This design comes from an exercise in tuning for small area on the open sky130 flow, not from production work. In this exercise RTL edits were held to simulation tests only and were not proved equivalent to the original. The series may have gaps, and a smaller design here may also do less where the tests do not look. No driver is modelled on the clock port, so clocking that relies on it looks cheaper here than on a real chip. Power is estimated from default activity; no workload was simulated.

--- flow/config.mk ---
export PLATFORM = sky130hd
export DESIGN_NAME = topModule
export DESIGN_NICKNAME = topModule
export VERILOG_FILES = /design/flow/design.v
export SDC_FILE = /design/flow/constraint.sdc
export NUM_CORES = 4
export LEC_CHECK = 0
export ABC_AREA = 1
export CAP_MARGIN = 20
export CORE_MARGIN = 2
export CORE_UTILIZATION = 40
export SLEW_MARGIN = 20
--- flow/constraint.sdc ---
create_clock -name core_clock -period 10.0 [get_ports {clk}]
set_input_delay 2.0000 -clock core_clock [delete_from_list [all_inputs] [get_ports {clk}]]
set_output_delay 2.0000 -clock core_clock [all_outputs]
set_load 0.01 [all_outputs]
--- flow/design.v ---
`timescale 1ns / 1ps
module pushButton(input logic clk, pb,
                  output logic pb_out);
logic Q1,Q2,Q2_bar;
always @ (posedge clk) 
begin
       Q1 <= pb ;
       Q2 <= Q1;
end
assign Q2_bar = ~Q2;
assign pb_out = Q1 & Q2_bar;
endmodule
module mainMemory(input logic clk, reset, we,
                  input logic [3:0] wAddr,
                  input logic [3:0] rAddr,
                  input logic [7:0] data,
                  output logic [7:0] out);
    logic [7:0] RAM [16];
    genvar k;
    generate
        for (k = 0; k < 16; k = k + 1) begin : word
            always_ff @(posedge clk)
                if (reset || (we && wAddr == k))
                    RAM[k] <= reset ? 8'(k) : data;
        end
    endgenerate
    assign out = RAM[rAddr];
endmodule
module sevSeg(input logic clk, reset,
              input logic [1:0] mode,  
              input logic [7:0] data,
              input logic [3:0] addr,
              output logic a, b, c, d, e, f, g, dp,
              output logic [3:0] an);
    logic [3:0] count;
    always_ff @(posedge clk, posedge reset)
        if (reset)
            count <= 4'b0;
        else
            count <= count + 1;
    logic [1:0] dig;
    assign dig = count[3:2];
    logic [3:0] hv;
    always_comb
        case (dig)
            2'b00: hv = data[3:0];
            2'b01: hv = data[7:4];
            default: hv = (mode == 2'b00) ? addr : 4'd12;  
        endcase
    logic [6:0] hex;
    always_comb
        case (hv)
            4'd0:  hex = 7'b0000001;
            4'd1:  hex = 7'b1001111;
            4'd2:  hex = 7'b0010010;
            4'd3:  hex = 7'b0000110;
            4'd4:  hex = 7'b1001100;
            4'd5:  hex = 7'b0100100;
            4'd6:  hex = 7'b0100000;
            4'd7:  hex = 7'b0001111;
            4'd8:  hex = 7'b0000000;
            4'd9:  hex = 7'b0000100;
            4'd10: hex = 7'b0001000;
            4'd11: hex = 7'b1100000;
            4'd12: hex = 7'b0110001;
            4'd13: hex = 7'b1000010;
            4'd14: hex = 7'b0110000;
            default: hex = 7'b0111000;
        endcase
    logic [6:0] seg;
    always_comb begin
        if (mode == 2'b11)
            seg = 7'b1111110;                        
        else if (dig == 2'b10)
            seg = (mode == 2'b01) ? 7'b1110110 :     
                  (mode == 2'b10) ? 7'b1111111 : 7'b1111110;
        else if (dig == 2'b11 && mode == 2'b10)
            seg = 7'b1111111;
        else
            seg = hex;
    end
    assign {a, b, c, d, e, f, g} = seg;
    assign dp = 1'b1;
    always_comb
        case (dig)
            2'b00: an = 4'b1110;
            2'b01: an = 4'b1101;
            2'b10: an = 4'b1011;
            default: an = 4'b0111;
        endcase
endmodule
module hlsm(input logic clk, reset,
            input logic next, prev, compute, counter, enter,
            input logic [3:0] addr,
            input logic [7:0] rd,           
            output logic [3:0] rAddr,       
            output logic [3:0] dAddr,       
            output logic we,
            output logic [1:0] mode,
            output logic [7:0] out);
    localparam logic [2:0] INIT = 3'd0, WAIT = 3'd1, ENT = 3'd2, CLR = 3'd3,
                           SUM = 3'd4, DSUM = 3'd5, DCNT = 3'd6;
    logic [2:0] state, nextstate;
    logic [4:0] c;           
    logic [7:0] sum;
    logic done;              
    logic [3:0] addrReg, addr_q;
    wire inSum  = (state == SUM);
    wire endSum = inSum & c[4];
    wire endDsp = c[4] & c[3] & c[2] & c[1];    
    always_comb begin
        nextstate = state;
        case (state)
            INIT: nextstate = WAIT;
            WAIT: if (compute) nextstate = CLR;
                  else if (enter) nextstate = ENT;
                  else if (counter) nextstate = DCNT;
            ENT:  nextstate = WAIT;
            CLR:  nextstate = SUM;
            SUM:  if (c[4]) nextstate = DSUM;
            DSUM, DCNT: if (endDsp) nextstate = WAIT;
            default: nextstate = INIT;
        endcase
    end
    always_ff @(posedge clk, posedge reset)
        if (reset) begin
            state <= INIT;
            c <= 0;
            done <= 0;
        end else begin
            state <= nextstate;
            c <= ((inSum & ~c[4]) | state == DSUM | state == DCNT) ? c + 5'd1 : 5'd0;
            if (endSum) done <= 1'b1;
        end
    always_ff @(posedge clk)
        if (state == CLR)
            sum <= 0;
        else if (inSum & ~c[4])
            sum <= sum - rd;
    always_ff @(posedge clk)
        addr_q <= addr;
    always_ff @(posedge clk, posedge reset)
        if (reset)
            addrReg <= 0;
        else if (next)
            addrReg <= addrReg + 1;
        else if (prev)
            addrReg <= addrReg - 1;
        else if (addr_q != addr)
            addrReg <= addr;
    always_comb
        case (state)
            WAIT, ENT, CLR: mode = 2'b00;
            DSUM: mode = 2'b01;
            DCNT: mode = 2'b10;
            default: mode = 2'b11;
        endcase
    assign we = (state == ENT);
    assign rAddr = inSum ? c[3:0] : addrReg;
    assign dAddr = addrReg;
    assign out = (state == DSUM) ? sum : {3'b000, done, 4'b0000};
endmodule
module topModule(input logic clk, reset,
                 input logic [3:0] wAddr,  
                 input logic [7:0] data,  
                 input logic next, prev, compute, counter, enter,  
                 output logic a, b, c, d, e, f, g, dp,  
                 output logic [3:0] an,  
                 output logic [7:0] lData,
                 output logic [3:0] lAddr,
                 output logic lReset
    );
logic nextB, prevB, computeB, counterB, enterB;
logic we;
logic [3:0] rAddr, dAddr;
logic [1:0] mode;
logic [7:0] rd, outCntrl, dataSSeg;
pushButton n(clk, next, nextB);
pushButton p(clk, prev, prevB);
pushButton cmp(clk, compute, computeB);
pushButton cnt(clk, counter, counterB);
pushButton ent(clk, enter, enterB);
hlsm HighLevelSM(.clk, .reset, .next(nextB), .prev(prevB), .compute(computeB),
                 .counter(counterB), .enter(enterB), .addr(wAddr), .rd,
                 .rAddr, .dAddr, .we, .mode, .out(outCntrl));
mainMemory memory(.clk, .reset, .we, .wAddr, .rAddr, .data, .out(rd));
assign dataSSeg = (mode == 2'b00) ? rd : outCntrl;
sevSeg sevenSegment(clk, reset, mode, dataSSeg, dAddr, a, b, c, d, e, f, g, dp, an);
assign lData = data;
assign lAddr = wAddr;
assign lReset = reset;
endmodule
--- flow/run.sh ---
#!/bin/bash
# synth_recipe.tcl (not shown) runs the flow's synth.tcl, then flattens the netlist and writes it again
# the make line also repeats each setting of config.mk as NAME=value (left out here)
make -C /OpenROAD-flow-scripts/flow DESIGN_CONFIG=/design/flow/config.mk WORK_HOME=/design/flow/orfs CLKGATE_MAP_FILE= SYNTH_SCRIPT=/design/flow/synth_recipe.tcl finish
==> results.toml, run 1 <==
[route]
drt-pass1-iter-count = 5
highest_layer = "met4"
via_per_inst = 4.91
wl_per_cell_um = 16.4
ant_nets = 0
wl_um = 18700
num_vias = 5586
wl_met3_um = 903
drt_iter0_markers = 425

[grt]
grt.met1_usage = 0.276
grtUsageMet3 = 0.0387
grt_pass1_wl_um = 29300
grtUsageTotal = 0.190
use_met2 = 0.289
overflow = 0
grt_max_degree = 36
gr-max-usage-layer = "met2"

[yosys]
yosys_warnings = 5
synth_seq_cells = 167
yosysMostFrequentCell = "nand2_1"
avgSynthCellArea_um2 = 9.78
synth_enable_flop_cells = 128
ys.flop_type = "edfxtp_1"
postSynthCellCount = 803
netlist_top_cells_count = "nand2_1 (245), edfxtp_1 (128), inv_1 (73)"
yosys.area_share.simple = 0.234

[timing]
relSlewSlack = 0.393
period_share = 0.619
rsz0062_at_grt = "false"
worst_pin_slew_ns = 0.905
fmax_mhz = 162
setup_viol = 0

[cells_and_area]
postLayoutCellArea_mm2 = 0.00916
seq_area_mm2 = 0.00471
multi_input_area_mm2 = 0.00270
drive_gt1_frac = 0.124
antennaDiodeCount = 0
inv_count = 78
dominant_cells = "sequential cells"
n_clock_buffer = 17
seq_share = 0.514
nonClkBufAreaFrac = 0.0606
final_cells = 1137
n_all_buffers = 60
n_fill_cell = 1779

[worst_setup_path]
critPathRequiredTime_ns = 8.00
cp-end-kind = "output pin"
crit_cells = 24
critical_path.startpoint = "HighLevelSM.state[1]$_DFFE_PP0P_"
arrival_ns = 4.19
regToRegSetupSlack_ns = 6.08
path_cells = "nor2_4, nand2_2, nand2_1, nand2_2, nand2_4, inv_2, nand2_4, nand2_1, nor2_1, nand2_1, o21ai_1, nand2_1, nand2_1, nand2_1, nor2_2, inv_1, ha_1, nand2_1, nand2_1, nand2_1, nand3_1, nand2_1, nand2_1, clkdlybuf4s50_1"
path_max_fanout = 15
slowest_delay_ns = 0.53
r2r-end = "HighLevelSM.sum[7]$_SDFFE_PP0P_"
crit_buf_inv = 3
start_kind = "register"

[placed_design]
port_buffers = 42
dp.cells = 1106
dp_hpwl_um = 13700

[min_path]
min_from = "p.Q1$_DFF_P_"
worstHoldPathCells = 0
min_path_type = "register to register"

[clock_network]
htreeDepth = 4
cts_setup_buffers = 0
cts.root.buffer_cell = "clkbuf_16"
cts.path.max_buffers = 2
clk_latency_ns = 0.42
tritoncts = "yes"
cts-resized-gates = 0

[floorplan]
rows = 51
io_pins = 44
die_area_mm2 = 0.0208

[power_and_ir_drop]
irDropWorstVdd_uv = 126
power_mw = 2.63

[run_status]
outcome = "no timing/DRC/antenna violations"
## run 1: sequential cells by signal, indices dropped and copies added (netlist names)
register	cells
n.Q2	1
HighLevelSM.addrReg	4
p.Q2	1
cmp.Q1	1
cnt.Q1	1
HighLevelSM.sum	8
n.Q1	1
HighLevelSM.state	3
HighLevelSM.addr_q	4
cnt.Q2	1
ent.Q1	1
p.Q1	1
memory.RAM	128
sevenSegment.count	4
HighLevelSM.done	1
cmp.Q2	1
HighLevelSM.c	5
ent.Q2	1
## run 1: layout by cell type (no fill, tap or decap), drive strengths merged, types with 6 or more instances in the layout
master	n
buf	18
edfxtp	128
a21oi	28
dfxtp	22
nand4	12
nand2	269
or2	6
dfrtp	17
clkinv	7
xor2	10
clkdlybuf4s50	42
inv	82
o21ai	50
nand3	37
clkbuf	17
nor2	83
ha	17
## run 1: metrics by stage
stage	worst slack, ns	hold WS, ns
2_1_floorplan	5.38	0.331
3_3_place_gp	4.27	0.336
3_5_place_dp	4.29	0.338
4_1_cts	3.82	0.351
5_1_grt	3.39	0.353
6_report	3.81	0.350
## run 1: power breakdown
group	switching, mW	leakage [nW]	internal [mW]
clock	0.273	0.285	0.368
sequential	0.0484	1.66	0.821
combinational	0.704	1.95	0.419
### Clock network drawn from the DEF, run 1

(2 px per um)
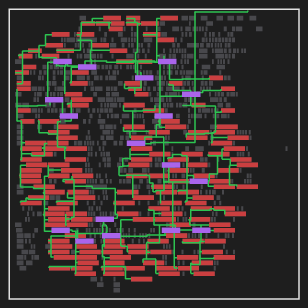
[red] flip-flops | count: 167
[green] clock wires | length: 1890 um
[purple] clock-net drivers | count: 17
flops lie	widely spread
routed clock nets	18

### M2 wires, run 1

(4 px per um)
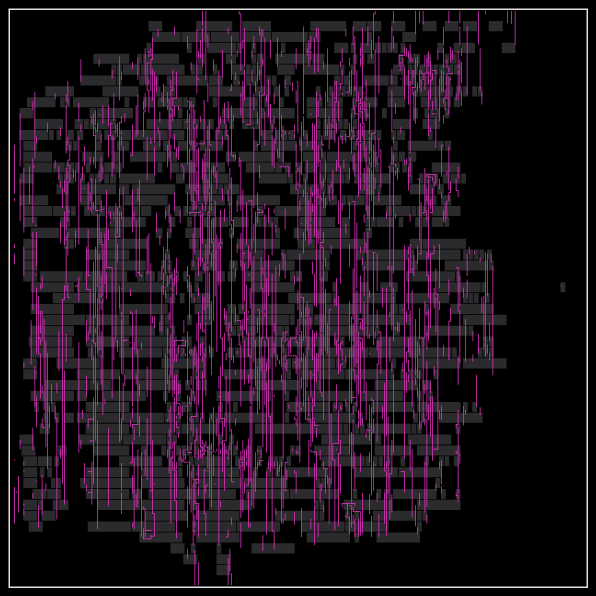
wire length on this layer	8510 um
share of all routed wire	46%
main direction	vertical
nets with wire on the layer	688

### Clock nets, run 1

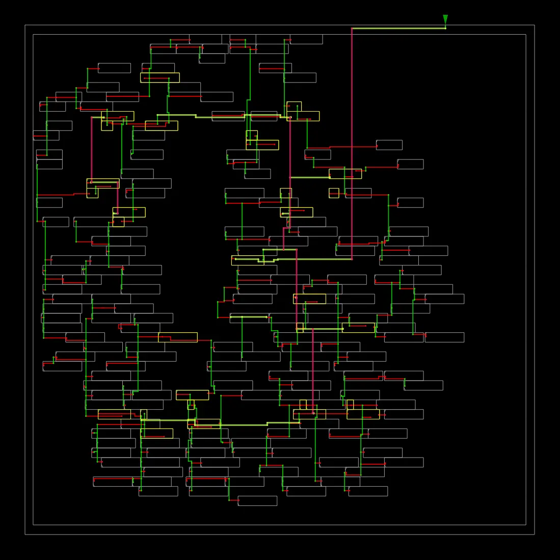
total clock sinks: 167
Worst Skew: 0.00690 ns
Power Clock: 0.641 mW

### Pin placement, run 1

(2 px per um) Pins as bars across the die edge, other pins in grey.
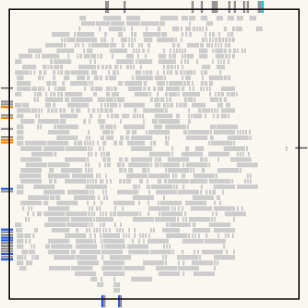

--- run 2 (diff from run 1) ---
--- a/flow/design.v
+++ b/flow/design.v
@@ -17,5 +17,5 @@
                   output logic [7:0] out);
     logic [7:0] RAM [16];
-    genvar k;
+    genvar k, b;
     generate
         for (k = 0; k < 16; k = k + 1) begin : word
@@ -25,5 +25,23 @@
         end
     endgenerate
-    assign out = RAM[rAddr];
+    logic [15:0] sel;
+    always_comb
+        for (int j = 0; j < 16; j = j + 1)
+            sel[j] = (rAddr == j);
+    generate
+        for (b = 0; b < 8; b = b + 1) begin : rbit
+            logic [5:0] y;
+            for (k = 0; k < 5; k = k + 1) begin : g
+                aoi222 u(.a1(sel[3*k]), .a2(RAM[3*k][b]),
+                         .b1(sel[3*k+1]), .b2(RAM[3*k+1][b]),
+                         .c1(sel[3*k+2]), .c2(RAM[3*k+2][b]), .y(y[k]));
+            end
+            assign y[5] = ~(sel[15] & RAM[15][b]);
+            assign out[b] = ~&y;
+        end
+    endgenerate
+endmodule
+module aoi222(input logic a1, a2, b1, b2, c1, c2, output logic y);
+    assign y = ~((a1 & a2) | (b1 & b2) | (c1 & c2));
 endmodule
 module sevSeg(input logic clk, reset,
--- a/flow/config.mk
+++ b/flow/config.mk
@@ -6,7 +6,9 @@
 export NUM_CORES = 4
 export LEC_CHECK = 0
-export ABC_AREA = 1
 export CAP_MARGIN = 20
 export CORE_MARGIN = 2
-export CORE_UTILIZATION = 40
+export CORE_UTILIZATION = 65
+export CTS_BUF_LIST = sky130_fd_sc_hd__clkbuf_8
 export SLEW_MARGIN = 20
+export SYNTH_HIERARCHICAL = 1
+export SYNTH_MINIMUM_KEEP_SIZE = 0
### Pin placement, run 2

(3 px per um) Pins as bars across the die edge, other pins in grey.
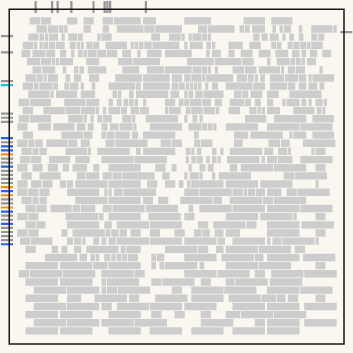
colour	port	pins	direction	edge
orange	lAddr	4	output	left
cyan	b	1	output	left
blue	data	8	input	left
all pins by edge	34 left, 9 top, 1 right

### M2 wires, run 2

(4 px per um)
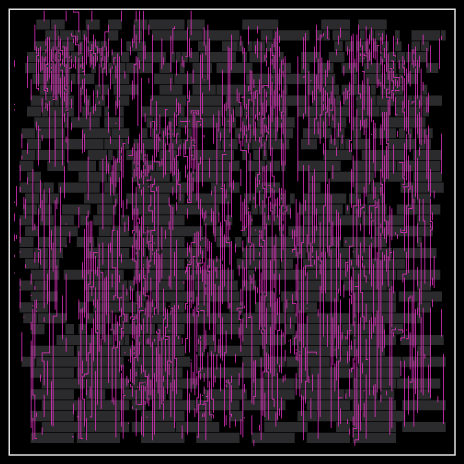
wire length on this layer	8160 um
main direction	vertical

==> results.toml, run 2 <==
[power_and_ir_drop]
power_leader = "combinational logic"
power_switching_mw = 0.962
power_mw = 2.50
seqPwrFrac = 0.349
power.internal_mw = 1.54
powerClk_mw = 0.517
irDropWorstVdd_uv = 365
p_sw_frac = 0.385
power_frac_clock = 0.207
combinationalPower_mw = 1.11

[yosys]
yosysMostFrequentCell = "edfxtp_1"
synth_seq_cells = 167
postSynthCellCount = 556
ys.flop_type = "edfxtp_1"
netlist_top_cells_count = "edfxtp_1 (128), a222oi_1 (40), nand2_1 (40)"
yosys_warnings = 12
synth_enable_flop_cells = 128
synth_area_leader_cell = "edfxtp_1"
avgSynthCellArea_um2 = 13.4
yosys.area_share.simple = 0.116

[cells_and_area]
final_cells = 761
top_register = "memory.RAM"
drive_gt1_frac = 0.142
seq_area_mm2 = 0.00471
reg_top3 = "memory.RAM (128), HighLevelSM.sum (8), HighLevelSM.c (5)"
multi_input_area_mm2 = 0.00247
largest_reg_flops = 128
n_fill_cell = 751
postLayoutCellArea_mm2 = 0.00843
antennaDiodeCount = 0
layout_commonest_cell = "edfxtp_1"
final_cell_mix = "edfxtp_1 (128), clkdlybuf4s50_1 (42), nand2_1 (40), a222oi_1 (40), nor2_1 (25)"

[worst_setup_path]
critPathKind = "register to output pin"
critPathRequiredTime_ns = 8.00
r2r-end = "HighLevelSM.sum[6]$_SDFFE_PP0P_"
start_kind = "register"
cp-end-kind = "output pin"
crit_cells = 15
arrival_ns = 5.63
regToRegSetupSlack_ns = 5.30
slowest_delay_ns = 0.68
critical_path.startpoint = "HighLevelSM.state[1]$_DFFE_PP0P_"
path_cells = "nor3b_4, o21ai_0, nand2b_1, nor2_1, a222oi_1, nand3_1, a211o_1, mux2_2, mux2i_1, o21ai_1, ha_1, a211o_1, a21oi_2, nor3_2, clkdlybuf4s50_1"
crit_buf_inv = 1

[grt]
antenna_found_initial = 0
grt_pass1_wl_um = 27300
overflow = 0
grt_max_degree = 21
grtUsageTotal = 0.297

[placed_design]
dp_slack_ns = 2.96
dp_hpwl_um = 12300
dp.cells = 729

[min_path]
worstHoldPathCells = 0
min_path_type = "register to register"

[timing]
period_share = 0.763
rsz0062_at_grt = "false"
worst_clock_skew_ns = 0.0140
relSlewSlack = 0.303
timing.hold.ws_ns = 0.362
setup_viol = 0
fmax_mhz = 131

[clock_network]
cts-resized-gates = 0
htreeDepth = 4
clk_latency_ns = 0.47
cts.root.buffer_cell = "clkbuf_8"
cts_sinks = 167
cts_setup_buffers = 0
cts.path.max_buffers = 2

[route]
wl_per_cell_um = 23.2
via_per_inst = 6.64
drt_iter0_markers = 760
drt-pass1-iter-count = 7
num_vias = 5051
ant_nets = 0

[floorplan]
die_area_mm2 = 0.0123
rows = 39
io_pins = 44

[run_status]
outcome = "no timing/DRC/antenna violations"
### Clock network drawn from the DEF, run 2

(3 px per um)
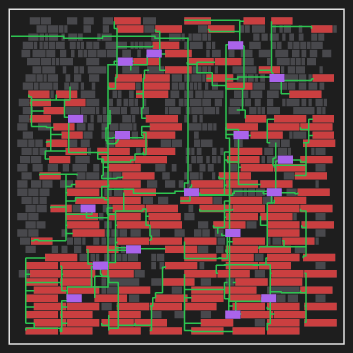
[purple] clock-net drivers | count: 17
[red] flip-flops | count: 167
[green] clock wires | length: 1720 um
routed clock nets	18

### Wiring by layer, run 2

(4 px per um) Only two layers are drawn.
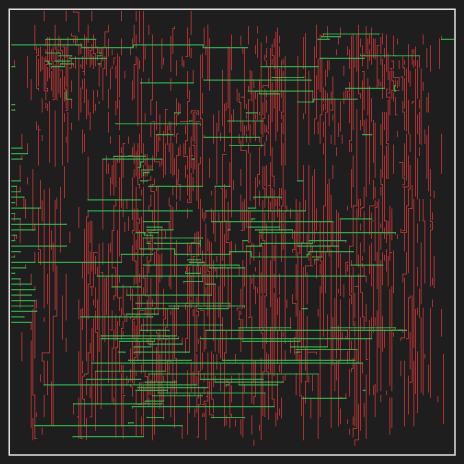
colour	layer	wire length
green	M3	1830 um
red	M2	8160 um

[run 2: changes by cell type in the layout (fill, tap and decap cells not counted), sizes merged, moves of 9 or more]
cell    delta
o21ai     -25
nor2b     +17
a211o     +11
mux2      +13
nand2b     +9
nand2    -229
inv       -48
and2      +10
a222oi    +40
nor2      -57
nand3     -21
nand4      -9
[run 2: modules after synthesis, one instance, submodules excluded]
module      area, um^2  copies in the design  cells
hlsm              1570                     1    183
sevSeg             651                     1     79
aoi222            10.0                    40      1
topModule          199                     1     22
mainMemory        4360                     1    217
pushButton        53.8                     5      3
[run 2: cell type report]
class / instances / share of cell area
Clock inverter: 15 / 0.0242
Inverter: 25 / 0.0111
Sequential cell: 167 / 0.559
Multi-Input combinational cell: 337 / 0.294
Timing Repair Buffer: 57 / 0.0632
Clock buffer: 17 / 0.0278
Tap cell: 143 / 0.0212
[run 2: metal layers]
layer / wire length, um / up-vias / GRT usage
li1: - / 2268 / -
met1: 7290 / 2442 / 0.436
met2: 8160 / 313 / 0.447
met3: 1830 / 28 / 0.0667
met4: 342 / 0 / 0.104
met5: 0 / - / 0
--- run 3 (diff from run 2) ---
--- a/flow/design.v
+++ b/flow/design.v
@@ -17,5 +17,5 @@
                   output logic [7:0] out);
     logic [7:0] RAM [16];
-    genvar k, b;
+    genvar k;
     generate
         for (k = 0; k < 16; k = k + 1) begin : word
@@ -25,23 +25,5 @@
         end
     endgenerate
-    logic [15:0] sel;
-    always_comb
-        for (int j = 0; j < 16; j = j + 1)
-            sel[j] = (rAddr == j);
-    generate
-        for (b = 0; b < 8; b = b + 1) begin : rbit
-            logic [5:0] y;
-            for (k = 0; k < 5; k = k + 1) begin : g
-                aoi222 u(.a1(sel[3*k]), .a2(RAM[3*k][b]),
-                         .b1(sel[3*k+1]), .b2(RAM[3*k+1][b]),
-                         .c1(sel[3*k+2]), .c2(RAM[3*k+2][b]), .y(y[k]));
-            end
-            assign y[5] = ~(sel[15] & RAM[15][b]);
-            assign out[b] = ~&y;
-        end
-    endgenerate
-endmodule
-module aoi222(input logic a1, a2, b1, b2, c1, c2, output logic y);
-    assign y = ~((a1 & a2) | (b1 & b2) | (c1 & c2));
+    assign out = RAM[rAddr];
 endmodule
 module sevSeg(input logic clk, reset,
==> flow/flow/run.sh (new file) <==
#!/bin/bash
# Layout flow: the standard flow (standard.sh), with two changes:
#  - ABC maps the logic with an area-only script (no buffering or upsizing;
#    the placer's repair steps size and buffer what timing needs);
#  - the port buffers are the smallest buffer cell.
# The synthesis is otherwise the standard flow's own (synth_recipe.tcl, ORFS synth.tcl).
set -euo pipefail
here=$PWD
sed "s#source \$::env(SCRIPTS_DIR)/synth.tcl#source $here/area_synth.tcl#" synth_recipe.tcl > area_synth_recipe.tcl
sed "s#^  log_cmd abc {\*}\$abc_args#  set abc_args [lreplace \$abc_args 1 1 $here/flow/abc_area.script]\n  log_cmd abc {*}\$abc_args#" \
    "$FLOW_HOME/scripts/synth.tcl" > area_synth.tcl
grep -q "area_synth.tcl" area_synth_recipe.tcl
grep -q "abc_area.script" area_synth.tcl
bash standard.sh SYNTH_SCRIPT=$here/area_synth_recipe.tcl \
    "BUFFER_PORTS_ARGS=-buffer_cell sky130_fd_sc_hd__buf_1" finish > flow_make.log 2>&1
==> flow/flow/abc_area.script (new file) <==
strash
dch
amap
strash
dch
amap
topo
==> flow/standard.sh (new file) <==
#!/bin/bash
# synth_recipe.tcl (not shown) runs the flow's synth.tcl, then flattens the netlist and writes it again
# the make line also repeats each setting of config.mk as NAME=value (left out here)
make -C /OpenROAD-flow-scripts/flow DESIGN_CONFIG=/design/flow/config.mk WORK_HOME=/design/flow/orfs CLKGATE_MAP_FILE= SYNTH_SCRIPT=/design/flow/synth_recipe.tcl "${@:-finish}"
--- a/flow/config.mk
+++ b/flow/config.mk
@@ -11,4 +11,2 @@
 export CTS_BUF_LIST = sky130_fd_sc_hd__clkbuf_8
 export SLEW_MARGIN = 20
-export SYNTH_HIERARCHICAL = 1
-export SYNTH_MINIMUM_KEEP_SIZE = 0
removed: flow/run.sh
### Wiring by layer, run 3

(4 px per um) Only two layers are drawn.
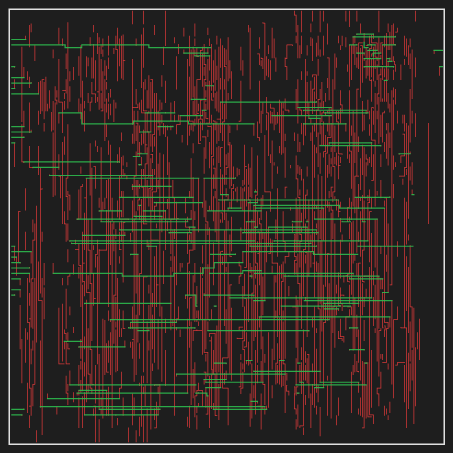
colour	layer	wire length
green	M3	1710 um
red	M2	8200 um

### Clock network drawn from the DEF, run 3

(3 px per um)
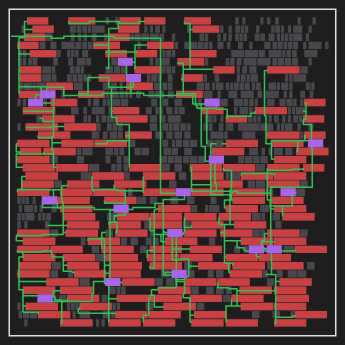
[red] flip-flops | count: 167
[purple] clock-net drivers | count: 17
[green] clock wires | length: 1690 um
routed clock nets	18

==> results.toml, run 3 <==
[route]
drt-pass1-iter-count = 5
drt_iter0_markers = 553
wl_per_cell_um = 22.4
via_per_inst = 6.55
ant_nets = 0
wl_um = 17700
num_vias = 5173

[min_path]
hold_end = "n.Q2$_DFF_P_"
worstHoldPathCells = 0
min_from = "n.Q1$_DFF_P_"
min_path_type = "register to register"

[yosys]
yosys_warnings = 5
yosys.area_share.simple = 0.0953
netlist_top_cells_count = "edfxtp_1 (128), nor2_1 (55), clkinv_1 (51)"
synth_area_leader_cell = "edfxtp_1"
ys.flop_type = "edfxtp_1"
syn_nets = 607
yosysMostFrequentCell = "edfxtp_1"
synth_mux_area_frac = 0
synth_fa_ha_area_frac = 0.0329
synth_enable_flop_cells = 128
postSynthCellCount = 570
avgSynthCellArea_um2 = 12.4
synth_area_mm2 = 0.00708
synth_seq_cells = 167
synth.area.top_cells = "edfxtp_1 (54%), dfxtp_1 (6.2%), dfrtp_1 (6.0%)"
ys_seq_area_frac = 0.665

[grt]
grt_pass1_vias = 4771
antenna_found_initial = 0
overflow = 0
grtUsageTotal = 0.325
grt_pass1_wl_um = 26800
grt_max_degree = 38

[placed_design]
dp_hpwl_um = 12200
port_buffers = 42
place_congestion = 0.888
dp_slack_ns = 2.06
dp.cells = 758

[floorplan]
io_pins = 44
die_area_mm2 = 0.0117
die_w_um = 108
initial_utilization = 0.659
rows = 38

[clock_network]
clk_latency_ns = 0.46
cts_setup_buffers = 0
cts-resized-gates = 0
htreeDepth = 4
cts_sinks = 167
cts.root.buffer_cell = "clkbuf_8"
clk_transition_reported_paths_ns = 0.08
tritoncts = "yes"
cts.path.max_buffers = 2

[worst_setup_path]
r2r-end = "HighLevelSM.sum[7]$_SDFFE_PP0P_"
slowest_delay_ns = 0.96
cp-end-kind = "output pin"
critical_path.startpoint = "HighLevelSM.state[2]$_DFFE_PP0P_"
cp_slowest_cell = "nor4_1"
path_cells = "clkinv_1, nor3_1, clkinv_1, o22ai_1, clkinv_1, nor4_1, buf_4, a22oi_1, nand4_1, o32ai_1, nor2_1, a211oi_1, nor3_1, clkinv_1, nor2b_1, a21oi_1, a21oi_1, nand2_1, a21oi_1, buf_1"
crit_cells = 20
critPathRequiredTime_ns = 8.00
regToRegSetupSlack_ns = 3.88
critPathKind = "register to output pin"
arrival_ns = 6.68
start_kind = "register"
crit_buf_inv = 6
path_max_fanout = 10

[cells_and_area]
postLayoutCoreUtil = 0.728
final_cell_mix = "edfxtp_1 (128), nor2_1 (55), clkinv_1 (51)"
postLayoutCellArea_mm2 = 0.00782
top_register = "memory.RAM"
n_fill_cell = 787
reg_top3 = "memory.RAM (128), HighLevelSM.sum (8), HighLevelSM.c (5)"
final_cells = 790
largest_reg_flops = 128
final_nets = 674
layout_commonest_cell = "edfxtp_1"
syn_to_final_growth_pct = 10.5
antennaDiodeCount = 0
drive_gt1_frac = 0.0892

[timing]
worst_clock_skew_ns = 0.00848
fmax_mhz = 115
period_share = 0.868
slew_violations = 0
worst_pin_slew_ns = 1.13
relSlewSlack = 0.239
timing.hold.ws_ns = 0.349
setup_viol = 0
setup_slack_ns = 1.32
rsz0062_at_grt = "false"

[power_and_ir_drop]
power.internal_mw = 1.39
seqPwrFrac = 0.359
p_sw_frac = 0.422
power_mw = 2.40
p_leak_nw = 2.73
irDropWorstVdd_uv = 215
power_switching_mw = 1.01
combinationalPowerShare = 0.467
power_frac_clock = 0.174

[run_status]
outcome = "no timing/DRC/antenna violations"
### Clock nets, run 3

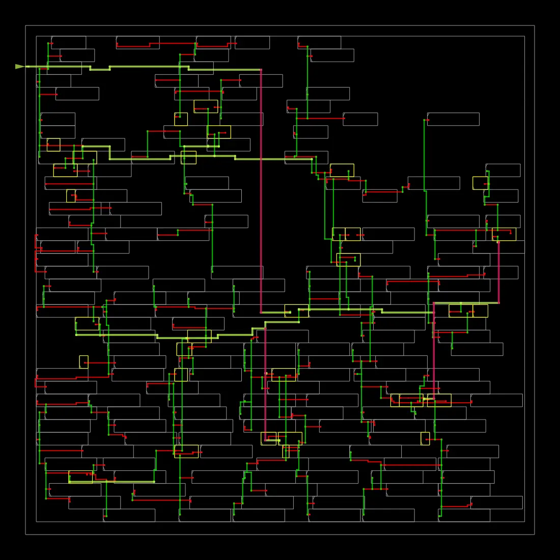
FFs & Latches: 167
TritonCTS Buffers: 17

### Pin placement, run 3

(3 px per um) Pins as bars across the die edge, other pins in grey.
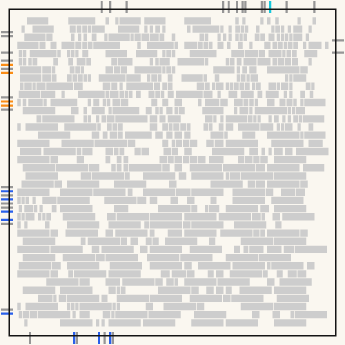
colour	port	pins	direction	edge
orange	lAddr	4	output	left
blue	data	8	input	5 left, 3 bottom
cyan	b	1	output	top
all pins by edge	22 left, 13 top, 7 bottom, 2 right

## run 3: cell count changes in the layout (fill, tap and decap cells not counted), sizes merged, moves of 29 or more
| cell | delta |
|---|---|
| clkdlybuf4s50 | -42 |
| a222oi | -33 |
| inv | -30 |
| nor2 | +29 |
| buf | +49 |
| a22oi | +39 |
| clkinv | +54 |
## run 3: per-layer routing
layer	track usage	vias up	wire length (um)
met5	0	-	0
met4	0.124	0	400
met3	0.101	41	1710
met2	0.476	288	8200
met1	0.461	2502	7420
li1	-	2342	-
## run 3: layout make-up
class / count / area [um^2] / share of cell area
clock inverter: 15 / 106 / 0.0136
inverter: 51 / 191 / 0.0245
clock buffer: 17 / 234 / 0.0299
multi-input combinational: 336 / 2080 / 0.266
tap: 140 / 175 / 0.0224
timing repair buffer: 64 / 323 / 0.0413
sequential: 167 / 4710 / 0.602
## run 3: power by group through the flow
stage                     Clock [mW]  Sequential, mW  Combinational (mW)
after global routing           0.450           0.870                1.24
after global placement             0           0.874                1.05
after floorplan                    0           0.863               0.773
final                          0.417           0.863                1.12
after detailed placement           0           0.878                1.09
after CTS                      0.422           0.863                1.09
==> run 4: a larger rewrite; changed files in full <==
==> flow/design.v <==
`timescale 1ns / 1ps
module pushButton(input logic clk, pb,
                  output logic pb_out);
logic Q1,Q2,Q2_bar;
always @ (posedge clk) 
begin
       Q1 <= pb ;
       Q2 <= Q1;
end
assign Q2_bar = ~Q2;
assign pb_out = Q1 & Q2_bar;
endmodule
module mainMemory(input logic clk, reset, we, ren,
                  input logic [3:0] wAddr,
                  input logic [3:0] rAddr,
                  input logic [7:0] data,
                  output logic [7:0] out);
    logic [7:0] RAM [16];
    genvar k;
    generate
        for (k = 0; k < 16; k = k + 1) begin : word
            always_ff @(posedge clk)
                if (reset || (we && wAddr == k))
                    RAM[k] <= reset ? 8'(k) : data;
        end
    endgenerate
    always_comb begin
        out = 8'b0;
        for (int j = 0; j < 16; j = j + 1)
            out = out | ({8{ren && rAddr == j}} & RAM[j]);
    end
endmodule
module sevSeg(input logic clk, reset,
              input logic [1:0] mode,  
              input logic [7:0] data,
              input logic [3:0] addr,
              output logic a, b, c, d, e, f, g, dp,
              output logic [3:0] an);
    logic [3:0] count;
    always_ff @(posedge clk, posedge reset)
        if (reset)
            count <= 4'b0;
        else
            count <= count + 1;
    logic [1:0] dig;
    assign dig = count[3:2];
    logic [3:0] hv;
    assign hv = dig[1] ? ((mode == 2'b00) ? addr : 4'd12)
                       : (dig[0] ? data[7:4] : data[3:0]);
    logic [6:0] hex;
    always_comb
        case (hv)
            4'd0:  hex = 7'b0000001;
            4'd1:  hex = 7'b1001111;
            4'd2:  hex = 7'b0010010;
            4'd3:  hex = 7'b0000110;
            4'd4:  hex = 7'b1001100;
            4'd5:  hex = 7'b0100100;
            4'd6:  hex = 7'b0100000;
            4'd7:  hex = 7'b0001111;
            4'd8:  hex = 7'b0000000;
            4'd9:  hex = 7'b0000100;
            4'd10: hex = 7'b0001000;
            4'd11: hex = 7'b1100000;
            4'd12: hex = 7'b0110001;
            4'd13: hex = 7'b1000010;
            4'd14: hex = 7'b0110000;
            default: hex = 7'b0111000;
        endcase
    wire special = (mode == 2'b11) | (dig == 2'b10) | (dig[1] & mode == 2'b10);
    wire eq      = (mode == 2'b01) & (dig == 2'b10);
    wire blank   = (mode == 2'b10) & dig[1];
    logic [6:0] seg;
    assign seg = special ? {3'b111, ~eq, 2'b11, blank} : hex;
    assign {a, b, c, d, e, f, g} = seg;
    assign dp = 1'b1;
    assign an = {~(dig == 2'b11), ~(dig == 2'b10), ~(dig == 2'b01), ~(dig == 2'b00)};
endmodule
module hlsm(input logic clk, reset,
            input logic next, prev, compute, counter, enter,
            input logic [3:0] addr,
            input logic [7:0] rd,           
            output logic [3:0] rAddr,       
            output logic ren,               
            output logic [3:0] dAddr,       
            output logic we,
            output logic [1:0] mode,
            output logic [7:0] out);        
    localparam logic [2:0] INIT = 3'd0, WAIT = 3'd1, ENT = 3'd2, CLR = 3'd3,
                           SUM = 3'd4, DSUM = 3'd5, DCNT = 3'd6;
    logic [2:0] state, nextstate;
    logic [4:0] c;           
    logic [7:0] n;           
    logic done;              
    logic [3:0] addrReg, addr_q;
    wire inSum  = (state == SUM);
    wire dsum   = (state == DSUM);
    wire dcnt   = (state == DCNT);
    wire endDsp = c[4] & c[3] & c[2] & c[1];    
    always_comb begin
        nextstate = state;
        case (state)
            INIT: nextstate = WAIT;
            WAIT: if (compute) nextstate = CLR;
                  else if (enter) nextstate = ENT;
                  else if (counter) nextstate = DCNT;
            ENT:  nextstate = WAIT;
            CLR:  nextstate = SUM;
            SUM:  if (c[4]) nextstate = DSUM;
            DSUM, DCNT: if (endDsp) nextstate = WAIT;
            default: nextstate = INIT;
        endcase
    end
    wire cen = (inSum & ~c[4]) | dsum | dcnt;
    logic [4:0] cinc;
    always_comb begin
        cinc[0] = ~c[0];
        cinc[1] = c[1] ^ c[0];
        cinc[2] = c[2] ^ (c[1] & c[0]);
        cinc[3] = c[3] ^ (c[2] & c[1] & c[0]);
        cinc[4] = c[4] ^ (c[3] & c[2] & c[1] & c[0]);
    end
    always_ff @(posedge clk, posedge reset)
        if (reset) begin
            state <= INIT;
            c <= 0;
            done <= 0;
        end else begin
            state <= nextstate;
            c <= cen ? cinc : 5'd0;
            if (inSum & c[4]) done <= 1'b1;
        end
    logic [7:0] s;
    logic [8:0] cy;
    always_comb begin
        cy[0] = 1'b0;
        for (int i = 0; i < 8; i = i + 1) begin
            s[i] = n[i] ^ rd[i] ^ cy[i];
            cy[i+1] = (n[i] & rd[i]) | (n[i] & cy[i]) | (rd[i] & cy[i]);
        end
    end
    always_ff @(posedge clk)
        if (state == CLR)
            n <= 8'hFF;
        else if (inSum & ~c[4])
            n <= s;
    always_ff @(posedge clk)
        addr_q <= addr;
    always_ff @(posedge clk, posedge reset)
        if (reset)
            addrReg <= 0;
        else if (next)
            addrReg <= addrReg + 1;
        else if (prev)
            addrReg <= addrReg - 1;
        else if (addr_q != addr)
            addrReg <= addr;
    always_comb
        case (state)
            WAIT, ENT, CLR: mode = 2'b00;
            DSUM: mode = 2'b01;
            DCNT: mode = 2'b10;
            default: mode = 2'b11;
        endcase
    assign we = (state == ENT);
    assign ren = ~(dsum | dcnt);
    assign rAddr = inSum ? c[3:0] : addrReg;
    assign dAddr = addrReg;
    assign out = rd | ({8{dsum}} & ~n) | {3'b000, dcnt & done, 4'b0000};
endmodule
module topModule(input logic clk, reset,
                 input logic [3:0] wAddr,  
                 input logic [7:0] data,  
                 input logic next, prev, compute, counter, enter,  
                 output logic a, b, c, d, e, f, g, dp,  
                 output logic [3:0] an,  
                 output logic [7:0] lData,
                 output logic [3:0] lAddr,
                 output logic lReset
    );
logic nextB, prevB, computeB, counterB, enterB;
logic we, ren;
logic [3:0] rAddr, dAddr;
logic [1:0] mode;
logic [7:0] rd, dataSSeg;
pushButton n(clk, next, nextB);
pushButton p(clk, prev, prevB);
pushButton cmp(clk, compute, computeB);
pushButton cnt(clk, counter, counterB);
pushButton ent(clk, enter, enterB);
hlsm HighLevelSM(.clk, .reset, .next(nextB), .prev(prevB), .compute(computeB),
                 .counter(counterB), .enter(enterB), .addr(wAddr), .rd,
                 .rAddr, .ren, .dAddr, .we, .mode, .out(dataSSeg));
mainMemory memory(.clk, .reset, .we, .ren, .wAddr, .rAddr, .data, .out(rd));
sevSeg sevenSegment(clk, reset, mode, dataSSeg, dAddr, a, b, c, d, e, f, g, dp, an);
assign lData = data;
assign lAddr = wAddr;
assign lReset = reset;
endmodule
==> flow/flow/run.sh <==
#!/bin/bash
# Layout flow: the standard flow (standard.sh) with these changes:
#  - ABC maps the logic with an area-only script (no buffering or upsizing;
#    the placer's repair steps size and buffer what timing needs);
#  - pass-through wires and ports are buffered with the smallest buffer cell;
#  - clock tree synthesis inserts no dummy loads.
# The synthesis is otherwise the standard flow's own (synth_recipe.tcl, ORFS synth.tcl).
set -euo pipefail
here=$PWD
sed "s#source \$::env(SCRIPTS_DIR)/synth.tcl#source $here/area_synth.tcl#" synth_recipe.tcl > area_synth_recipe.tcl
sed "s#^  log_cmd abc {\*}\$abc_args#  set abc_args [lreplace \$abc_args 1 1 $here/flow/abc_area.script]\n  log_cmd abc {*}\$abc_args#" \
    "$FLOW_HOME/scripts/synth.tcl" > area_synth.tcl
grep -q "area_synth.tcl" area_synth_recipe.tcl
grep -q "abc_area.script" area_synth.tcl
bash standard.sh SYNTH_SCRIPT=$here/area_synth_recipe.tcl \
    "MIN_BUF_CELL_AND_PORTS=sky130_fd_sc_hd__buf_1 A X" \
    "BUFFER_PORTS_ARGS=-buffer_cell sky130_fd_sc_hd__buf_1" \
    "CTS_ARGS=-sink_clustering_enable -repair_clock_nets -dont_use_dummy_load -buf_list sky130_fd_sc_hd__clkbuf_8" \
    finish > flow_make.log 2>&1
==> flow/config.mk <==
export PLATFORM = sky130hd
export DESIGN_NAME = topModule
export DESIGN_NICKNAME = topModule
export VERILOG_FILES = /design/flow/design.v
export SDC_FILE = /design/flow/constraint.sdc
export NUM_CORES = 4
export LEC_CHECK = 0
export CAP_MARGIN = 20
export CORE_MARGIN = 2
export CORE_UTILIZATION = 70
export SLEW_MARGIN = 20
==> results.toml, run 4 <==
[power_and_ir_drop]
p_leak_nw = 2.64
power.internal_mw = 1.31
power_leader = "combinational logic"
combinationalPowerShare = 0.441
power_frac_clock = 0.160
irDropWorstVdd_uv = 203
p_sw_frac = 0.397
seq_power_mw = 0.869
seqPwrFrac = 0.399
power_mw = 2.18
combinationalPower_mw = 0.959
power_switching_mw = 0.864

[placed_design]
place_congestion = 0.939
dp_slack_ns = 2.83
dp.cells = 708
dp_hpwl_um = 11300

[grt]
grt.met1_usage = 0.481
grt_max_degree = 38
grt_pass1_vias = 4470
grtUsageTotal = 0.335
grt_pass1_wl_um = 24800
grtUsageMet3 = 0.123
overflow = 0
antenna_found_initial = 0
use_met2 = 0.481

[cells_and_area]
postLayoutCoreUtil = 0.782
final_cells = 725
layout_commonest_cell = "edfxtp_1"
final_cell_mix = "edfxtp_1 (128), clkinv_1 (48), buf_1 (42)"
final_nets = 630
antennaDiodeCount = 0
largest_reg_flops = 128
reg_top3 = "memory.RAM (128), HighLevelSM.n (8), HighLevelSM.c (5)"
top_register = "memory.RAM"
syn_to_final_growth_pct = 9.69
postLayoutCellArea_mm2 = 0.00753
drive_gt1_frac = 0.0726

[worst_setup_path]
slowest_delay_ns = 0.57
regToRegSetupSlack_ns = 3.02
r2r-end = "HighLevelSM.n[7]$_SDFFE_PP1P_"
critical_path.startpoint = "HighLevelSM.state[1]$_DFFE_PP0P_"
cp_slowest_cell = "o221ai_1"
start_kind = "register"
critPathKind = "register to output pin"
path_max_fanout = 9
critPathRequiredTime_ns = 8.00
cp-end-kind = "output pin"

[yosys]
ys_seq_area_frac = 0.686
yosysMostFrequentCell = "edfxtp_1"
yosys_warnings = 5
yosys.area_share.simple = 0.0840
synth_mux_area_frac = 0
synth_area_leader_cell = "edfxtp_1"
synth_area_mm2 = 0.00687
synth_fa_ha_area_frac = 0.0375
postSynthCellCount = 530
avgSynthCellArea_um2 = 13.0
synth_enable_flop_cells = 128
syn_nets = 566
synth.area.top_cells = "edfxtp_1 (56%), dfxtp_1 (6.4%), dfrtp_1 (6.2%)"
synth_seq_cells = 167

[floorplan]
rows = 36
die_area_mm2 = 0.0106
initial_utilization = 0.712
io_pins = 44

[route]
wl_per_cell_um = 22.7
wl_met3_um = 2220
wl_met1_um = 6500
num_vias = 4830
via_per_inst = 6.66
ant_nets = 0
highest_layer = "met4"
wl_um = 16400
drt-pass1-iter-count = 7
drt_iter0_markers = 654

[timing]
timing.hold.ws_ns = 0.348
rsz0062_at_grt = "false"
min_period_ns = 7.69
period_share = 0.769
worst_clock_skew_ns = 0.0128
slew_violations = 0
setup_slack_ns = 2.31
hold_viol = 0
relSlewSlack = 0.286
fmax_mhz = 130

[clock_network]
cts.path.max_buffers = 2
clk_transition_reported_paths_ns = 0.07
cts_sinks = 167
cts.root.buffer_cell = "clkbuf_8"
htreeDepth = 4
tritoncts = "yes"
cts_buffers = 17

[min_path]
min_path_type = "register to register"
min_from = "p.Q1$_DFF_P_"

[run_status]
outcome = "no timing/DRC/antenna violations"
==> run 4: cell types whose count changed after synthesis, moves of 5 or more <==
cell / change
nor2_1: -25
nor4_1: -16
buf_4: -14
buf_1: +12
a22oi_1: -11
nand2_1: +9
a211oi_1: -8
a222oi_1: +8
nor3_1: +8
a21oi_1: -7
ha_1: -6
a221oi_1: -5
fa_1: +5
==> run 4: worst min path at each step <==
stage,cells past startpoint,slack (ns),to
finish,0,0.35,p.Q2$_DFF_P_
global route,0,0.36,p.Q2$_DFF_P_
CTS,0,0.35,p.Q2$_DFF_P_
detailed placement,0,0.34,p.Q2$_DFF_P_
global placement,0,0.33,n.Q2$_DFF_P_
floorplan,0,0.32,cmp.Q2$_DFF_P_
==> run 4: final cells by class <==
| type | instances | area (um^2) | area share |
|---|---|---|---|
| Inverter | 49 | 184 | 0.0244 |
| Clock buffer | 17 | 234 | 0.0311 |
| Tap cell | 133 | 166 | 0.0221 |
| Timing Repair Buffer | 59 | 285 | 0.0379 |
| Multi-Input combinational cell | 300 | 1950 | 0.259 |
| Sequential cell | 167 | 4710 | 0.625 |
### Pin placement, run 4

(4 px per um) Pins as bars across the die edge, other pins in grey.
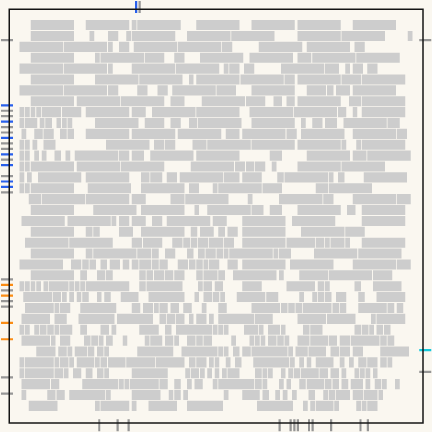
colour	port	pins	direction	edge
blue	data	8	input	7 left, 1 top
orange	lAddr	4	output	left
cyan	b	1	output	right

### Wiring by layer, run 4

(4 px per um) Only two layers are drawn.
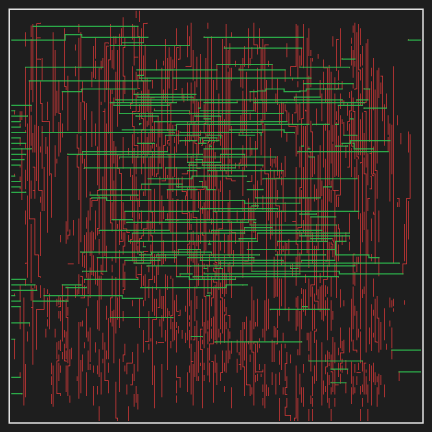
colour	layer	wire length
red	M2	7250 um
green	M3	2220 um

### Clock nets, run 4

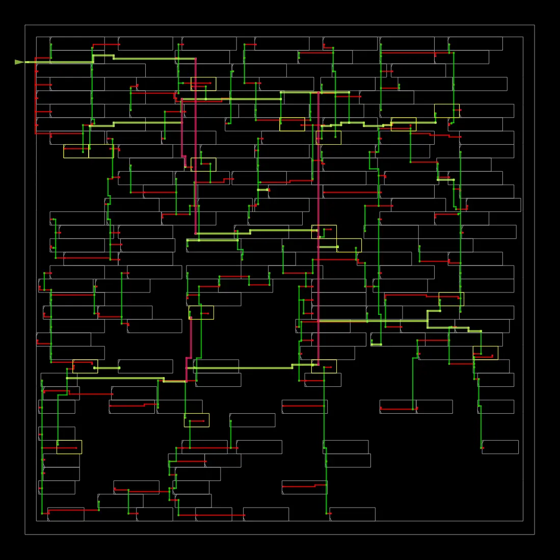
clock latency on the worst-skew pair: 0.45 ns
Power Clock: 0.349 mW

### M2 wires, run 4

(6 px per um)
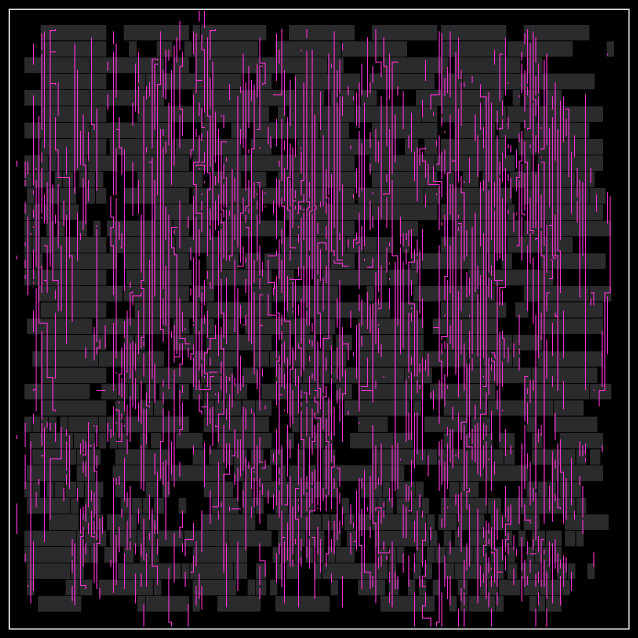
nets with wire on the layer	546
longest straight run	53.7 um

--- run 5 (diff from run 4) ---
--- a/flow/flow/run.sh
+++ b/flow/flow/run.sh
@@ -3,4 +3,5 @@
 #  - ABC maps the logic with an area-only script (no buffering or upsizing;
 #    the placer's repair steps size and buffer what timing needs);
+#  - only full adders are extracted as adder cells (no half adders);
 #  - pass-through wires and ports are buffered with the smallest buffer cell;
 #  - clock tree synthesis inserts no dummy loads.
@@ -9,8 +10,10 @@
 here=$PWD
 sed "s#source \$::env(SCRIPTS_DIR)/synth.tcl#source $here/area_synth.tcl#" synth_recipe.tcl > area_synth_recipe.tcl
-sed "s#^  log_cmd abc {\*}\$abc_args#  set abc_args [lreplace \$abc_args 1 1 $here/flow/abc_area.script]\n  log_cmd abc {*}\$abc_args#" \
+sed -e "s#^  log_cmd abc {\*}\$abc_args#  set abc_args [lreplace \$abc_args 1 1 $here/flow/abc_area.script]\n  log_cmd abc {*}\$abc_args#" \
+    -e "s#^  extract_fa {\*}\[dont_use_extract_fa_args\]#  extract_fa -fa#" \
     "$FLOW_HOME/scripts/synth.tcl" > area_synth.tcl
 grep -q "area_synth.tcl" area_synth_recipe.tcl
 grep -q "abc_area.script" area_synth.tcl
+grep -q "extract_fa -fa" area_synth.tcl
 bash standard.sh SYNTH_SCRIPT=$here/area_synth_recipe.tcl \
     "MIN_BUF_CELL_AND_PORTS=sky130_fd_sc_hd__buf_1 A X" \
==> flow/flow/abc_area.script (replaced) <==
strash
&get -n
&deepsyn -T 20
&put
dch -f
amap
topo
--- a/flow/config.mk
+++ b/flow/config.mk
@@ -6,6 +6,7 @@
 export NUM_CORES = 4
 export LEC_CHECK = 0
-export CAP_MARGIN = 20
+export CAP_MARGIN = 0
 export CORE_MARGIN = 2
 export CORE_UTILIZATION = 70
-export SLEW_MARGIN = 20
+export GPL_TIMING_DRIVEN = 0
+export SLEW_MARGIN = 0
### Clock nets, run 5

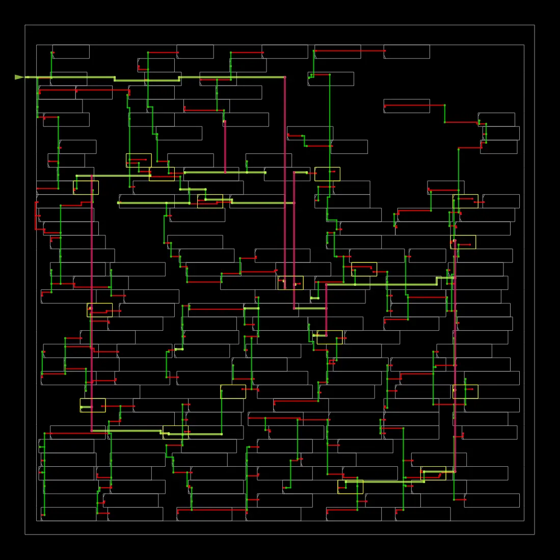
clk_buf instances: 17
Worst Skew: 0.0309 ns
Power Clock: 0.344 mW

### Clock network drawn from the DEF, run 5

(4 px per um)
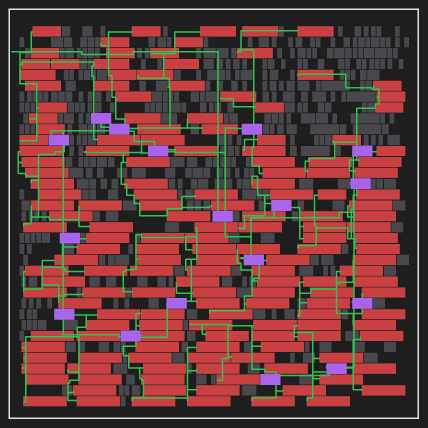
[purple] clock-net drivers | count: 17
[green] clock wires | length: 1530 um
[red] flip-flops | count: 167
flops lie	widely spread
routed clock nets	18

==> results.toml, run 5 <==
[route]
drt_iter0_markers = 592

[power_and_ir_drop]
p_leak_nw = 2.55
power_mw = 2.33
combinationalPower_mw = 1.12
irDropWorstVdd_uv = 220
p_sw_frac = 0.423
combinationalPowerShare = 0.481
power_switching_mw = 0.985
seq_power_mw = 0.865
seqPwrFrac = 0.371
power.internal_mw = 1.34

[clock_network]
cts_setup_buffers = 0
clk_latency_ns = 0.45
cts_sinks = 167
cts.path.max_buffers = 2

[cells_and_area]
largest_reg_flops = 128
top_register = "memory.RAM"
final_nets = 617
antennaDiodeCount = 0
seq_cells = 167
inv_count = 43
multi_input_cells = 299
seq_share = 0.644
multi_input_area_mm2 = 0.00179
n_fill_cell = 634
n_all_buffers = 64

[grt]
overflow = 0
grt_pass1_vias = 4398
antenna_found_initial = 0

[worst_setup_path]
regToRegSetupSlack_ns = 2.79
arrival_ns = 6.13
cp-end-kind = "output pin"
r2r-end = "HighLevelSM.n[7]$_SDFFE_PP1P_"

[yosys]
yosys_warnings = 5
synth.area.top_cells = "edfxtp_1 (57%), dfxtp_1 (6.6%), dfrtp_1 (6.3%)"
ys_seq_area_frac = 0.702
netlist_top_cells_count = "edfxtp_1 (128), nor2_1 (56), clkinv_1 (43)"

[placed_design]
dp_hpwl_um = 11000

[run_status]
outcome = "complete, but fails checks"
violatedChecks = "capacitance limit, slew limit"

[timing]
period_share = 0.813
slew_violations = 9
timing.hold.ws_ns = 0.352
hold_viol = 0

[floorplan]
die_area_mm2 = 0.0104

[flow_run]
maxCapViolations = 1

[min_path]
min_from = "p.Q1$_DFF_P_"
### Pin placement, run 5

(4 px per um) Pins as bars across the die edge, other pins in grey.
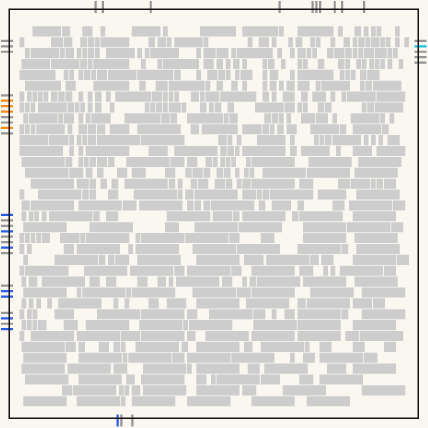
colour	port	pins	direction	edge
blue	data	8	input	7 left, 1 bottom
cyan	b	1	output	right
orange	lAddr	4	output	left
all pins by edge	26 left, 10 top, 5 right, 3 bottom

### Wiring by layer, run 5

(4 px per um) Only two layers are drawn.
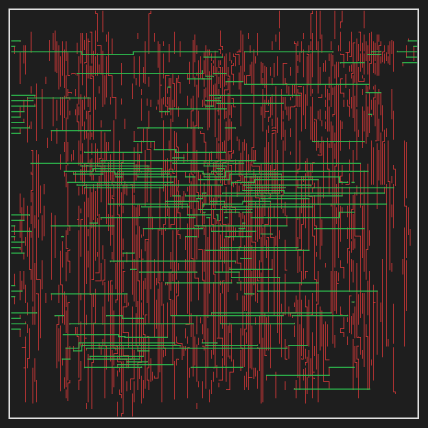
colour	layer	wire length
green	M3	1910 um
red	M2	7590 um

## run 5: changes by cell type after synthesis, sizes merged, moves of 4 or more
| cell | before | now |
|---|---|---|
| clkinv | 49 | 43 |
| nand4 | 11 | 5 |
| o21ai | 42 | 37 |
| o22ai | 15 | 4 |
| a22o | 4 | 13 |
| nand2 | 35 | 42 |
| a22oi | 28 | 17 |
| ha | 11 | 0 |
| nor2 | 30 | 56 |
| o32ai | 0 | 4 |
## run 5: per-stage QoR
| stage | cell area [um^2] | instances | setup slack, ns |
|---|---|---|---|
| 6_report | 7320 | 719 | 1.87 |
| 5_1_grt | 7320 | 719 | 1.41 |
| 4_1_cts | 7310 | 718 | 2.04 |
| 3_5_place_dp | 7080 | 701 | 2.55 |
| 3_3_place_gp | 7030 | 694 | 2.59 |
| 2_1_floorplan | 6710 | 523 | 3.89 |
## run 5: routing by layer
metal / global-route usage / routed length, um
met5: 0 / 0
met2: 0.497 / 7590
met4: 0.116 / 286
met1: 0.473 / 6100
met3: 0.0903 / 1910
--- run 6 (diff from run 5) ---
--- a/flow/config.mk
+++ b/flow/config.mk
@@ -6,7 +6,7 @@
 export NUM_CORES = 4
 export LEC_CHECK = 0
-export CAP_MARGIN = 0
+export CAP_MARGIN = 20
 export CORE_MARGIN = 2
 export CORE_UTILIZATION = 70
 export GPL_TIMING_DRIVEN = 0
-export SLEW_MARGIN = 0
+export SLEW_MARGIN = 20
==> results.toml, run 6 <==
[run_status]
outcome = "no timing/DRC/antenna violations"

[worst_setup_path]
start_kind = "register"
cp_slowest_cell = "nor3_1"
arrival_ns = 6.37
critical_path.startpoint = "HighLevelSM.state[2]$_DFFE_PP0P_"
crit_cells = 19
critPathRequiredTime_ns = 8.00
r2r-end = "HighLevelSM.n[7]$_SDFFE_PP1P_"
path_cells = "clkinv_1, nor3_1, clkinv_1, o22ai_1, clkinv_1, nand2_1, nor2_1, a22o_1, a221oi_1, nand4_1, nor3b_1, a22oi_1, o32ai_1, clkinv_1, nor2_1, nor2_1, a31oi_1, o311ai_0, buf_1"
regToRegSetupSlack_ns = 2.96
critPathKind = "register to output pin"
crit_buf_inv = 5
path_max_fanout = 8

[yosys]
yosysMostFrequentCell = "edfxtp_1"
syn_nets = 548
synth.area.top_cells = "edfxtp_1 (57%), dfxtp_1 (6.6%), dfrtp_1 (6.3%)"
synth_area_mm2 = 0.00671
synth_seq_cells = 167
ys_seq_area_frac = 0.702
ys.flop_type = "edfxtp_1"
postSynthCellCount = 523
netlist_top_cells_count = "edfxtp_1 (128), nor2_1 (56), clkinv_1 (43)"
avgSynthCellArea_um2 = 12.8

[timing]
period_share = 0.837
setup_viol = 0
rsz0062_at_grt = "false"
timing.hold.ws_ns = 0.345
slew_violations = 0
min_period_ns = 8.37
worst_pin_slew_ns = 0.988
fmax_mhz = 119

[min_path]
worstHoldPathCells = 0
hold_end = "p.Q2$_DFF_P_"
min_from = "p.Q1$_DFF_P_"

[clock_network]
cts.root.buffer_cell = "clkbuf_8"
cts_buffers = 17
cts.path.max_buffers = 2
cts-resized-gates = 0
cts_sinks = 167
clk_transition_reported_paths_ns = 0.09
htreeDepth = 4

[grt]
grt_pass1_vias = 4435
grt_max_degree = 37
grtUsageTotal = 0.332
grt_pass1_wl_um = 24200
overflow = 0

[floorplan]
die_w_um = 102
initial_utilization = 0.723
die_area_mm2 = 0.0104

[route]
wl_um = 16100
drt_iter0_markers = 641
wl_per_cell_um = 22.3

[placed_design]
place_congestion = 0.929
placed_area_mm2 = 0.00714
dp_slack_ns = 2.33
port_buffers = 42
dp_hpwl_um = 11200

[power_and_ir_drop]
power_mw = 2.36
p_leak_nw = 2.56
irDropWorstVdd_uv = 201
power.internal_mw = 1.35
power_switching_mw = 1.01
p_sw_frac = 0.428
power_frac_clock = 0.148
seqPwrFrac = 0.367

[cells_and_area]
top_register = "memory.RAM"
postLayoutCellArea_mm2 = 0.00738
final_cell_mix = "edfxtp_1 (128), nor2_1 (56), buf_1 (56)"
largest_reg_flops = 128
n_fill_cell = 591
layout_commonest_cell = "edfxtp_1"

[flow_run]
maxCapViolations = 0
run 6: power by group through the flow:
| stage | logic, mW | clock network, mW | registers (mW) |
|---|---|---|---|
| floorplan | 0.767 | 0 | 0.864 |
| global placement | 1.03 | 0 | 0.874 |
| detailed placement | 1.12 | 0 | 0.877 |
| CTS | 1.12 | 0.347 | 0.863 |
| global route | 1.26 | 0.369 | 0.871 |
| finish | 1.14 | 0.348 | 0.864 |
run 6: final cells by class:
class,count,area [um^2],share of cell area
Tap cell,129,161,0.0219
Buffer,14,52.6,0.00712
Sequential cell,167,4710,0.638
Multi-Input combinational cell,299,1830,0.249
Inverter,43,161,0.0219
Timing Repair Buffer,51,225,0.0305
Clock buffer,17,234,0.0317
run 6: logic make-up after synthesis:
| group | synth area share |
|---|---|
| flops | 0.702 |
| simple gates | 0.0996 |
| compound gates | 0.148 |
| buf+inv | 0.0319 |
| fa+ha+maj | 0.0179 |
| other cells | 0.000559 |
run 6: layer usage:
layer  vias to the layer above  GRT usage  wire [um]
li1                       2120          -          -
met4                         0      0.119        322
met2                       318      0.500       7590
met3                        37      0.103       1910
met1                      2240      0.468       6260
met5                         -          0          0
### Pin placement, run 6

(4 px per um) Pins as bars across the die edge, other pins in grey.
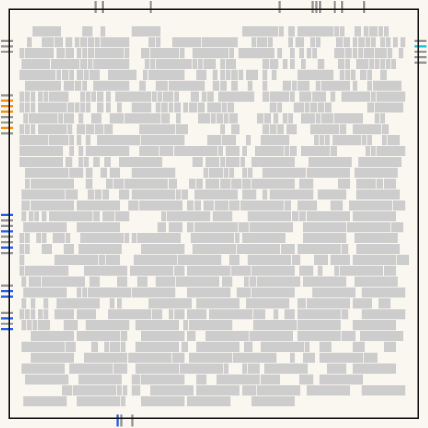
colour	port	pins	direction	edge
cyan	b	1	output	right
blue	data	8	input	7 left, 1 bottom
orange	lAddr	4	output	left
all pins by edge	26 left, 10 top, 5 right, 3 bottom

### Clock nets, run 6

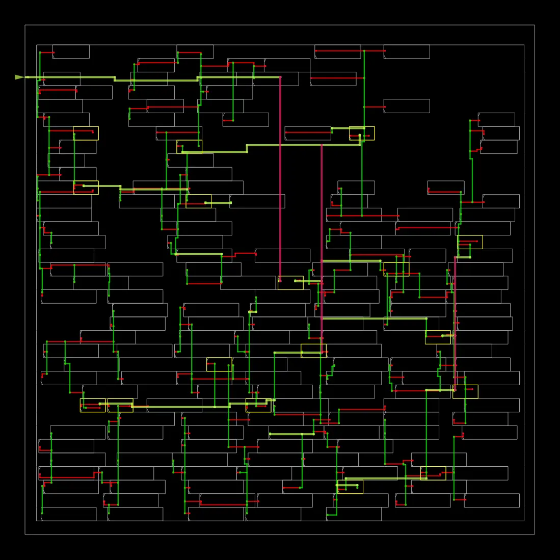
clock latency on the worst-skew pair: 0.46 ns
Worst Skew: 0.0278 ns

### M2 wires, run 6

(6 px per um)
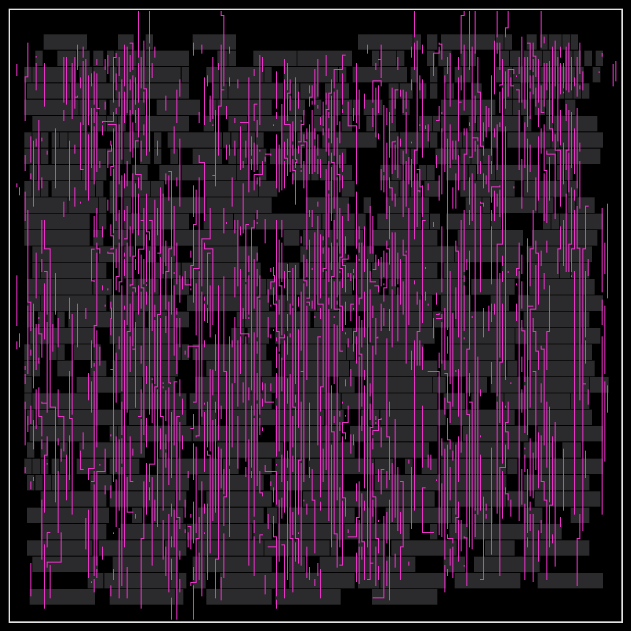
share of all routed wire	47%
main direction	vertical
nets with wire on the layer	548
wire length on this layer	7590 um
longest straight run	54.4 um

### Clock network drawn from the DEF, run 6

(4 px per um)
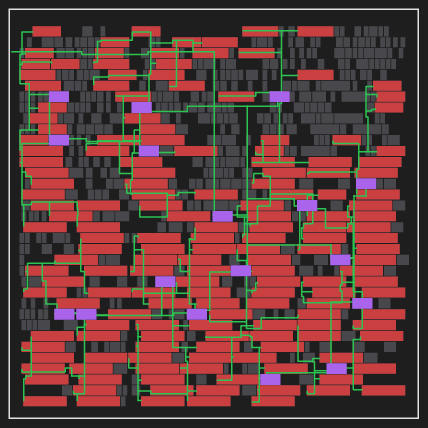
[green] clock wires | length: 1570 um
[red] flip-flops | count: 167
[purple] clock-net drivers | count: 17
flops lie	widely spread
routed clock nets	18

--- run 7 (diff from run 6) ---
--- a/flow/config.mk
+++ b/flow/config.mk
@@ -6,7 +6,7 @@
 export NUM_CORES = 4
 export LEC_CHECK = 0
-export CAP_MARGIN = 20
+export CAP_MARGIN = 10
 export CORE_MARGIN = 2
-export CORE_UTILIZATION = 70
+export CORE_UTILIZATION = 80
 export GPL_TIMING_DRIVEN = 0
-export SLEW_MARGIN = 20
+export SLEW_MARGIN = 10
==> results.toml, run 7 <==
[timing]
period_share = 0.891
slew_violations = 9
rsz0062_at_grt = "false"
min_period_ns = 8.91
hold_viol = 0
relSlewSlack = -0.0380
setup_viol = 0
worst_pin_slew_ns = 1.55

[yosys]
ys.flop_type = "edfxtp_1"
avgSynthCellArea_um2 = 12.8
yosys_warnings = 5
synth_seq_cells = 167
postSynthCellCount = 523
yosysMostFrequentCell = "edfxtp_1"
ys_seq_area_frac = 0.702
netlist_top_cells_count = "edfxtp_1 (128), nor2_1 (56), clkinv_1 (43)"
synth_area_leader_cell = "edfxtp_1"

[floorplan]
die_area_mm2 = 0.00913
rows = 33
initial_utilization = 0.821

[worst_setup_path]
path_max_fanout = 8
critical_path.startpoint = "HighLevelSM.state[2]$_DFFE_PP0P_"
critPathKind = "register to output pin"
crit_buf_inv = 5
slowest_delay_ns = 1.08
path_cells = "clkinv_1, nor3_1, clkinv_1, o22ai_1, clkinv_1, nor3_1, a22oi_1, nand3_1, a2111oi_1, o211a_1, o32ai_1, clkinv_1, nor2_1, a21oi_1, o21ai_0, buf_1"
regToRegSetupSlack_ns = 2.10
start_kind = "register"
crit_cells = 16

[grt]
grt_pass1_vias = 4919
grt_max_degree = 37
antenna_found_initial = 0
grtUsageTotal = 0.436
grt.met1_usage = 0.550
grtUsageMet3 = 0.160

[route]
highest_layer = "met5"
wl_met1_um = 5730
drt-pass1-iter-count = 20
wl_per_cell_um = 27.0
wl_um = 18800
num_vias = 5283
wl_met3_um = 3110
wl_met2_um = 8450
ant_nets = 0

[run_status]
violatedChecks = "capacitance limit, slew limit"
outcome = "complete, but fails checks"

[cells_and_area]
syn_to_final_growth_pct = 8.90
drive_gt1_frac = 0.0475
postLayoutCellArea_mm2 = 0.00731
final_nets = 617
n_fill_cell = 321
layout_commonest_cell = "edfxtp_1"
multi_input_area_mm2 = 0.00180
top_register = "memory.RAM"

[clock_network]
cts_buffers = 17
cts_sinks = 167
cts.path.max_buffers = 2
htreeDepth = 4
cts_setup_buffers = 0
clk_latency_ns = 0.46
clk_transition_reported_paths_ns = 0.08
cts-resized-gates = 0

[power_and_ir_drop]
irDropWorstVdd_uv = 179

[flow_run]
maxCapViolations = 1

[placed_design]
port_buffers = 42
place_congestion = 0.892
dp_hpwl_um = 12100

[min_path]
min_path_type = "register to register"
==> run 7: report_power, final <==
group,switching (mW),internal (mW)
clock,0.209,0.150
combinational,0.876,0.388
sequential,0.0478,0.822
total,1.13,1.36
==> run 7: layout make-up <==
type,instances,area share
multi-input combinational,299,0.247
timing repair buffer,50,0.0295
clock buffer,17,0.0320
tap,105,0.0180
inverter,43,0.0221
sequential,167,0.645
buffer,14,0.00719
==> run 7: cells by family (layout without fill, tap and decap cells) <==
family,after synthesis,after routing,share of synthesized area
AO/OA/AOI/OAI,141,141,0.148
adder cells (fa/ha/maj),6,6,0.0179
buffers and inverters,57,124,0.0319
flip-flops,167,167,0.702
other,1,1,0.000559
AND/OR/NAND/NOR,151,151,0.0996
==> run 7: worst min-delay path by stage <==
stage	depth (start not counted)	end
floorplan	0	n.Q2$_DFF_P_
global placement	0	p.Q2$_DFF_P_
detailed placement	0	n.Q2$_DFF_P_
CTS	0	n.Q2$_DFF_P_
global route	0	n.Q2$_DFF_P_
finish	0	n.Q2$_DFF_P_
==> run 7: metrics by stage <==
stage	util	std cells
after global routing	0.894	695
final	0.894	695
after global placement	0.856	670
after floorplan	-	523
after detailed placement	0.862	677
after CTS	0.891	694
### Clock nets, run 7

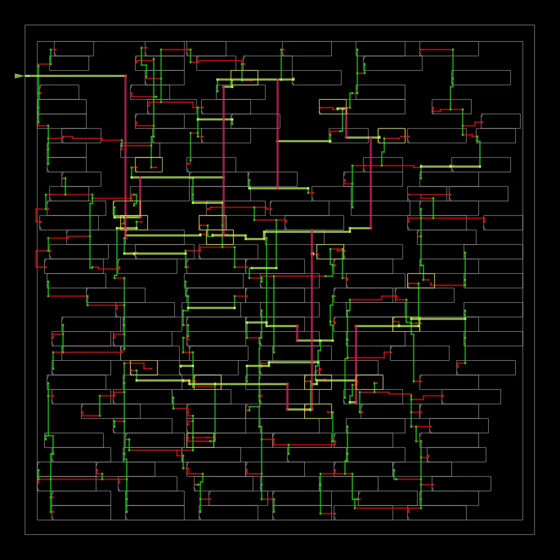
Power Clock: 0.359 mW
Worst Skew: 0.0280 ns

### Pin placement, run 7

(4 px per um) Pins as bars across the die edge, other pins in grey.
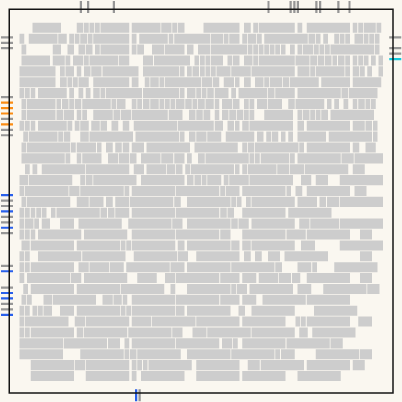
colour	port	pins	direction	edge
cyan	b	1	output	right
orange	lAddr	4	output	left
blue	data	8	input	7 left, 1 bottom

### M2 wires, run 7

(6 px per um)
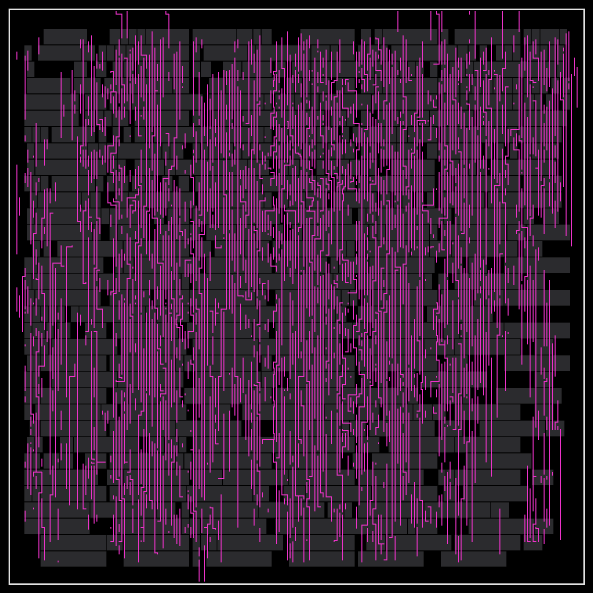
main direction	vertical
longest straight run	43.5 um
wire length on this layer	8450 um
share of all routed wire	45%
nets with wire on the layer	558

### Wiring by layer, run 7

(4 px per um) Only two layers are drawn.
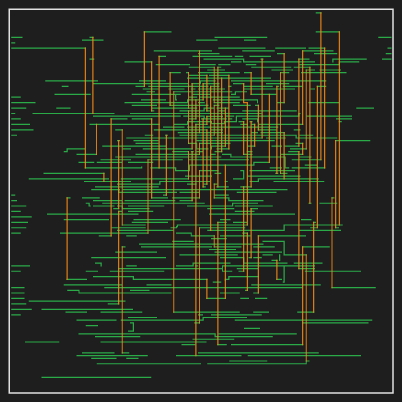
colour	layer	wire length
orange	M4	1430 um
green	M3	3110 um

### Clock network drawn from the DEF, run 7

(4 px per um)
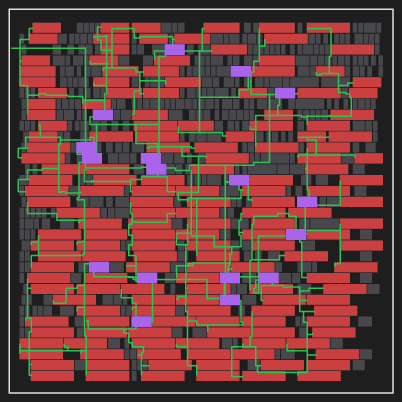

--- run 8 (diff from run 7) ---
--- a/flow/flow/run.sh
+++ b/flow/flow/run.sh
@@ -5,5 +5,6 @@
 #  - only full adders are extracted as adder cells (no half adders);
 #  - pass-through wires and ports are buffered with the smallest buffer cell;
-#  - clock tree synthesis inserts no dummy loads.
+#  - clock tree synthesis inserts no dummy loads;
+#  - synthesis buffers are removed before placement, as with timing-driven placement.
 # The synthesis is otherwise the standard flow's own (synth_recipe.tcl, ORFS synth.tcl).
 set -euo pipefail
@@ -20,3 +21,4 @@
     "BUFFER_PORTS_ARGS=-buffer_cell sky130_fd_sc_hd__buf_1" \
     "CTS_ARGS=-sink_clustering_enable -repair_clock_nets -dont_use_dummy_load -buf_list sky130_fd_sc_hd__clkbuf_8" \
+    "PRE_GLOBAL_PLACE_TCL=$here/flow/pre_global_place.tcl" \
     finish > flow_make.log 2>&1
==> flow/flow/pre_global_place.tcl (new file) <==
# Remove synthesis buffers (the pass-through buffers) before the ports are
# buffered, as the standard flow's timing-driven placement does.
remove_buffers
--- a/flow/config.mk
+++ b/flow/config.mk
@@ -6,7 +6,7 @@
 export NUM_CORES = 4
 export LEC_CHECK = 0
-export CAP_MARGIN = 10
+export CAP_MARGIN = 20
 export CORE_MARGIN = 2
-export CORE_UTILIZATION = 80
+export CORE_UTILIZATION = 70
 export GPL_TIMING_DRIVEN = 0
-export SLEW_MARGIN = 10
+export SLEW_MARGIN = 20
### Clock network drawn from the DEF, run 8

(4 px per um)
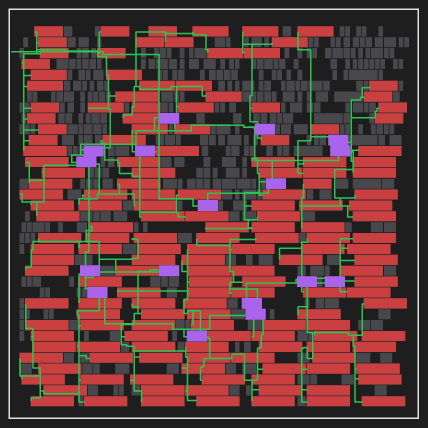
[red] flip-flops | count: 167
[purple] clock-net drivers | count: 17
[green] clock wires | length: 1520 um
routed clock nets	18

### Pin placement, run 8

(4 px per um) Pins as bars across the die edge, other pins in grey.
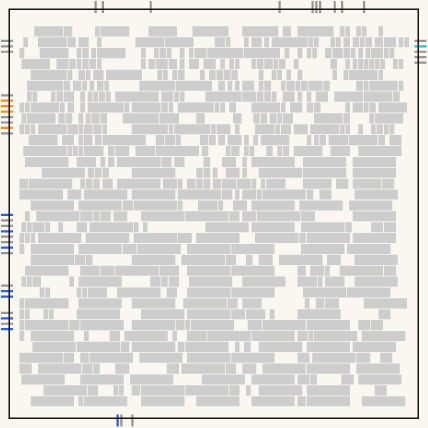
colour	port	pins	direction	edge
blue	data	8	input	7 left, 1 bottom
orange	lAddr	4	output	left
cyan	b	1	output	right
all pins by edge	26 left, 10 top, 5 right, 3 bottom

==> results.toml, run 8 <==
[clock_network]
cts.path.max_buffers = 2
cts.root.buffer_cell = "clkbuf_8"
cts_buffers = 17
cts-resized-gates = 0
tritoncts = "yes"
cts_sinks = 167
clk_transition_reported_paths_ns = 0.09
htreeDepth = 4
cts_setup_buffers = 0

[route]
wl_per_cell_um = 22.7
wl_met1_um = 6090
wl_um = 15900
highest_layer = "met4"
num_vias = 4817
drt_iter0_markers = 633
wl_met2_um = 7300
via_per_inst = 6.86
wl_met3_um = 2100
ant_nets = 0
drt-pass1-iter-count = 6
drc = 0

[floorplan]
die_w_um = 102
initial_utilization = 0.723
die_h_um = 102
die_area_mm2 = 0.0104
rows = 35
io_pins = 44

[timing]
period_share = 0.843
fmax_mhz = 119
setup_slack_ns = 1.57
hold_viol = 0
slew_violations = 0
timing.hold.ws_ns = 0.353
setup_viol = 0
min_period_ns = 8.43
rsz0062_at_grt = "false"
tns_ns = 0
worst_pin_slew_ns = 1.10
relSlewSlack = 0.260

[cells_and_area]
postLayoutCoreUtil = 0.786
syn_to_final_growth_pct = 8.71
antennaDiodeCount = 0
top_register = "memory.RAM"
final_nets = 600
reg_top3 = "memory.RAM (128), HighLevelSM.n (8), HighLevelSM.c (5)"
final_cell_mix = "edfxtp_1 (128), nor2_1 (56), clkinv_1 (42), nand2_1 (42), buf_1 (42)"
layout_commonest_cell = "edfxtp_1"
drive_gt1_frac = 0.0576
n_fill_cell = 597
largest_reg_flops = 128

[worst_setup_path]
critPathTopFamily = "compound AO/OA/AOI/OAI gates"
crit_end = "a"
arrival_ns = 6.43
path_cells = "clkinv_1, nor3_1, clkinv_1, o22ai_1, clkinv_1, nand2_1, nor2_1, a22o_1, a221oi_1, nand4_1, nor3b_1, a22oi_1, o32ai_1, clkinv_1, nor2_1, nor2_1, a31oi_1, o311ai_0, buf_1"
crit_buf_inv = 5
critPathKind = "register to output pin"
r2r-end = "HighLevelSM.n[7]$_SDFFE_PP1P_"
r2r_cells = 19
crit_cells = 19
critPathRequiredTime_ns = 8.00
critical_path.startpoint = "HighLevelSM.state[2]$_DFFE_PP0P_"
rr_startpoint = "HighLevelSM.state[2]$_DFFE_PP0P_"
slowest_delay_ns = 0.63
cp-end-kind = "output pin"
cp_common_cell = "clkinv_1"
cp_slowest_cell = "nor3_1"
start_kind = "register"
path_max_fanout = 8
regToRegSetupSlack_ns = 2.89

[grt]
grt_max_degree = 37
grt_pass1_vias = 4263
grt_pass1_wl_um = 23800
grtUsageTotal = 0.324
overflow = 0
antenna_found_initial = 0

[yosys]
yosysMostFrequentCell = "edfxtp_1"
postSynthCellCount = 523
avgSynthCellArea_um2 = 12.8
synth.area.top_cells = "edfxtp_1 (57%), dfxtp_1 (6.6%), dfrtp_1 (6.3%)"
synth_top_area_frac = 0.573
synth_enable_flop_cells = 128
synth_seq_cells = 167
syn_nets = 548
synth_area_mm2 = 0.00671
synth_area_leader_cell = "edfxtp_1"
ys.flop_type = "edfxtp_1"
synth_cell_type_count = 42
ys_async_sr_fraction = 0.102
netlist_top_cells_count = "edfxtp_1 (128), nor2_1 (56), clkinv_1 (43)"
ys_seq_area_frac = 0.702
yosys_warnings = 5

[placed_design]
dp_slack_ns = 2.25
port_buffers = 42
dp_hpwl_um = 11000
place_congestion = 0.903

[min_path]
worstHoldPathCells = 0
hold_end = "p.Q2$_DFF_P_"
min_path_type = "register to register"
min_from = "p.Q1$_DFF_P_"

[power_and_ir_drop]
p_leak_nw = 2.53
power_mw = 2.36
irDropWorstVdd_uv = 238

[flow_run]
maxCapViolations = 0

[run_status]
outcome = "no timing/DRC/antenna violations"
### Clock nets, run 8

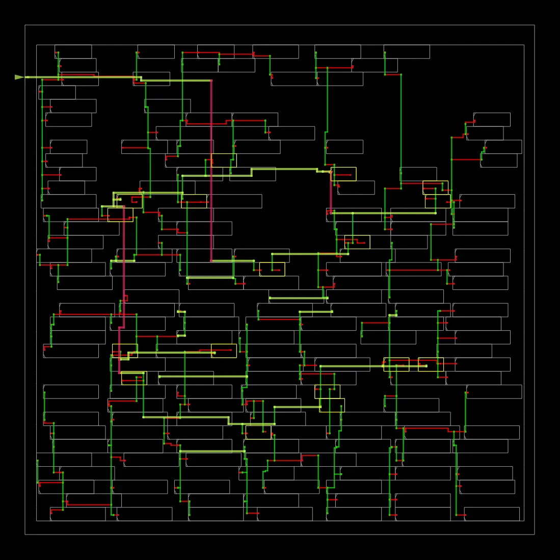
Power Clock: 0.348 mW
Worst Skew: 0.0407 ns
clock latency on the worst-skew pair: 0.45 ns

### Wiring by layer, run 8

(4 px per um) Only two layers are drawn.
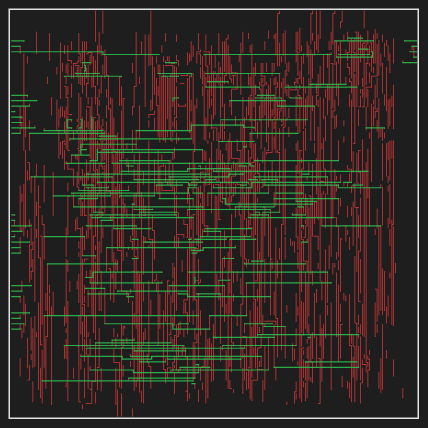
colour	layer	wire length
red	M2	7300 um
green	M3	2100 um

-- run 8: cells by family after synthesis --
family | Yosys count | synth area share
other cells | 1 | 0.000559
fa+ha+maj | 6 | 0.0179
flops | 167 | 0.702
compound gates | 141 | 0.148
buf+inv | 57 | 0.0319
simple gates | 151 | 0.0996
-- run 8: where the power goes --
part           total, mW  switching [mW]  internal (mW)
Sequential         0.864          0.0417          0.822
Combinational       1.15           0.777          0.371
Clock              0.348           0.198          0.150
-- run 8: final cells by class --
cell class	count	area (um^2)	share of cell area
Tap cell	129	161	0.0221
Clock buffer	17	234	0.0321
Timing Repair Buffer	47	195	0.0268
Sequential cell	167	4710	0.646
Inverter	43	161	0.0221
Multi-Input combinational cell	299	1830	0.251
-- run 8: routing by layer --
metal,track usage,vias up
li1,-,2090
met4,0.0810,0
met3,0.0773,34
met5,0,-
met1,0.488,2329
met2,0.491,364
-- run 8: stage by stage --
stage          area [um^2]  cells
2_1_floorplan         6710    523
3_3_place_gp          6980    680
3_5_place_dp          7050    685
4_1_cts               7290    702
5_1_grt               7290    702
6_report              7290    702
### M2 wires, run 8

(6 px per um)
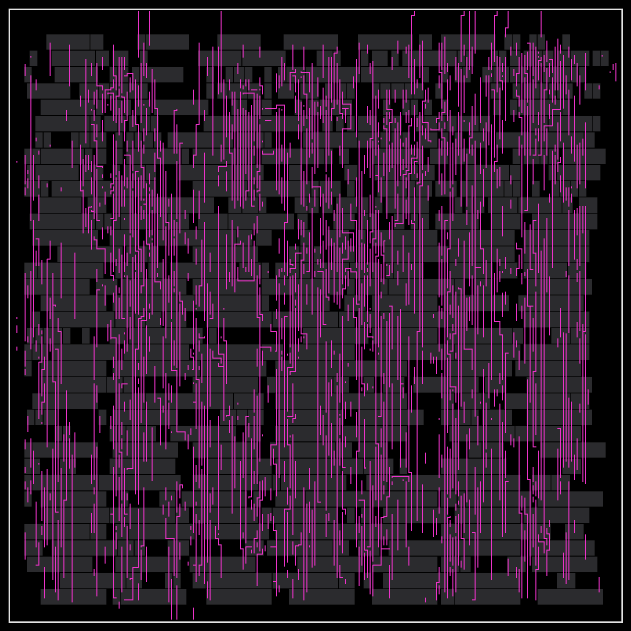

--- run 9 (diff from run 8) ---
--- a/flow/flow/run.sh
+++ b/flow/flow/run.sh
@@ -6,5 +6,6 @@
 #  - pass-through wires and ports are buffered with the smallest buffer cell;
 #  - clock tree synthesis inserts no dummy loads;
-#  - synthesis buffers are removed before placement, as with timing-driven placement.
+#  - synthesis buffers are removed before placement, as with timing-driven placement;
+#  - leaf clock buffers with few flip-flops are downsized after CTS (post_cts.tcl).
 # The synthesis is otherwise the standard flow's own (synth_recipe.tcl, ORFS synth.tcl).
 set -euo pipefail
@@ -22,3 +23,4 @@
     "CTS_ARGS=-sink_clustering_enable -repair_clock_nets -dont_use_dummy_load -buf_list sky130_fd_sc_hd__clkbuf_8" \
     "PRE_GLOBAL_PLACE_TCL=$here/flow/pre_global_place.tcl" \
+    "POST_CTS_TCL=$here/flow/post_cts.tcl" \
     finish > flow_make.log 2>&1
==> flow/flow/post_cts.tcl (new file) <==
set limit 0.112
proc worst_ff_clk_slew {} {
  set worst 0
  foreach pin [get_pins -hierarchical */CLK] {
    foreach p {slew_max_rise slew_max_fall} {
      set v [get_property $pin $p]
      if {$v > $worst} { set worst $v }
    }
  }
  return $worst
}
estimate_parasitics -placement
puts "post_cts: worst flip-flop clock slew before [worst_ff_clk_slew]"
set leaves {}
foreach inst [get_cells clkbuf_*] {
  if {[get_property $inst ref_name] ne "sky130_fd_sc_hd__clkbuf_8"} { continue }
  set net [get_nets -of_objects [get_pins [get_full_name $inst]/X]]
  set loads [get_pins -of_objects $net -filter "direction == input"]
  set leaf 1
  foreach l $loads {
    if {[get_property $l lib_pin_name] ne "CLK"} { set leaf 0 }
  }
  if {$leaf} { lappend leaves [list [llength $loads] [get_full_name $inst]] }
}
set n 0
foreach item [lsort -integer -index 0 $leaves] {
  set inst [get_cells [lindex $item 1]]
  replace_cell $inst sky130_fd_sc_hd__clkbuf_4
  estimate_parasitics -placement
  set w [worst_ff_clk_slew]
  if {$w > $limit} {
    replace_cell $inst sky130_fd_sc_hd__clkbuf_8
    estimate_parasitics -placement
  } else {
    incr n
  }
}
puts "post_cts: $n of [llength $leaves] leaf buffers set to clkbuf_4, worst flip-flop clock slew [worst_ff_clk_slew]"
--- a/flow/config.mk
+++ b/flow/config.mk
@@ -8,5 +8,5 @@
 export CAP_MARGIN = 20
 export CORE_MARGIN = 2
-export CORE_UTILIZATION = 70
+export CORE_UTILIZATION = 75
 export GPL_TIMING_DRIVEN = 0
 export SLEW_MARGIN = 20
### M2 wires, run 9

(6 px per um)
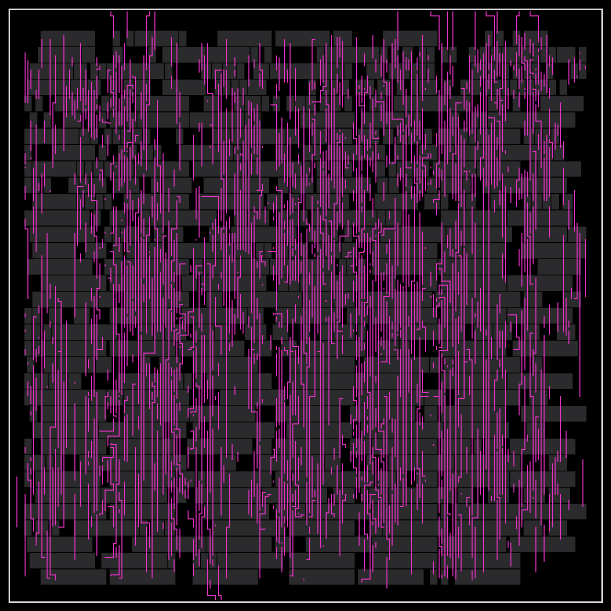
wire length on this layer	7710 um
main direction	vertical
nets with wire on the layer	546
share of all routed wire	48%
longest straight run	67.3 um

### Wiring by layer, run 9

(4 px per um) Only two layers are drawn.
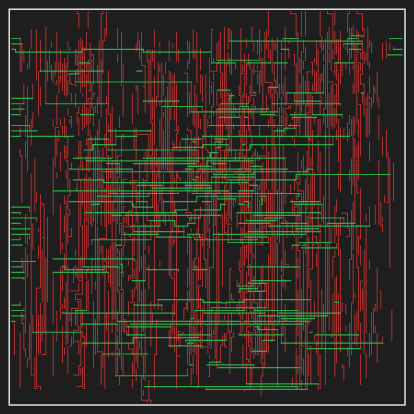
colour	layer	wire length
red	M2	7710 um
green	M3	2150 um

==> results.toml, run 9 <==
[timing]
rsz0062_at_grt = "false"
slew_violations = 0
min_period_ns = 8.51
setup_viol = 0
worst_pin_slew_ns = 1.07
period_share = 0.851
relSlewSlack = 0.283

[cells_and_area]
dominant_cells = "sequential cells"
seq_share = 0.656
n_all_buffers = 47
n_clock_buffer = 17
final_cell_mix = "edfxtp_1 (128), nor2_1 (56), clkinv_1 (42), nand2_1 (42), buf_1 (42)"
nonClkBufAreaFrac = 0.0272
largest_reg_flops = 128
clock_area_frac = 0.0213

[route]
drc = 0
wl_um = 16200
wl_met2_um = 7710
wl_met1_um = 5900
num_vias = 4856
wl_per_cell_um = 23.8
ant_nets = 0

[yosys]
synth_mux_area_frac = 0
synth.area.top_cells = "edfxtp_1 (57%), dfxtp_1 (6.6%), dfrtp_1 (6.3%)"
postSynthCellCount = 523
yosysMostFrequentCell = "edfxtp_1"
synth_compound_area_frac = 0.148
ys.flop_type = "edfxtp_1"
avgSynthCellArea_um2 = 12.8
ys_seq_area_frac = 0.702
yosys.area_share.simple = 0.0996
synth_area_leader_cell = "edfxtp_1"
synth_fa_ha_area_frac = 0.0179

[worst_setup_path]
critPathTopFamily = "compound AO/OA/AOI/OAI gates"
cp_common_cell = "clkinv_1"
critPathRequiredTime_ns = 8.00
crit_buf_inv = 5
critPathKind = "register to output pin"
slowest_delay_ns = 0.62

[grt]
overflow = 0
antenna_found_initial = 0
grt_pass1_wl_um = 25100

[run_status]
outcome = "no timing/DRC/antenna violations"

[power_and_ir_drop]
combinationalPowerShare = 0.500
power_switching_mw = 1.01
power_frac_clock = 0.125
p_sw_frac = 0.440
power_leader = "combinational logic"

[floorplan]
tap_cells = 108
die_h_um = 98.6
io_pins = 44

[min_path]
min_path_type = "register to register"
### Pin placement, run 9

(4 px per um) Pins as bars across the die edge, other pins in grey.
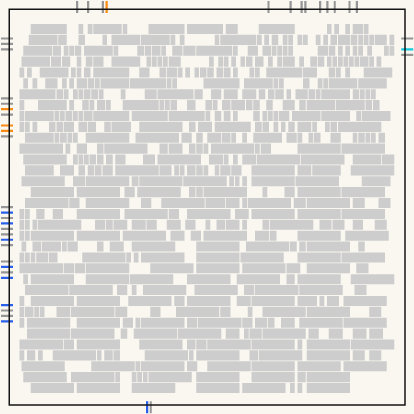
colour	port	pins	direction	edge
orange	lAddr	4	output	3 left, 1 top
cyan	b	1	output	right
blue	data	8	input	7 left, 1 bottom
all pins by edge	26 left, 13 top, 3 right, 2 bottom

### Clock nets, run 9

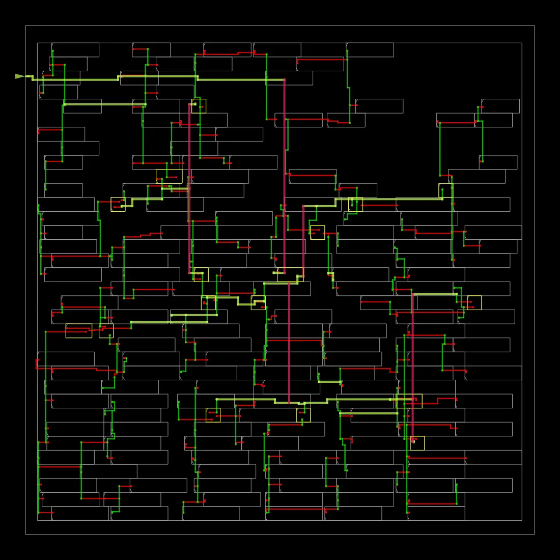
Power Clock: 0.288 mW
clock latency on the worst-skew pair: 0.43 ns
Worst Skew: 0.0266 ns

[run 9: cell counts after synthesis]
No cell type changed its count.
[run 9: metrics by stage]
step | setup WS [ns] | util | cell area, um^2 | instances
2_1_floorplan | 3.89 | - | 6710 | 523
6_report | 1.49 | 0.828 | 7180 | 681
3_3_place_gp | 2.76 | 0.801 | 6950 | 659
5_1_grt | 1.04 | 0.828 | 7180 | 681
3_5_place_dp | 2.27 | 0.809 | 7020 | 664
[run 9: path summary, 6_finish.rpt]
path / depth (start not counted) / endpoint / slack [ns] / startpoint
hold / removal: 0 / cmp.Q2$_DFF_P_ / 0.35 / cmp.Q1$_DFF_P_
setup reg to reg: 19 / HighLevelSM.n[7]$_SDFFE_PP1P_ / 2.88 / HighLevelSM.state[2]$_DFFE_PP0P_
min in group asynchronous: 2 / HighLevelSM.c[0]$_DFF_PP0_ / 1.91 / reset
max in group asynchronous: 2 / HighLevelSM.addrReg[3]$_DFFE_PP0P_ / 7.67 / reset
hold reg to reg: 0 / cmp.Q2$_DFF_P_ / 0.35 / cmp.Q1$_DFF_P_
setup / recovery: 19 / a / 1.49 / HighLevelSM.state[2]$_DFFE_PP0P_
--- run 10 (diff from run 9) ---
--- a/flow/config.mk
+++ b/flow/config.mk
@@ -8,5 +8,5 @@
 export CAP_MARGIN = 20
 export CORE_MARGIN = 2
-export CORE_UTILIZATION = 75
+export CORE_UTILIZATION = 70
 export GPL_TIMING_DRIVEN = 0
 export SLEW_MARGIN = 20
### Pin placement, run 10

(4 px per um) Pins as bars across the die edge, other pins in grey.
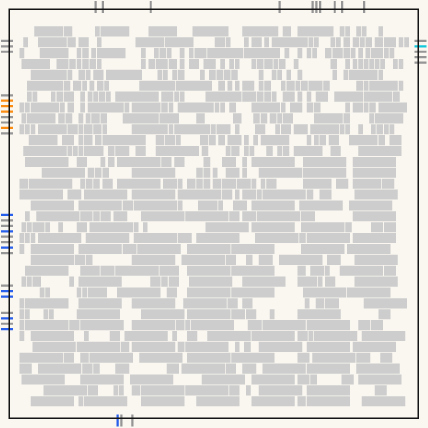
colour	port	pins	direction	edge
orange	lAddr	4	output	left
blue	data	8	input	7 left, 1 bottom
cyan	b	1	output	right

### M2 wires, run 10

(6 px per um)
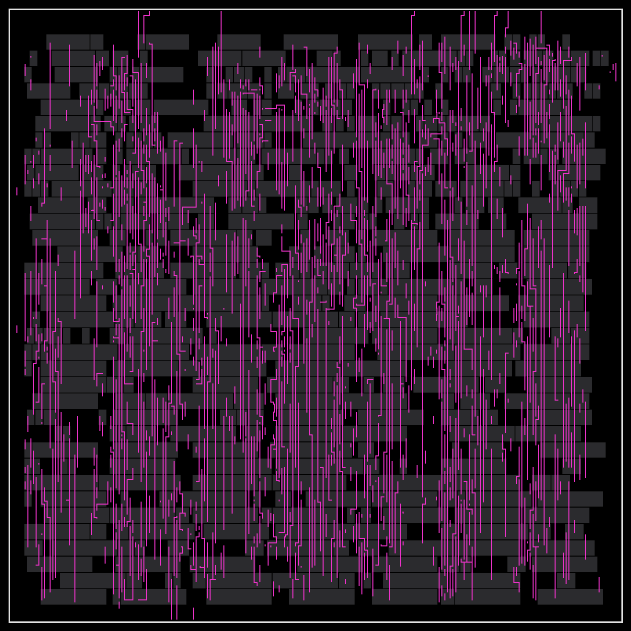
share of all routed wire	46%
main direction	vertical
wire length on this layer	7370 um
nets with wire on the layer	534

### Clock network drawn from the DEF, run 10

(4 px per um)
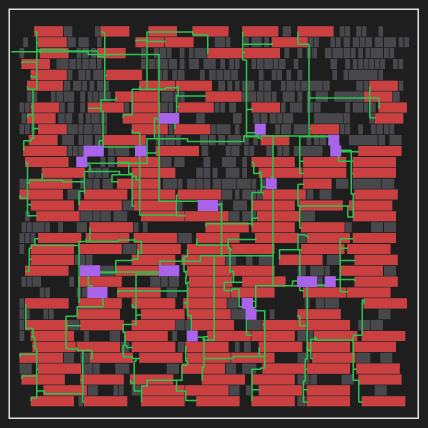
[purple] clock-net drivers | count: 17
[red] flip-flops | count: 167
[green] clock wires | length: 1510 um
flops lie	widely spread

### Clock nets, run 10

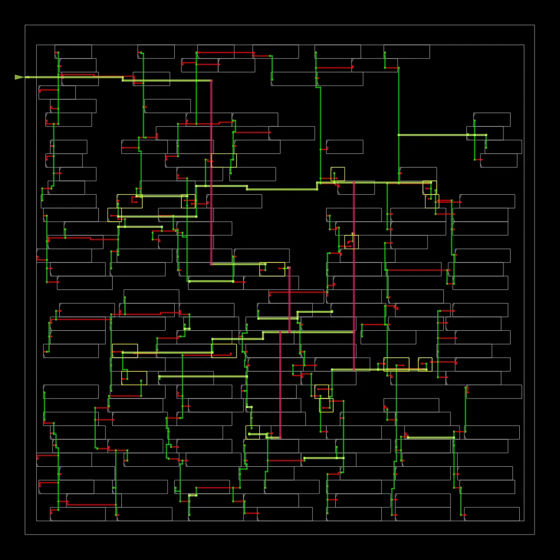
Worst Skew: 0.0358 ns
Power Clock: 0.300 mW

==> results.toml, run 10 <==
[cells_and_area]
top_register = "memory.RAM"
seq_area_mm2 = 0.00471
postLayoutCoreUtil = 0.779
layout_commonest_cell = "edfxtp_1"
multi_input_area_mm2 = 0.00183
nonClkBufAreaFrac = 0.0270
syn_to_final_growth_pct = 7.78
n_fill_cell = 609
reg_top3 = "memory.RAM (128), HighLevelSM.n (8), HighLevelSM.c (5)"
n_all_buffers = 47

[timing]
period_share = 0.835
setup_viol = 0
worst_pin_slew_ns = 1.08
rsz0062_at_grt = "false"
fmax_mhz = 120
min_period_ns = 8.35

[grt]
grt.met1_usage = 0.491
use_met2 = 0.490
grtUsageTotal = 0.325
grt_pass1_wl_um = 23900
antenna_found_initial = 0

[route]
drt_iter0_markers = 602
drt-pass1-iter-count = 6
wl_met1_um = 6110

[yosys]
synth_fa_ha_area_frac = 0.0179
postSynthCellCount = 523
synth_mux_area_frac = 0
synth_seq_cells = 167
ys_seq_area_frac = 0.702
yosys.area_share.simple = 0.0996
synth_enable_flop_cells = 128
synth_top_family_by_area = "compound AO/OA/AOI/OAI gates"
synth_area_leader_cell = "edfxtp_1"
synth_area_mm2 = 0.00671
ys.flop_type = "edfxtp_1"
yosys_warnings = 5

[placed_design]
port_buffers = 42
dp_hpwl_um = 11000

[flow_run]
maxCapViolations = 0

[min_path]
worstHoldPathCells = 0
min_path_type = "register to register"

[floorplan]
tap_cells = 129
rows = 35
die_area_mm2 = 0.0104
die_h_um = 102
io_pins = 44

[worst_setup_path]
cp_common_cell = "clkinv_1"
r2r_cells = 19
cp-end-kind = "output pin"
crit_buf_inv = 5

[clock_network]
clk_transition_reported_paths_ns = 0.09

[power_and_ir_drop]
irDropWorstVdd_uv = 242

[run_status]
outcome = "no timing/DRC/antenna violations"
## run 10: final timing paths
check	from	end	slack, ns
min in group asynchronous	reset	sevenSegment.count[3]$_DFF_PP0_	1.93
max reg2reg	HighLevelSM.state[2]$_DFFE_PP0P_	HighLevelSM.n[7]$_SDFFE_PP1P_	2.92
min	p.Q1$_DFF_P_	p.Q2$_DFF_P_	0.35
min reg2reg	p.Q1$_DFF_P_	p.Q2$_DFF_P_	0.35
max	HighLevelSM.state[2]$_DFFE_PP0P_	a	1.65
max in group asynchronous	reset	sevenSegment.count[1]$_DFF_PP0_	7.62
## run 10: cell families after synthesis
family / Yosys count
adders and majority gates: 6
and+or+nand+nor: 151
other: 1
buffers and inverters: 57
DFF: 167
AOI/OAI and AO/OA: 141
## run 10: through the flow
stage               hold WS, ns  cell area, um^2  setup slack, ns  std cells
global placement          0.329             6980             2.79        680
global route              0.367             7230             1.13        702
detailed placement        0.336             7050             2.25        685
floorplan                 0.324             6710             3.89        523
finish                    0.355             7230             1.65        702
## run 10: power breakdown
group	total, mW	internal, mW	switching [mW]
clock	0.300	0.109	0.191
combinational	1.15	0.372	0.780
sequential	0.863	0.821	0.0416
total	2.31	1.30	1.01
--- run 11 (diff from run 10) ---
--- a/flow/design.v
+++ b/flow/design.v
@@ -25,9 +25,24 @@
         end
     endgenerate
-    always_comb begin
-        out = 8'b0;
+    logic [15:0] sel;
+    always_comb
         for (int j = 0; j < 16; j = j + 1)
-            out = out | ({8{ren && rAddr == j}} & RAM[j]);
-    end
+            sel[j] = ren && rAddr == j;
+    genvar b;
+    generate
+        for (b = 0; b < 8; b = b + 1) begin : rbit
+            logic [5:0] y;
+            for (k = 0; k < 5; k = k + 1) begin : g
+                aoi222 u(.a1(sel[3*k]), .a2(RAM[3*k][b]),
+                         .b1(sel[3*k+1]), .b2(RAM[3*k+1][b]),
+                         .c1(sel[3*k+2]), .c2(RAM[3*k+2][b]), .y(y[k]));
+            end
+            assign y[5] = ~(sel[15] & RAM[15][b]);
+            assign out[b] = ~&y;
+        end
+    endgenerate
+endmodule
+module aoi222(input logic a1, a2, b1, b2, c1, c2, output logic y);
+    assign y = ~((a1 & a2) | (b1 & b2) | (c1 & c2));
 endmodule
 module sevSeg(input logic clk, reset,
--- a/flow/flow/run.sh
+++ b/flow/flow/run.sh
@@ -7,5 +7,7 @@
 #  - clock tree synthesis inserts no dummy loads;
 #  - synthesis buffers are removed before placement, as with timing-driven placement;
-#  - leaf clock buffers with few flip-flops are downsized after CTS (post_cts.tcl).
+#  - leaf clock buffers with few flip-flops are downsized after CTS (post_cts.tcl);
+#  - the and-or-invert cells of the memory read port (module aoi222) are
+#    kept as modules through synthesis, so ABC maps each to one cell.
 # The synthesis is otherwise the standard flow's own (synth_recipe.tcl, ORFS synth.tcl).
 set -euo pipefail
@@ -19,4 +21,5 @@
 grep -q "extract_fa -fa" area_synth.tcl
 bash standard.sh SYNTH_SCRIPT=$here/area_synth_recipe.tcl \
+    SYNTH_HIERARCHICAL=1 SYNTH_MINIMUM_KEEP_SIZE=100000 SYNTH_KEEP_MODULES=aoi222 \
     "MIN_BUF_CELL_AND_PORTS=sky130_fd_sc_hd__buf_1 A X" \
     "BUFFER_PORTS_ARGS=-buffer_cell sky130_fd_sc_hd__buf_1" \
--- a/flow/flow/post_cts.tcl
+++ b/flow/flow/post_cts.tcl
@@ -1,3 +1,3 @@
-set limit 0.112
+set limit 0.108
 proc worst_ff_clk_slew {} {
   set worst 0
--- a/flow/config.mk
+++ b/flow/config.mk
@@ -8,5 +8,5 @@
 export CAP_MARGIN = 20
 export CORE_MARGIN = 2
-export CORE_UTILIZATION = 70
+export CORE_UTILIZATION = 76
 export GPL_TIMING_DRIVEN = 0
 export SLEW_MARGIN = 20
### Wiring by layer, run 11

(4 px per um) Only two layers are drawn.
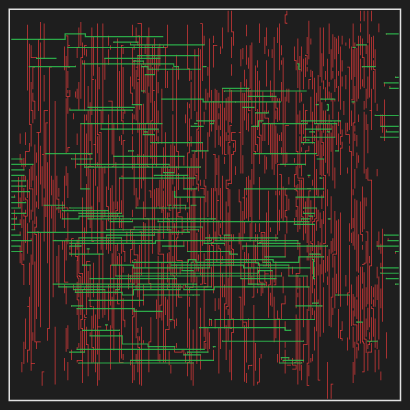
colour	layer	wire length
green	M3	1800 um
red	M2	7180 um

### Clock nets, run 11

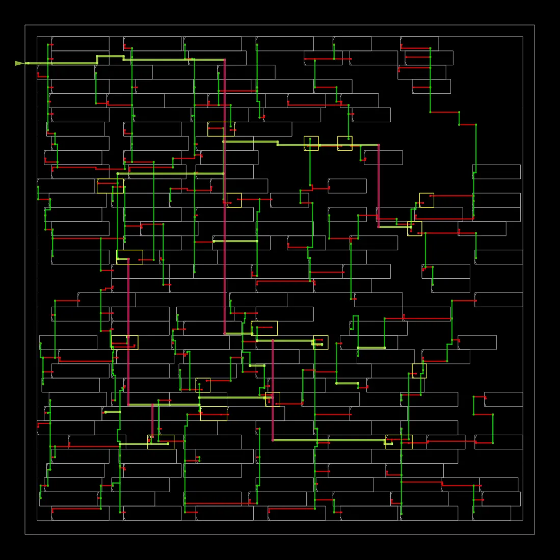
Power Clock: 0.308 mW
Worst Skew: 0.0283 ns

==> results.toml, run 11 <==
[route]
wl_per_cell_um = 22.8
drt_iter0_markers = 634
ant_nets = 0
num_vias = 4560
drc = 0
drt-pass1-iter-count = 6
wl_met2_um = 7180
wl_um = 15000

[cells_and_area]
drive_gt1_frac = 0.0400
layout_commonest_cell = "edfxtp_1"
postLayoutCellArea_mm2 = 0.00706
syn_to_final_growth_pct = 6.45
reg_top3 = "memory.RAM (128), HighLevelSM.n (8), HighLevelSM.c (5)"
top_register = "memory.RAM"
final_nets = 577
largest_reg_flops = 128
final_cell_mix = "edfxtp_1 (128), nor2_1 (61), clkinv_1 (49)"

[worst_setup_path]
crit_buf_inv = 4
cp-end-kind = "output pin"
critPathRequiredTime_ns = 8.00
cp_slowest_cell = "a222oi_1"
cp_common_cell = "nor2_1"
arrival_ns = 5.87
regToRegSetupSlack_ns = 3.29
critPathTopFamily = "compound AO/OA/AOI/OAI gates"
crit_end = "b"
path_max_fanout = 8
critPathKind = "register to output pin"
critical_path.startpoint = "HighLevelSM.state[2]$_DFFE_PP0P_"

[timing]
timing.hold.ws_ns = 0.351
hold_viol = 0
relSlewSlack = 0.442
slew_violations = 0
min_period_ns = 7.87
period_share = 0.787
setup_viol = 0
fmax_mhz = 127
rsz0062_at_grt = "false"
setup_slack_ns = 2.13
tns_ns = 0
worst_pin_slew_ns = 0.829

[yosys]
avgSynthCellArea_um2 = 13.1
yosys.area_share.simple = 0.0833
syn_nets = 530
ys_async_sr_fraction = 0.102
ys_seq_area_frac = 0.710
synth_xor_area_frac = 0
synth_mux_area_frac = 0
yosys_warnings = 12
ys.flop_type = "edfxtp_1"
synth_area_leader_cell = "edfxtp_1"
netlist_top_cells_count = "edfxtp_1 (128), nor2_1 (61), clkinv_1 (50)"
synth_area_mm2 = 0.00664
yosysMostFrequentCell = "edfxtp_1"
synth_top_family_by_area = "compound AO/OA/AOI/OAI gates"
synth_compound_area_frac = 0.152
synth_fa_ha_area_frac = 0.0181
synth_seq_cells = 167
postSynthCellCount = 505
synth.area.top_cells = "edfxtp_1 (58%), dfxtp_1 (6.6%), dfrtp_1 (6.4%)"
synth_enable_flop_cells = 128
synth_cell_type_count = 37
synth_top_area_frac = 0.579

[floorplan]
die_w_um = 97.4
initial_utilization = 0.772
die_area_mm2 = 0.00949
die_h_um = 97.4

[placed_design]
port_buffers = 42
dp_hpwl_um = 10400

[grt]
use_met2 = 0.514
grt_pass1_wl_um = 23400
grt.met1_usage = 0.452
grt_pass1_vias = 4399
grtUsageMet3 = 0.0906
gr-max-usage-layer = "met2"
overflow = 0
antenna_found_initial = 0
grtUsageTotal = 0.330
grt_max_degree = 38

[run_status]
outcome = "no timing/DRC/antenna violations"

[clock_network]
clk_latency_ns = 0.43
clk_transition_reported_paths_ns = 0.08
cts_sinks = 167
tritoncts = "yes"

[power_and_ir_drop]
irDropWorstVdd_uv = 170
p_leak_nw = 2.42
power_mw = 2.20

[min_path]
min_path_type = "register to register"
### Clock network drawn from the DEF, run 11

(4 px per um)
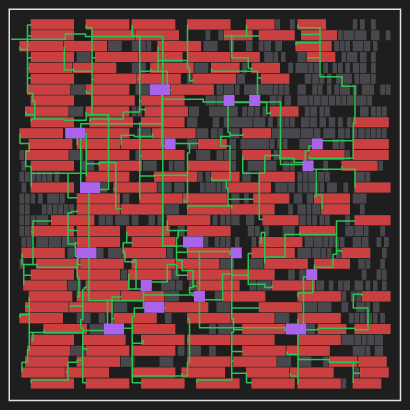
[red] flip-flops | count: 167
[green] clock wires | length: 1580 um
[purple] clock-net drivers | count: 17
flops lie	widely spread

### Pin placement, run 11

(4 px per um) Pins as bars across the die edge, other pins in grey.
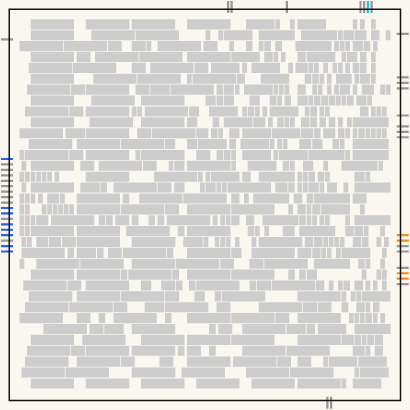
colour	port	pins	direction	edge
orange	lAddr	4	output	right
blue	data	8	input	left
cyan	b	1	output	top
all pins by edge	19 left, 16 right, 7 top, 2 bottom

[run 11: power breakdown]
group          switching [mW]  leakage, nW  internal, mW
Clock                   0.195       0.0989         0.113
Combinational           0.683        0.663         0.348
Sequential             0.0399         1.66         0.824
Total                   0.917         2.42          1.29
[run 11: layout make-up]
class / count / area, um^2
Timing Repair Buffer: 42 / 158
Fill cell: 483 / 1530
Sequential cell: 167 / 4710
Tap cell: 108 / 135
Multi-Input combinational cell: 274 / 1700
Inverter: 50 / 188
Clock buffer: 17 / 178
[run 11: through the flow]
step / cells / util
3_3_place_gp: 641 / 0.800
5_1_grt: 658 / 0.822
2_1_floorplan: 505 / -
3_5_place_dp: 641 / 0.800
6_report: 658 / 0.822
[run 11: how the worst min path moves through the flow]
stage                       startpoint           end  cells past startpoint
final                     n.Q1$_DFF_P_  n.Q2$_DFF_P_                      0
after global routing      p.Q1$_DFF_P_  p.Q2$_DFF_P_                      0
after detailed placement  n.Q1$_DFF_P_  n.Q2$_DFF_P_                      0
after global placement    n.Q1$_DFF_P_  n.Q2$_DFF_P_                      0
after floorplan           n.Q1$_DFF_P_  n.Q2$_DFF_P_                      0
--- run 12 (diff from run 11) ---
--- a/flow/config.mk
+++ b/flow/config.mk
@@ -8,5 +8,6 @@
 export CAP_MARGIN = 20
 export CORE_MARGIN = 2
-export CORE_UTILIZATION = 76
+export CORE_UTILIZATION = 70
 export GPL_TIMING_DRIVEN = 0
+export PLACE_DENSITY = 0.9
 export SLEW_MARGIN = 20
==> results.toml, run 12 <==
[run_status]
outcome = "no timing/DRC/antenna violations"

[worst_setup_path]
arrival_ns = 5.96
critPathKind = "register to output pin"
critical_path.startpoint = "HighLevelSM.state[2]$_DFFE_PP0P_"
start_kind = "register"
rr_startpoint = "HighLevelSM.state[2]$_DFFE_PP0P_"
cp-end-kind = "output pin"
regToRegSetupSlack_ns = 3.35
r2r_cells = 23
path_max_fanout = 8
crit_end = "b"

[cells_and_area]
largest_reg_flops = 128
layout_commonest_cell = "edfxtp_1"
final_cell_mix = "edfxtp_1 (128), nor2_1 (61), clkinv_1 (49)"
seq_area_mm2 = 0.00471
drive_gt1_frac = 0.0400
antennaDiodeCount = 0
postLayoutCoreUtil = 0.767
multi_input_area_mm2 = 0.00170
syn_to_final_growth_pct = 6.85
reg_top3 = "memory.RAM (128), HighLevelSM.n (8), HighLevelSM.c (5)"
n_fill_cell = 540
final_cells = 679
postLayoutCellArea_mm2 = 0.00709

[clock_network]
clk_latency_ns = 0.45
tritoncts = "yes"
cts_sinks = 167

[floorplan]
initial_utilization = 0.718
die_h_um = 101
die_w_um = 101
io_pins = 44
rows = 35
die_area_mm2 = 0.0103

[route]
drc = 0
drt_iter0_markers = 655
wl_per_cell_um = 22.0
wl_met3_um = 1550
drt-pass1-iter-count = 8
highest_layer = "met4"
num_vias = 4620
ant_nets = 0
via_per_inst = 6.80
wl_met2_um = 7460
wl_met1_um = 5380

[grt]
grt.met1_usage = 0.397
use_met2 = 0.508
overflow = 0
gr-max-usage-layer = "met2"
antenna_found_initial = 0
grt_pass1_wl_um = 23000
grtUsageMet3 = 0.0807
grt_pass1_vias = 4487
grt_max_degree = 38

[min_path]
min_from = "cnt.Q1$_DFF_P_"
worstHoldPathCells = 0
min_path_type = "register to register"

[placed_design]
dp_hpwl_um = 10400
port_buffers = 42
dp_slack_ns = 2.74
dp.cells = 662
placed_area_mm2 = 0.00690
place_congestion = 0.941

[yosys]
synth_xor_area_frac = 0
synth_area_mm2 = 0.00664
yosys_warnings = 12
ys_async_sr_fraction = 0.102
synth_top_family_by_area = "compound AO/OA/AOI/OAI gates"
netlist_top_cells_count = "edfxtp_1 (128), nor2_1 (61), clkinv_1 (50)"
synth_enable_flop_cells = 128
syn_nets = 530
synth_area_leader_cell = "edfxtp_1"
ys.flop_type = "edfxtp_1"
ys_seq_area_frac = 0.710
yosys.area_share.simple = 0.0833
synth_fa_ha_area_frac = 0.0181
yosysMostFrequentCell = "edfxtp_1"
postSynthCellCount = 505
synth.area.top_cells = "edfxtp_1 (58%), dfxtp_1 (6.6%), dfrtp_1 (6.4%)"
synth_mux_area_frac = 0
synth_cell_type_count = 37
synth_compound_area_frac = 0.152
synth_top_area_frac = 0.579
synth_seq_cells = 167
avgSynthCellArea_um2 = 13.1

[timing]
period_share = 0.796
slew_violations = 0
relSlewSlack = 0.395
setup_viol = 0
hold_viol = 0
rsz0062_at_grt = "false"
tns_ns = 0
setup_slack_ns = 2.04

[power_and_ir_drop]
irDropWorstVdd_uv = 230
p_leak_nw = 2.42
power_mw = 2.20

[flow_run]
maxCapViolations = 0
==> run 12: cell counts in the layout (fill, tap and decap cells not counted) <==
Identical to the previous run, type by type.
==> run 12: cell type report <==
cell class                      count  area share
Tap cell                          129      0.0228
Inverter                           50      0.0265
Timing Repair Buffer               42      0.0222
Sequential cell                   167       0.664
Clock buffer                       17      0.0251
Multi-Input combinational cell    274       0.239
==> run 12: power breakdown <==
part           internal (mW)  total [mW]  switching, mW
Combinational          0.347        1.03          0.683
Sequential             0.824       0.865         0.0409
Clock                  0.113       0.310          0.197
==> run 12: critical path: stages (launching register included) <==
cell and delay [ns]:
dfrtp_1 0.36, clkinv_1 0.20, nor2_1 0.19, clkinv_1 0.12, nor2_1 0.32, clkinv_1 0.26, o21ai_0 0.60, nand3_1 0.31
nor2_1 0.67, a222oi_1 0.20, nand3_1 0.23, a211oi_1 0.13, o21ai_0 0.52, clkinv_1 0.24, nor2_1 0.22, o21ai_0 0.16
nor3_1 0.30, a21oi_1 0.11, nand3_1 0.14, o211ai_1 0.09, buf_1 0.14
==> run 12: modules after synthesis (local to each module, per instance) <==
module / flip-flops and latches / copies in the design / cells inside
aoi222: 0 / 40 / 1
topModule: 167 / 1 / 465
### Wiring by layer, run 12

(4 px per um) Only two layers are drawn.
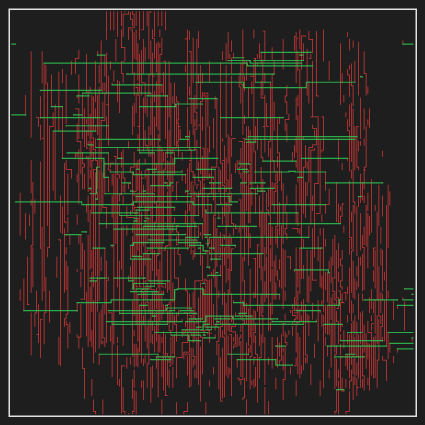
colour	layer	wire length
red	M2	7460 um
green	M3	1550 um

### Clock network drawn from the DEF, run 12

(4 px per um)
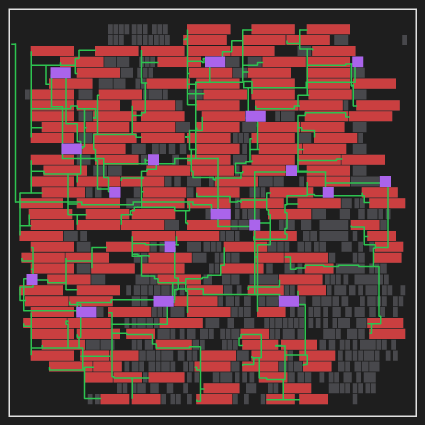
[green] clock wires | length: 1630 um
[purple] clock-net drivers | count: 17
[red] flip-flops | count: 167
routed clock nets	18
flops lie	widely spread

### Pin placement, run 12

(4 px per um) Pins as bars across the die edge, other pins in grey.
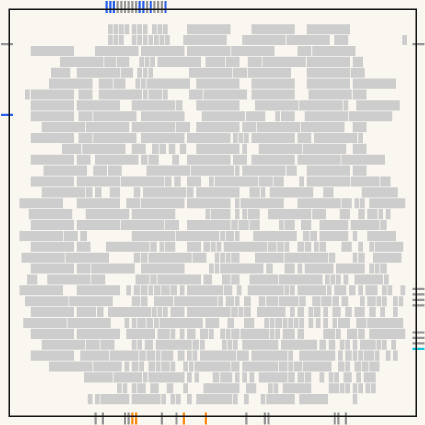
colour	port	pins	direction	edge
blue	data	8	input	7 top, 1 left
orange	lAddr	4	output	bottom
cyan	b	1	output	right

### M2 wires, run 12

(6 px per um)
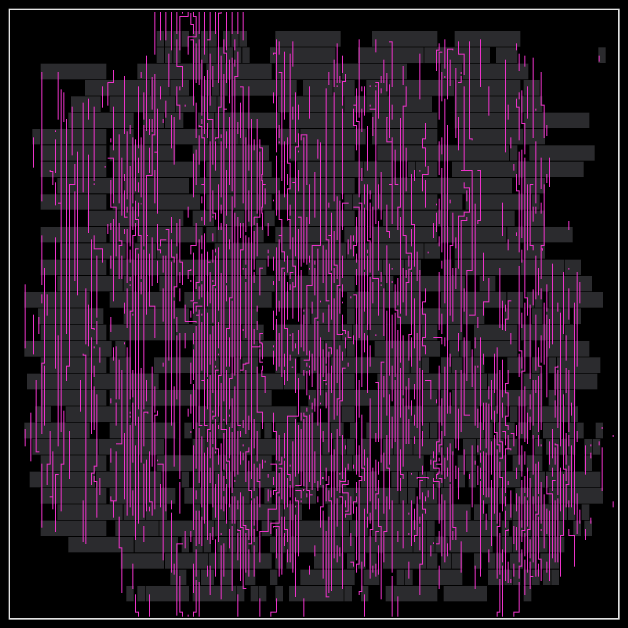
main direction	vertical
longest straight run	59.8 um
nets with wire on the layer	524
share of all routed wire	50%
wire length on this layer	7460 um

### Clock nets, run 12

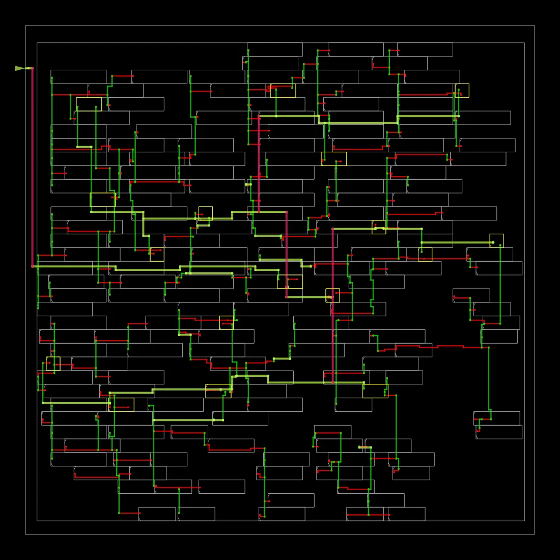

--- run 13 (diff from run 12) ---
--- a/flow/config.mk
+++ b/flow/config.mk
@@ -10,4 +10,3 @@
 export CORE_UTILIZATION = 70
 export GPL_TIMING_DRIVEN = 0
-export PLACE_DENSITY = 0.9
 export SLEW_MARGIN = 20
### Clock nets, run 13

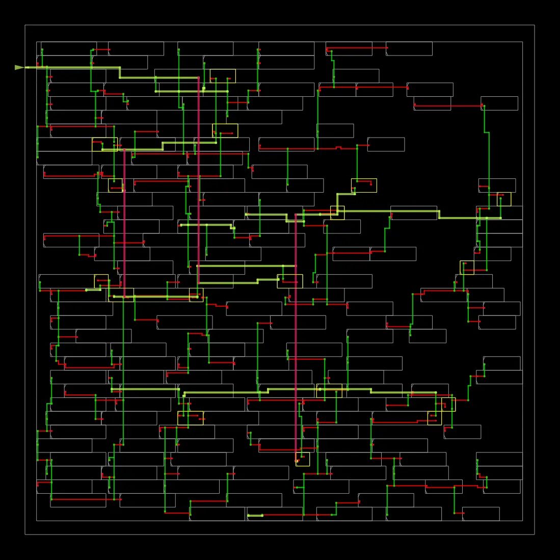
Worst Skew: 0.0354 ns
clock latency on the worst-skew pair: 0.44 ns
Power Clock: 0.310 mW

### Wiring by layer, run 13

(4 px per um) Only two layers are drawn.
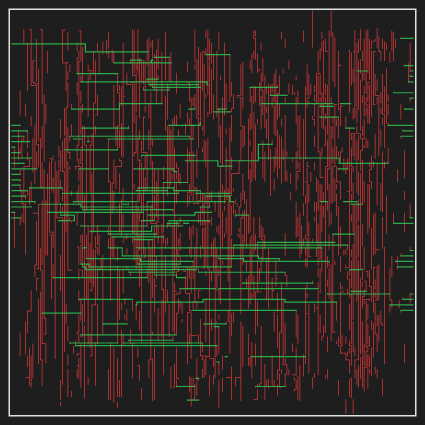
colour	layer	wire length
green	M3	1500 um
red	M2	6760 um

### M2 wires, run 13

(6 px per um)
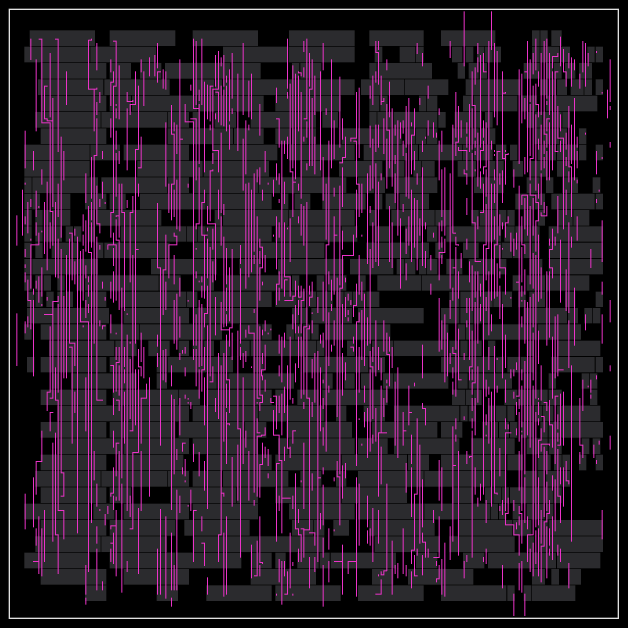
share of all routed wire	46%
wire length on this layer	6760 um
longest straight run	49.3 um
main direction	vertical

### Pin placement, run 13

(4 px per um) Pins as bars across the die edge, other pins in grey.
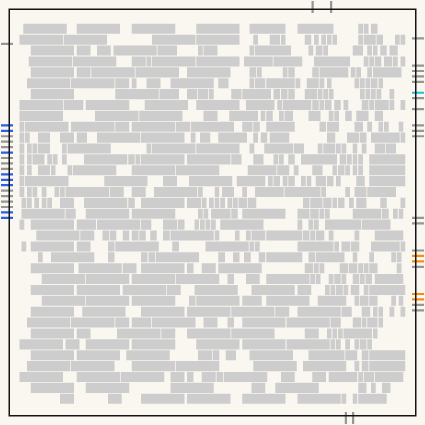
colour	port	pins	direction	edge
blue	data	8	input	left
cyan	b	1	output	right
orange	lAddr	4	output	right

==> results.toml, run 13 <==
[grt]
antenna_found_initial = 0
grt_max_degree = 38
gr-max-usage-layer = "met2"
use_met2 = 0.460
grt_pass1_vias = 4216
overflow = 0
grt_pass1_wl_um = 22700
grt.met1_usage = 0.436
grtUsageMet3 = 0.0766

[worst_setup_path]
crit_buf_inv = 4
path_cells = "clkinv_1, nand2_1, nor2_1, clkinv_1, o21ai_0, nor2_1, a222oi_1, nand3_1, a211oi_1, a21oi_1, nor2_1, clkinv_1, nor2_1, nor2_1, nand2_1, a21oi_1, nor2b_1, o21ai_0, buf_1"
critPathKind = "register to output pin"
slowest_delay_ns = 0.60
r2r_cells = 22
crit_cells = 19
regToRegSetupSlack_ns = 3.50
critical_path.startpoint = "HighLevelSM.state[0]$_DFFE_PP0P_"
r2r-end = "HighLevelSM.n[7]$_SDFFE_PP1P_"
start_kind = "register"
rr_startpoint = "HighLevelSM.state[0]$_DFFE_PP0P_"
cp_common_cell = "nor2_1"

[placed_design]
placed_area_mm2 = 0.00688

[power_and_ir_drop]
irDropWorstVdd_uv = 206
p_leak_nw = 2.46
power_mw = 2.18

[yosys]
synth_cell_type_count = 35
ys_seq_area_frac = 0.711
synth_enable_flop_cells = 128
netlist_top_cells_count = "edfxtp_1 (128), nor2_1 (67), clkinv_1 (46)"
synth_seq_cells = 167
synth_area_mm2 = 0.00662
avgSynthCellArea_um2 = 13.1
synth_top_area_frac = 0.580
synth.area.top_cells = "edfxtp_1 (58%), dfxtp_1 (6.7%), dfrtp_1 (6.4%)"
synth_area_leader_cell = "edfxtp_1"

[route]
drc = 0
drt_iter0_markers = 539
highest_layer = "met4"
ant_nets = 0
drt-pass1-iter-count = 5
wl_met1_um = 5910
num_vias = 4455
wl_per_cell_um = 21.9
wl_um = 14600
wl_met3_um = 1500

[timing]
slew_violations = 0
worst_pin_slew_ns = 0.888
tns_ns = 0
fmax_mhz = 131
setup_viol = 0
hold_viol = 0
rsz0062_at_grt = "false"
relSlewSlack = 0.404
timing.hold.ws_ns = 0.352
period_share = 0.762

[run_status]
outcome = "no timing/DRC/antenna violations"

[clock_network]
cts_sinks = 167
tritoncts = "yes"

[cells_and_area]
layout_commonest_cell = "edfxtp_1"
final_nets = 580
reg_top3 = "memory.RAM (128), HighLevelSM.n (8), HighLevelSM.c (5)"
postLayoutCellArea_mm2 = 0.00706
largest_reg_flops = 128
postLayoutCoreUtil = 0.768
drive_gt1_frac = 0.0434
syn_to_final_growth_pct = 6.67

[min_path]
min_path_type = "register to register"
min_from = "n.Q1$_DFF_P_"
worstHoldPathCells = 0

[floorplan]
die_area_mm2 = 0.0103
rows = 35
die_h_um = 101
die_w_um = 101
io_pins = 44
## run 13: changes by cell type after synthesis, moves of 3 or more
cell,delta
o22ai_1,-3
nand4_1,+4
or2_0,-3
or3_1,-3
nand2_1,+6
o211ai_1,-3
nor2_1,+6
clkinv_1,-4
## run 13: report_power, final
group	leakage, nW	switching (mW)	internal [mW]
clock	0.0989	0.197	0.113
sequential	1.66	0.0388	0.819
combinational	0.701	0.673	0.343
## run 13: cells by family after synthesis
family / share of synthesized area
AND/OR/NAND/NOR: 0.0897
buffers and inverters: 0.0340
flip-flops: 0.711
adder cells (fa/ha/maj): 0.0181
AO/OA/AOI/OAI: 0.146
other: 0.000566
## run 13: metrics by stage
| step | worst slack [ns] | cells |
|---|---|---|
| global placement | 3.21 | 645 |
| global route | 1.97 | 664 |
| detailed placement | 2.96 | 647 |
| finish | 2.38 | 664 |
| floorplan | 4.22 | 506 |
## run 13: layout make-up
type                       instances  area (um^2)
fill                             574         2130
multi-input combinational        279         1700
timing repair buffer              44          168
sequential                       167         4710
clock buffer                      17          178
tap                              111          139
inverter                          46          173
## run 13: Yosys stat by module (local to each module, per instance)
module     flops+latches  area, um^2  times used  cells inside
topModule            167        6220           1           466
aoi222                 0        10.0          40             1

## Gallery

Clock network drawn from the DEF.
(4 px per um)
(a)
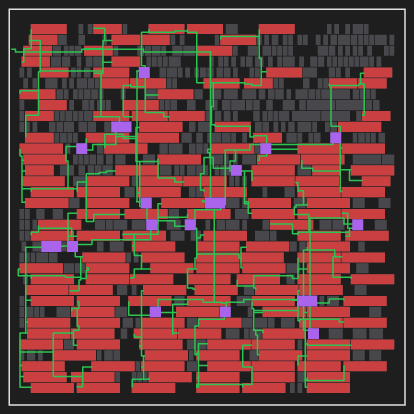
(b)
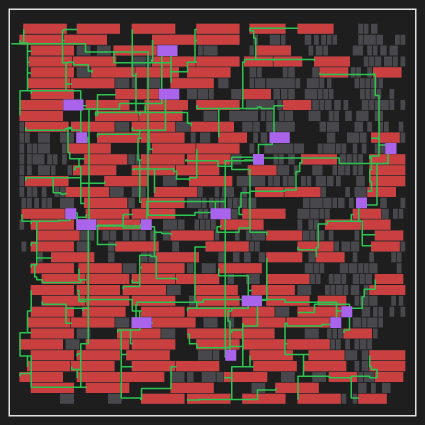
(c)
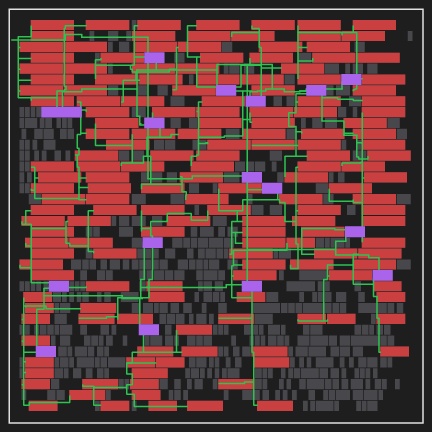
| picture | from |
|---|---|
| (b) | run 13 |
| (c) | run 4 |
| (a) | run 9 |


==> screenshots <==
Wiring by layer.
picture 1
(3 px per um) Only two layers are drawn.
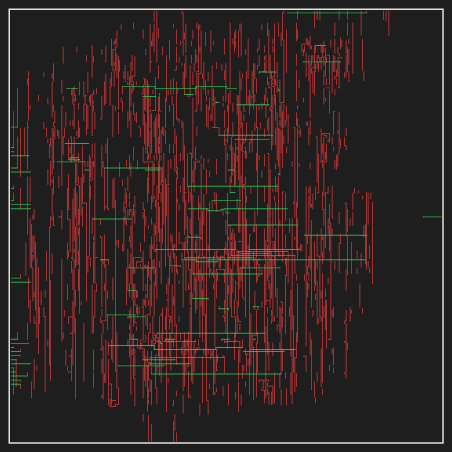
picture 2
(4 px per um) Only two layers are drawn.
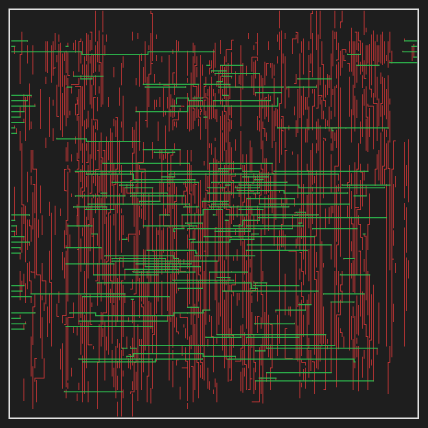
picture 3
(4 px per um) Only two layers are drawn.
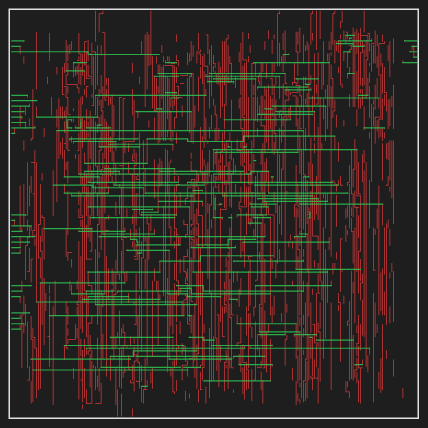
run 1 -> picture 1
run 10 -> picture 3
run 6 -> picture 2

Key to picture 2:
colour	layer	wire length
green	M3	1910 um
red	M2	7590 um

port drivers added, routing unchanged:
In the flow no input, the clock included, has a driving cell. The finished layouts below were timed again as built, in two steps.
Step 1 sets driving cells, clkbuf_16 on the clock port and buf_2 on the other inputs (assumed; they add their load-dependent delay and slew).
Step 2 moves the port delays by t, midway between the first and last clock arrival at a register: inputs arrive t later, outputs are due t later. That takes back most of the time a late clock gives input paths.
Slacks: ideal ports / drivers / drivers and shift; pairs: ideal ports / drivers.
run | t (ns) | slack for setup (ns) | worst data-port slew with drivers (ns)
run 1 | 0.463 | 3.813 / 3.770 / 4.233 | 0.03
run 2 | 0.506 | 2.370 / 2.331 / 2.836 | 0.03
run 3 | 0.492 | 1.320 / 1.280 / 1.773 | 0.03
run 4 | 0.479 | 2.306 / 2.270 / 2.749 | 0.03
run 5 | 0.474 | 1.867 / 1.831 / 2.304 | 0.03
run 6 | 0.480 | 1.630 / 1.595 / 2.075 | 0.03
run 7 | 0.473 | 1.087 / 1.058 / 1.530 | 0.03
run 8 | 0.463 | 1.573 / 1.539 / 2.001 | 0.03
run 9 | 0.452 | 1.488 / 1.453 / 1.905 | 0.03
run 10 | 0.445 | 1.652 / 1.618 / 2.063 | 0.03
run 11 | 0.450 | 2.133 / 2.098 / 2.548 | 0.03
run 12 | 0.469 | 2.037 / 2.005 / 2.474 | 0.03
run 13 | 0.459 | 2.377 / 2.342 / 2.800 | 0.03
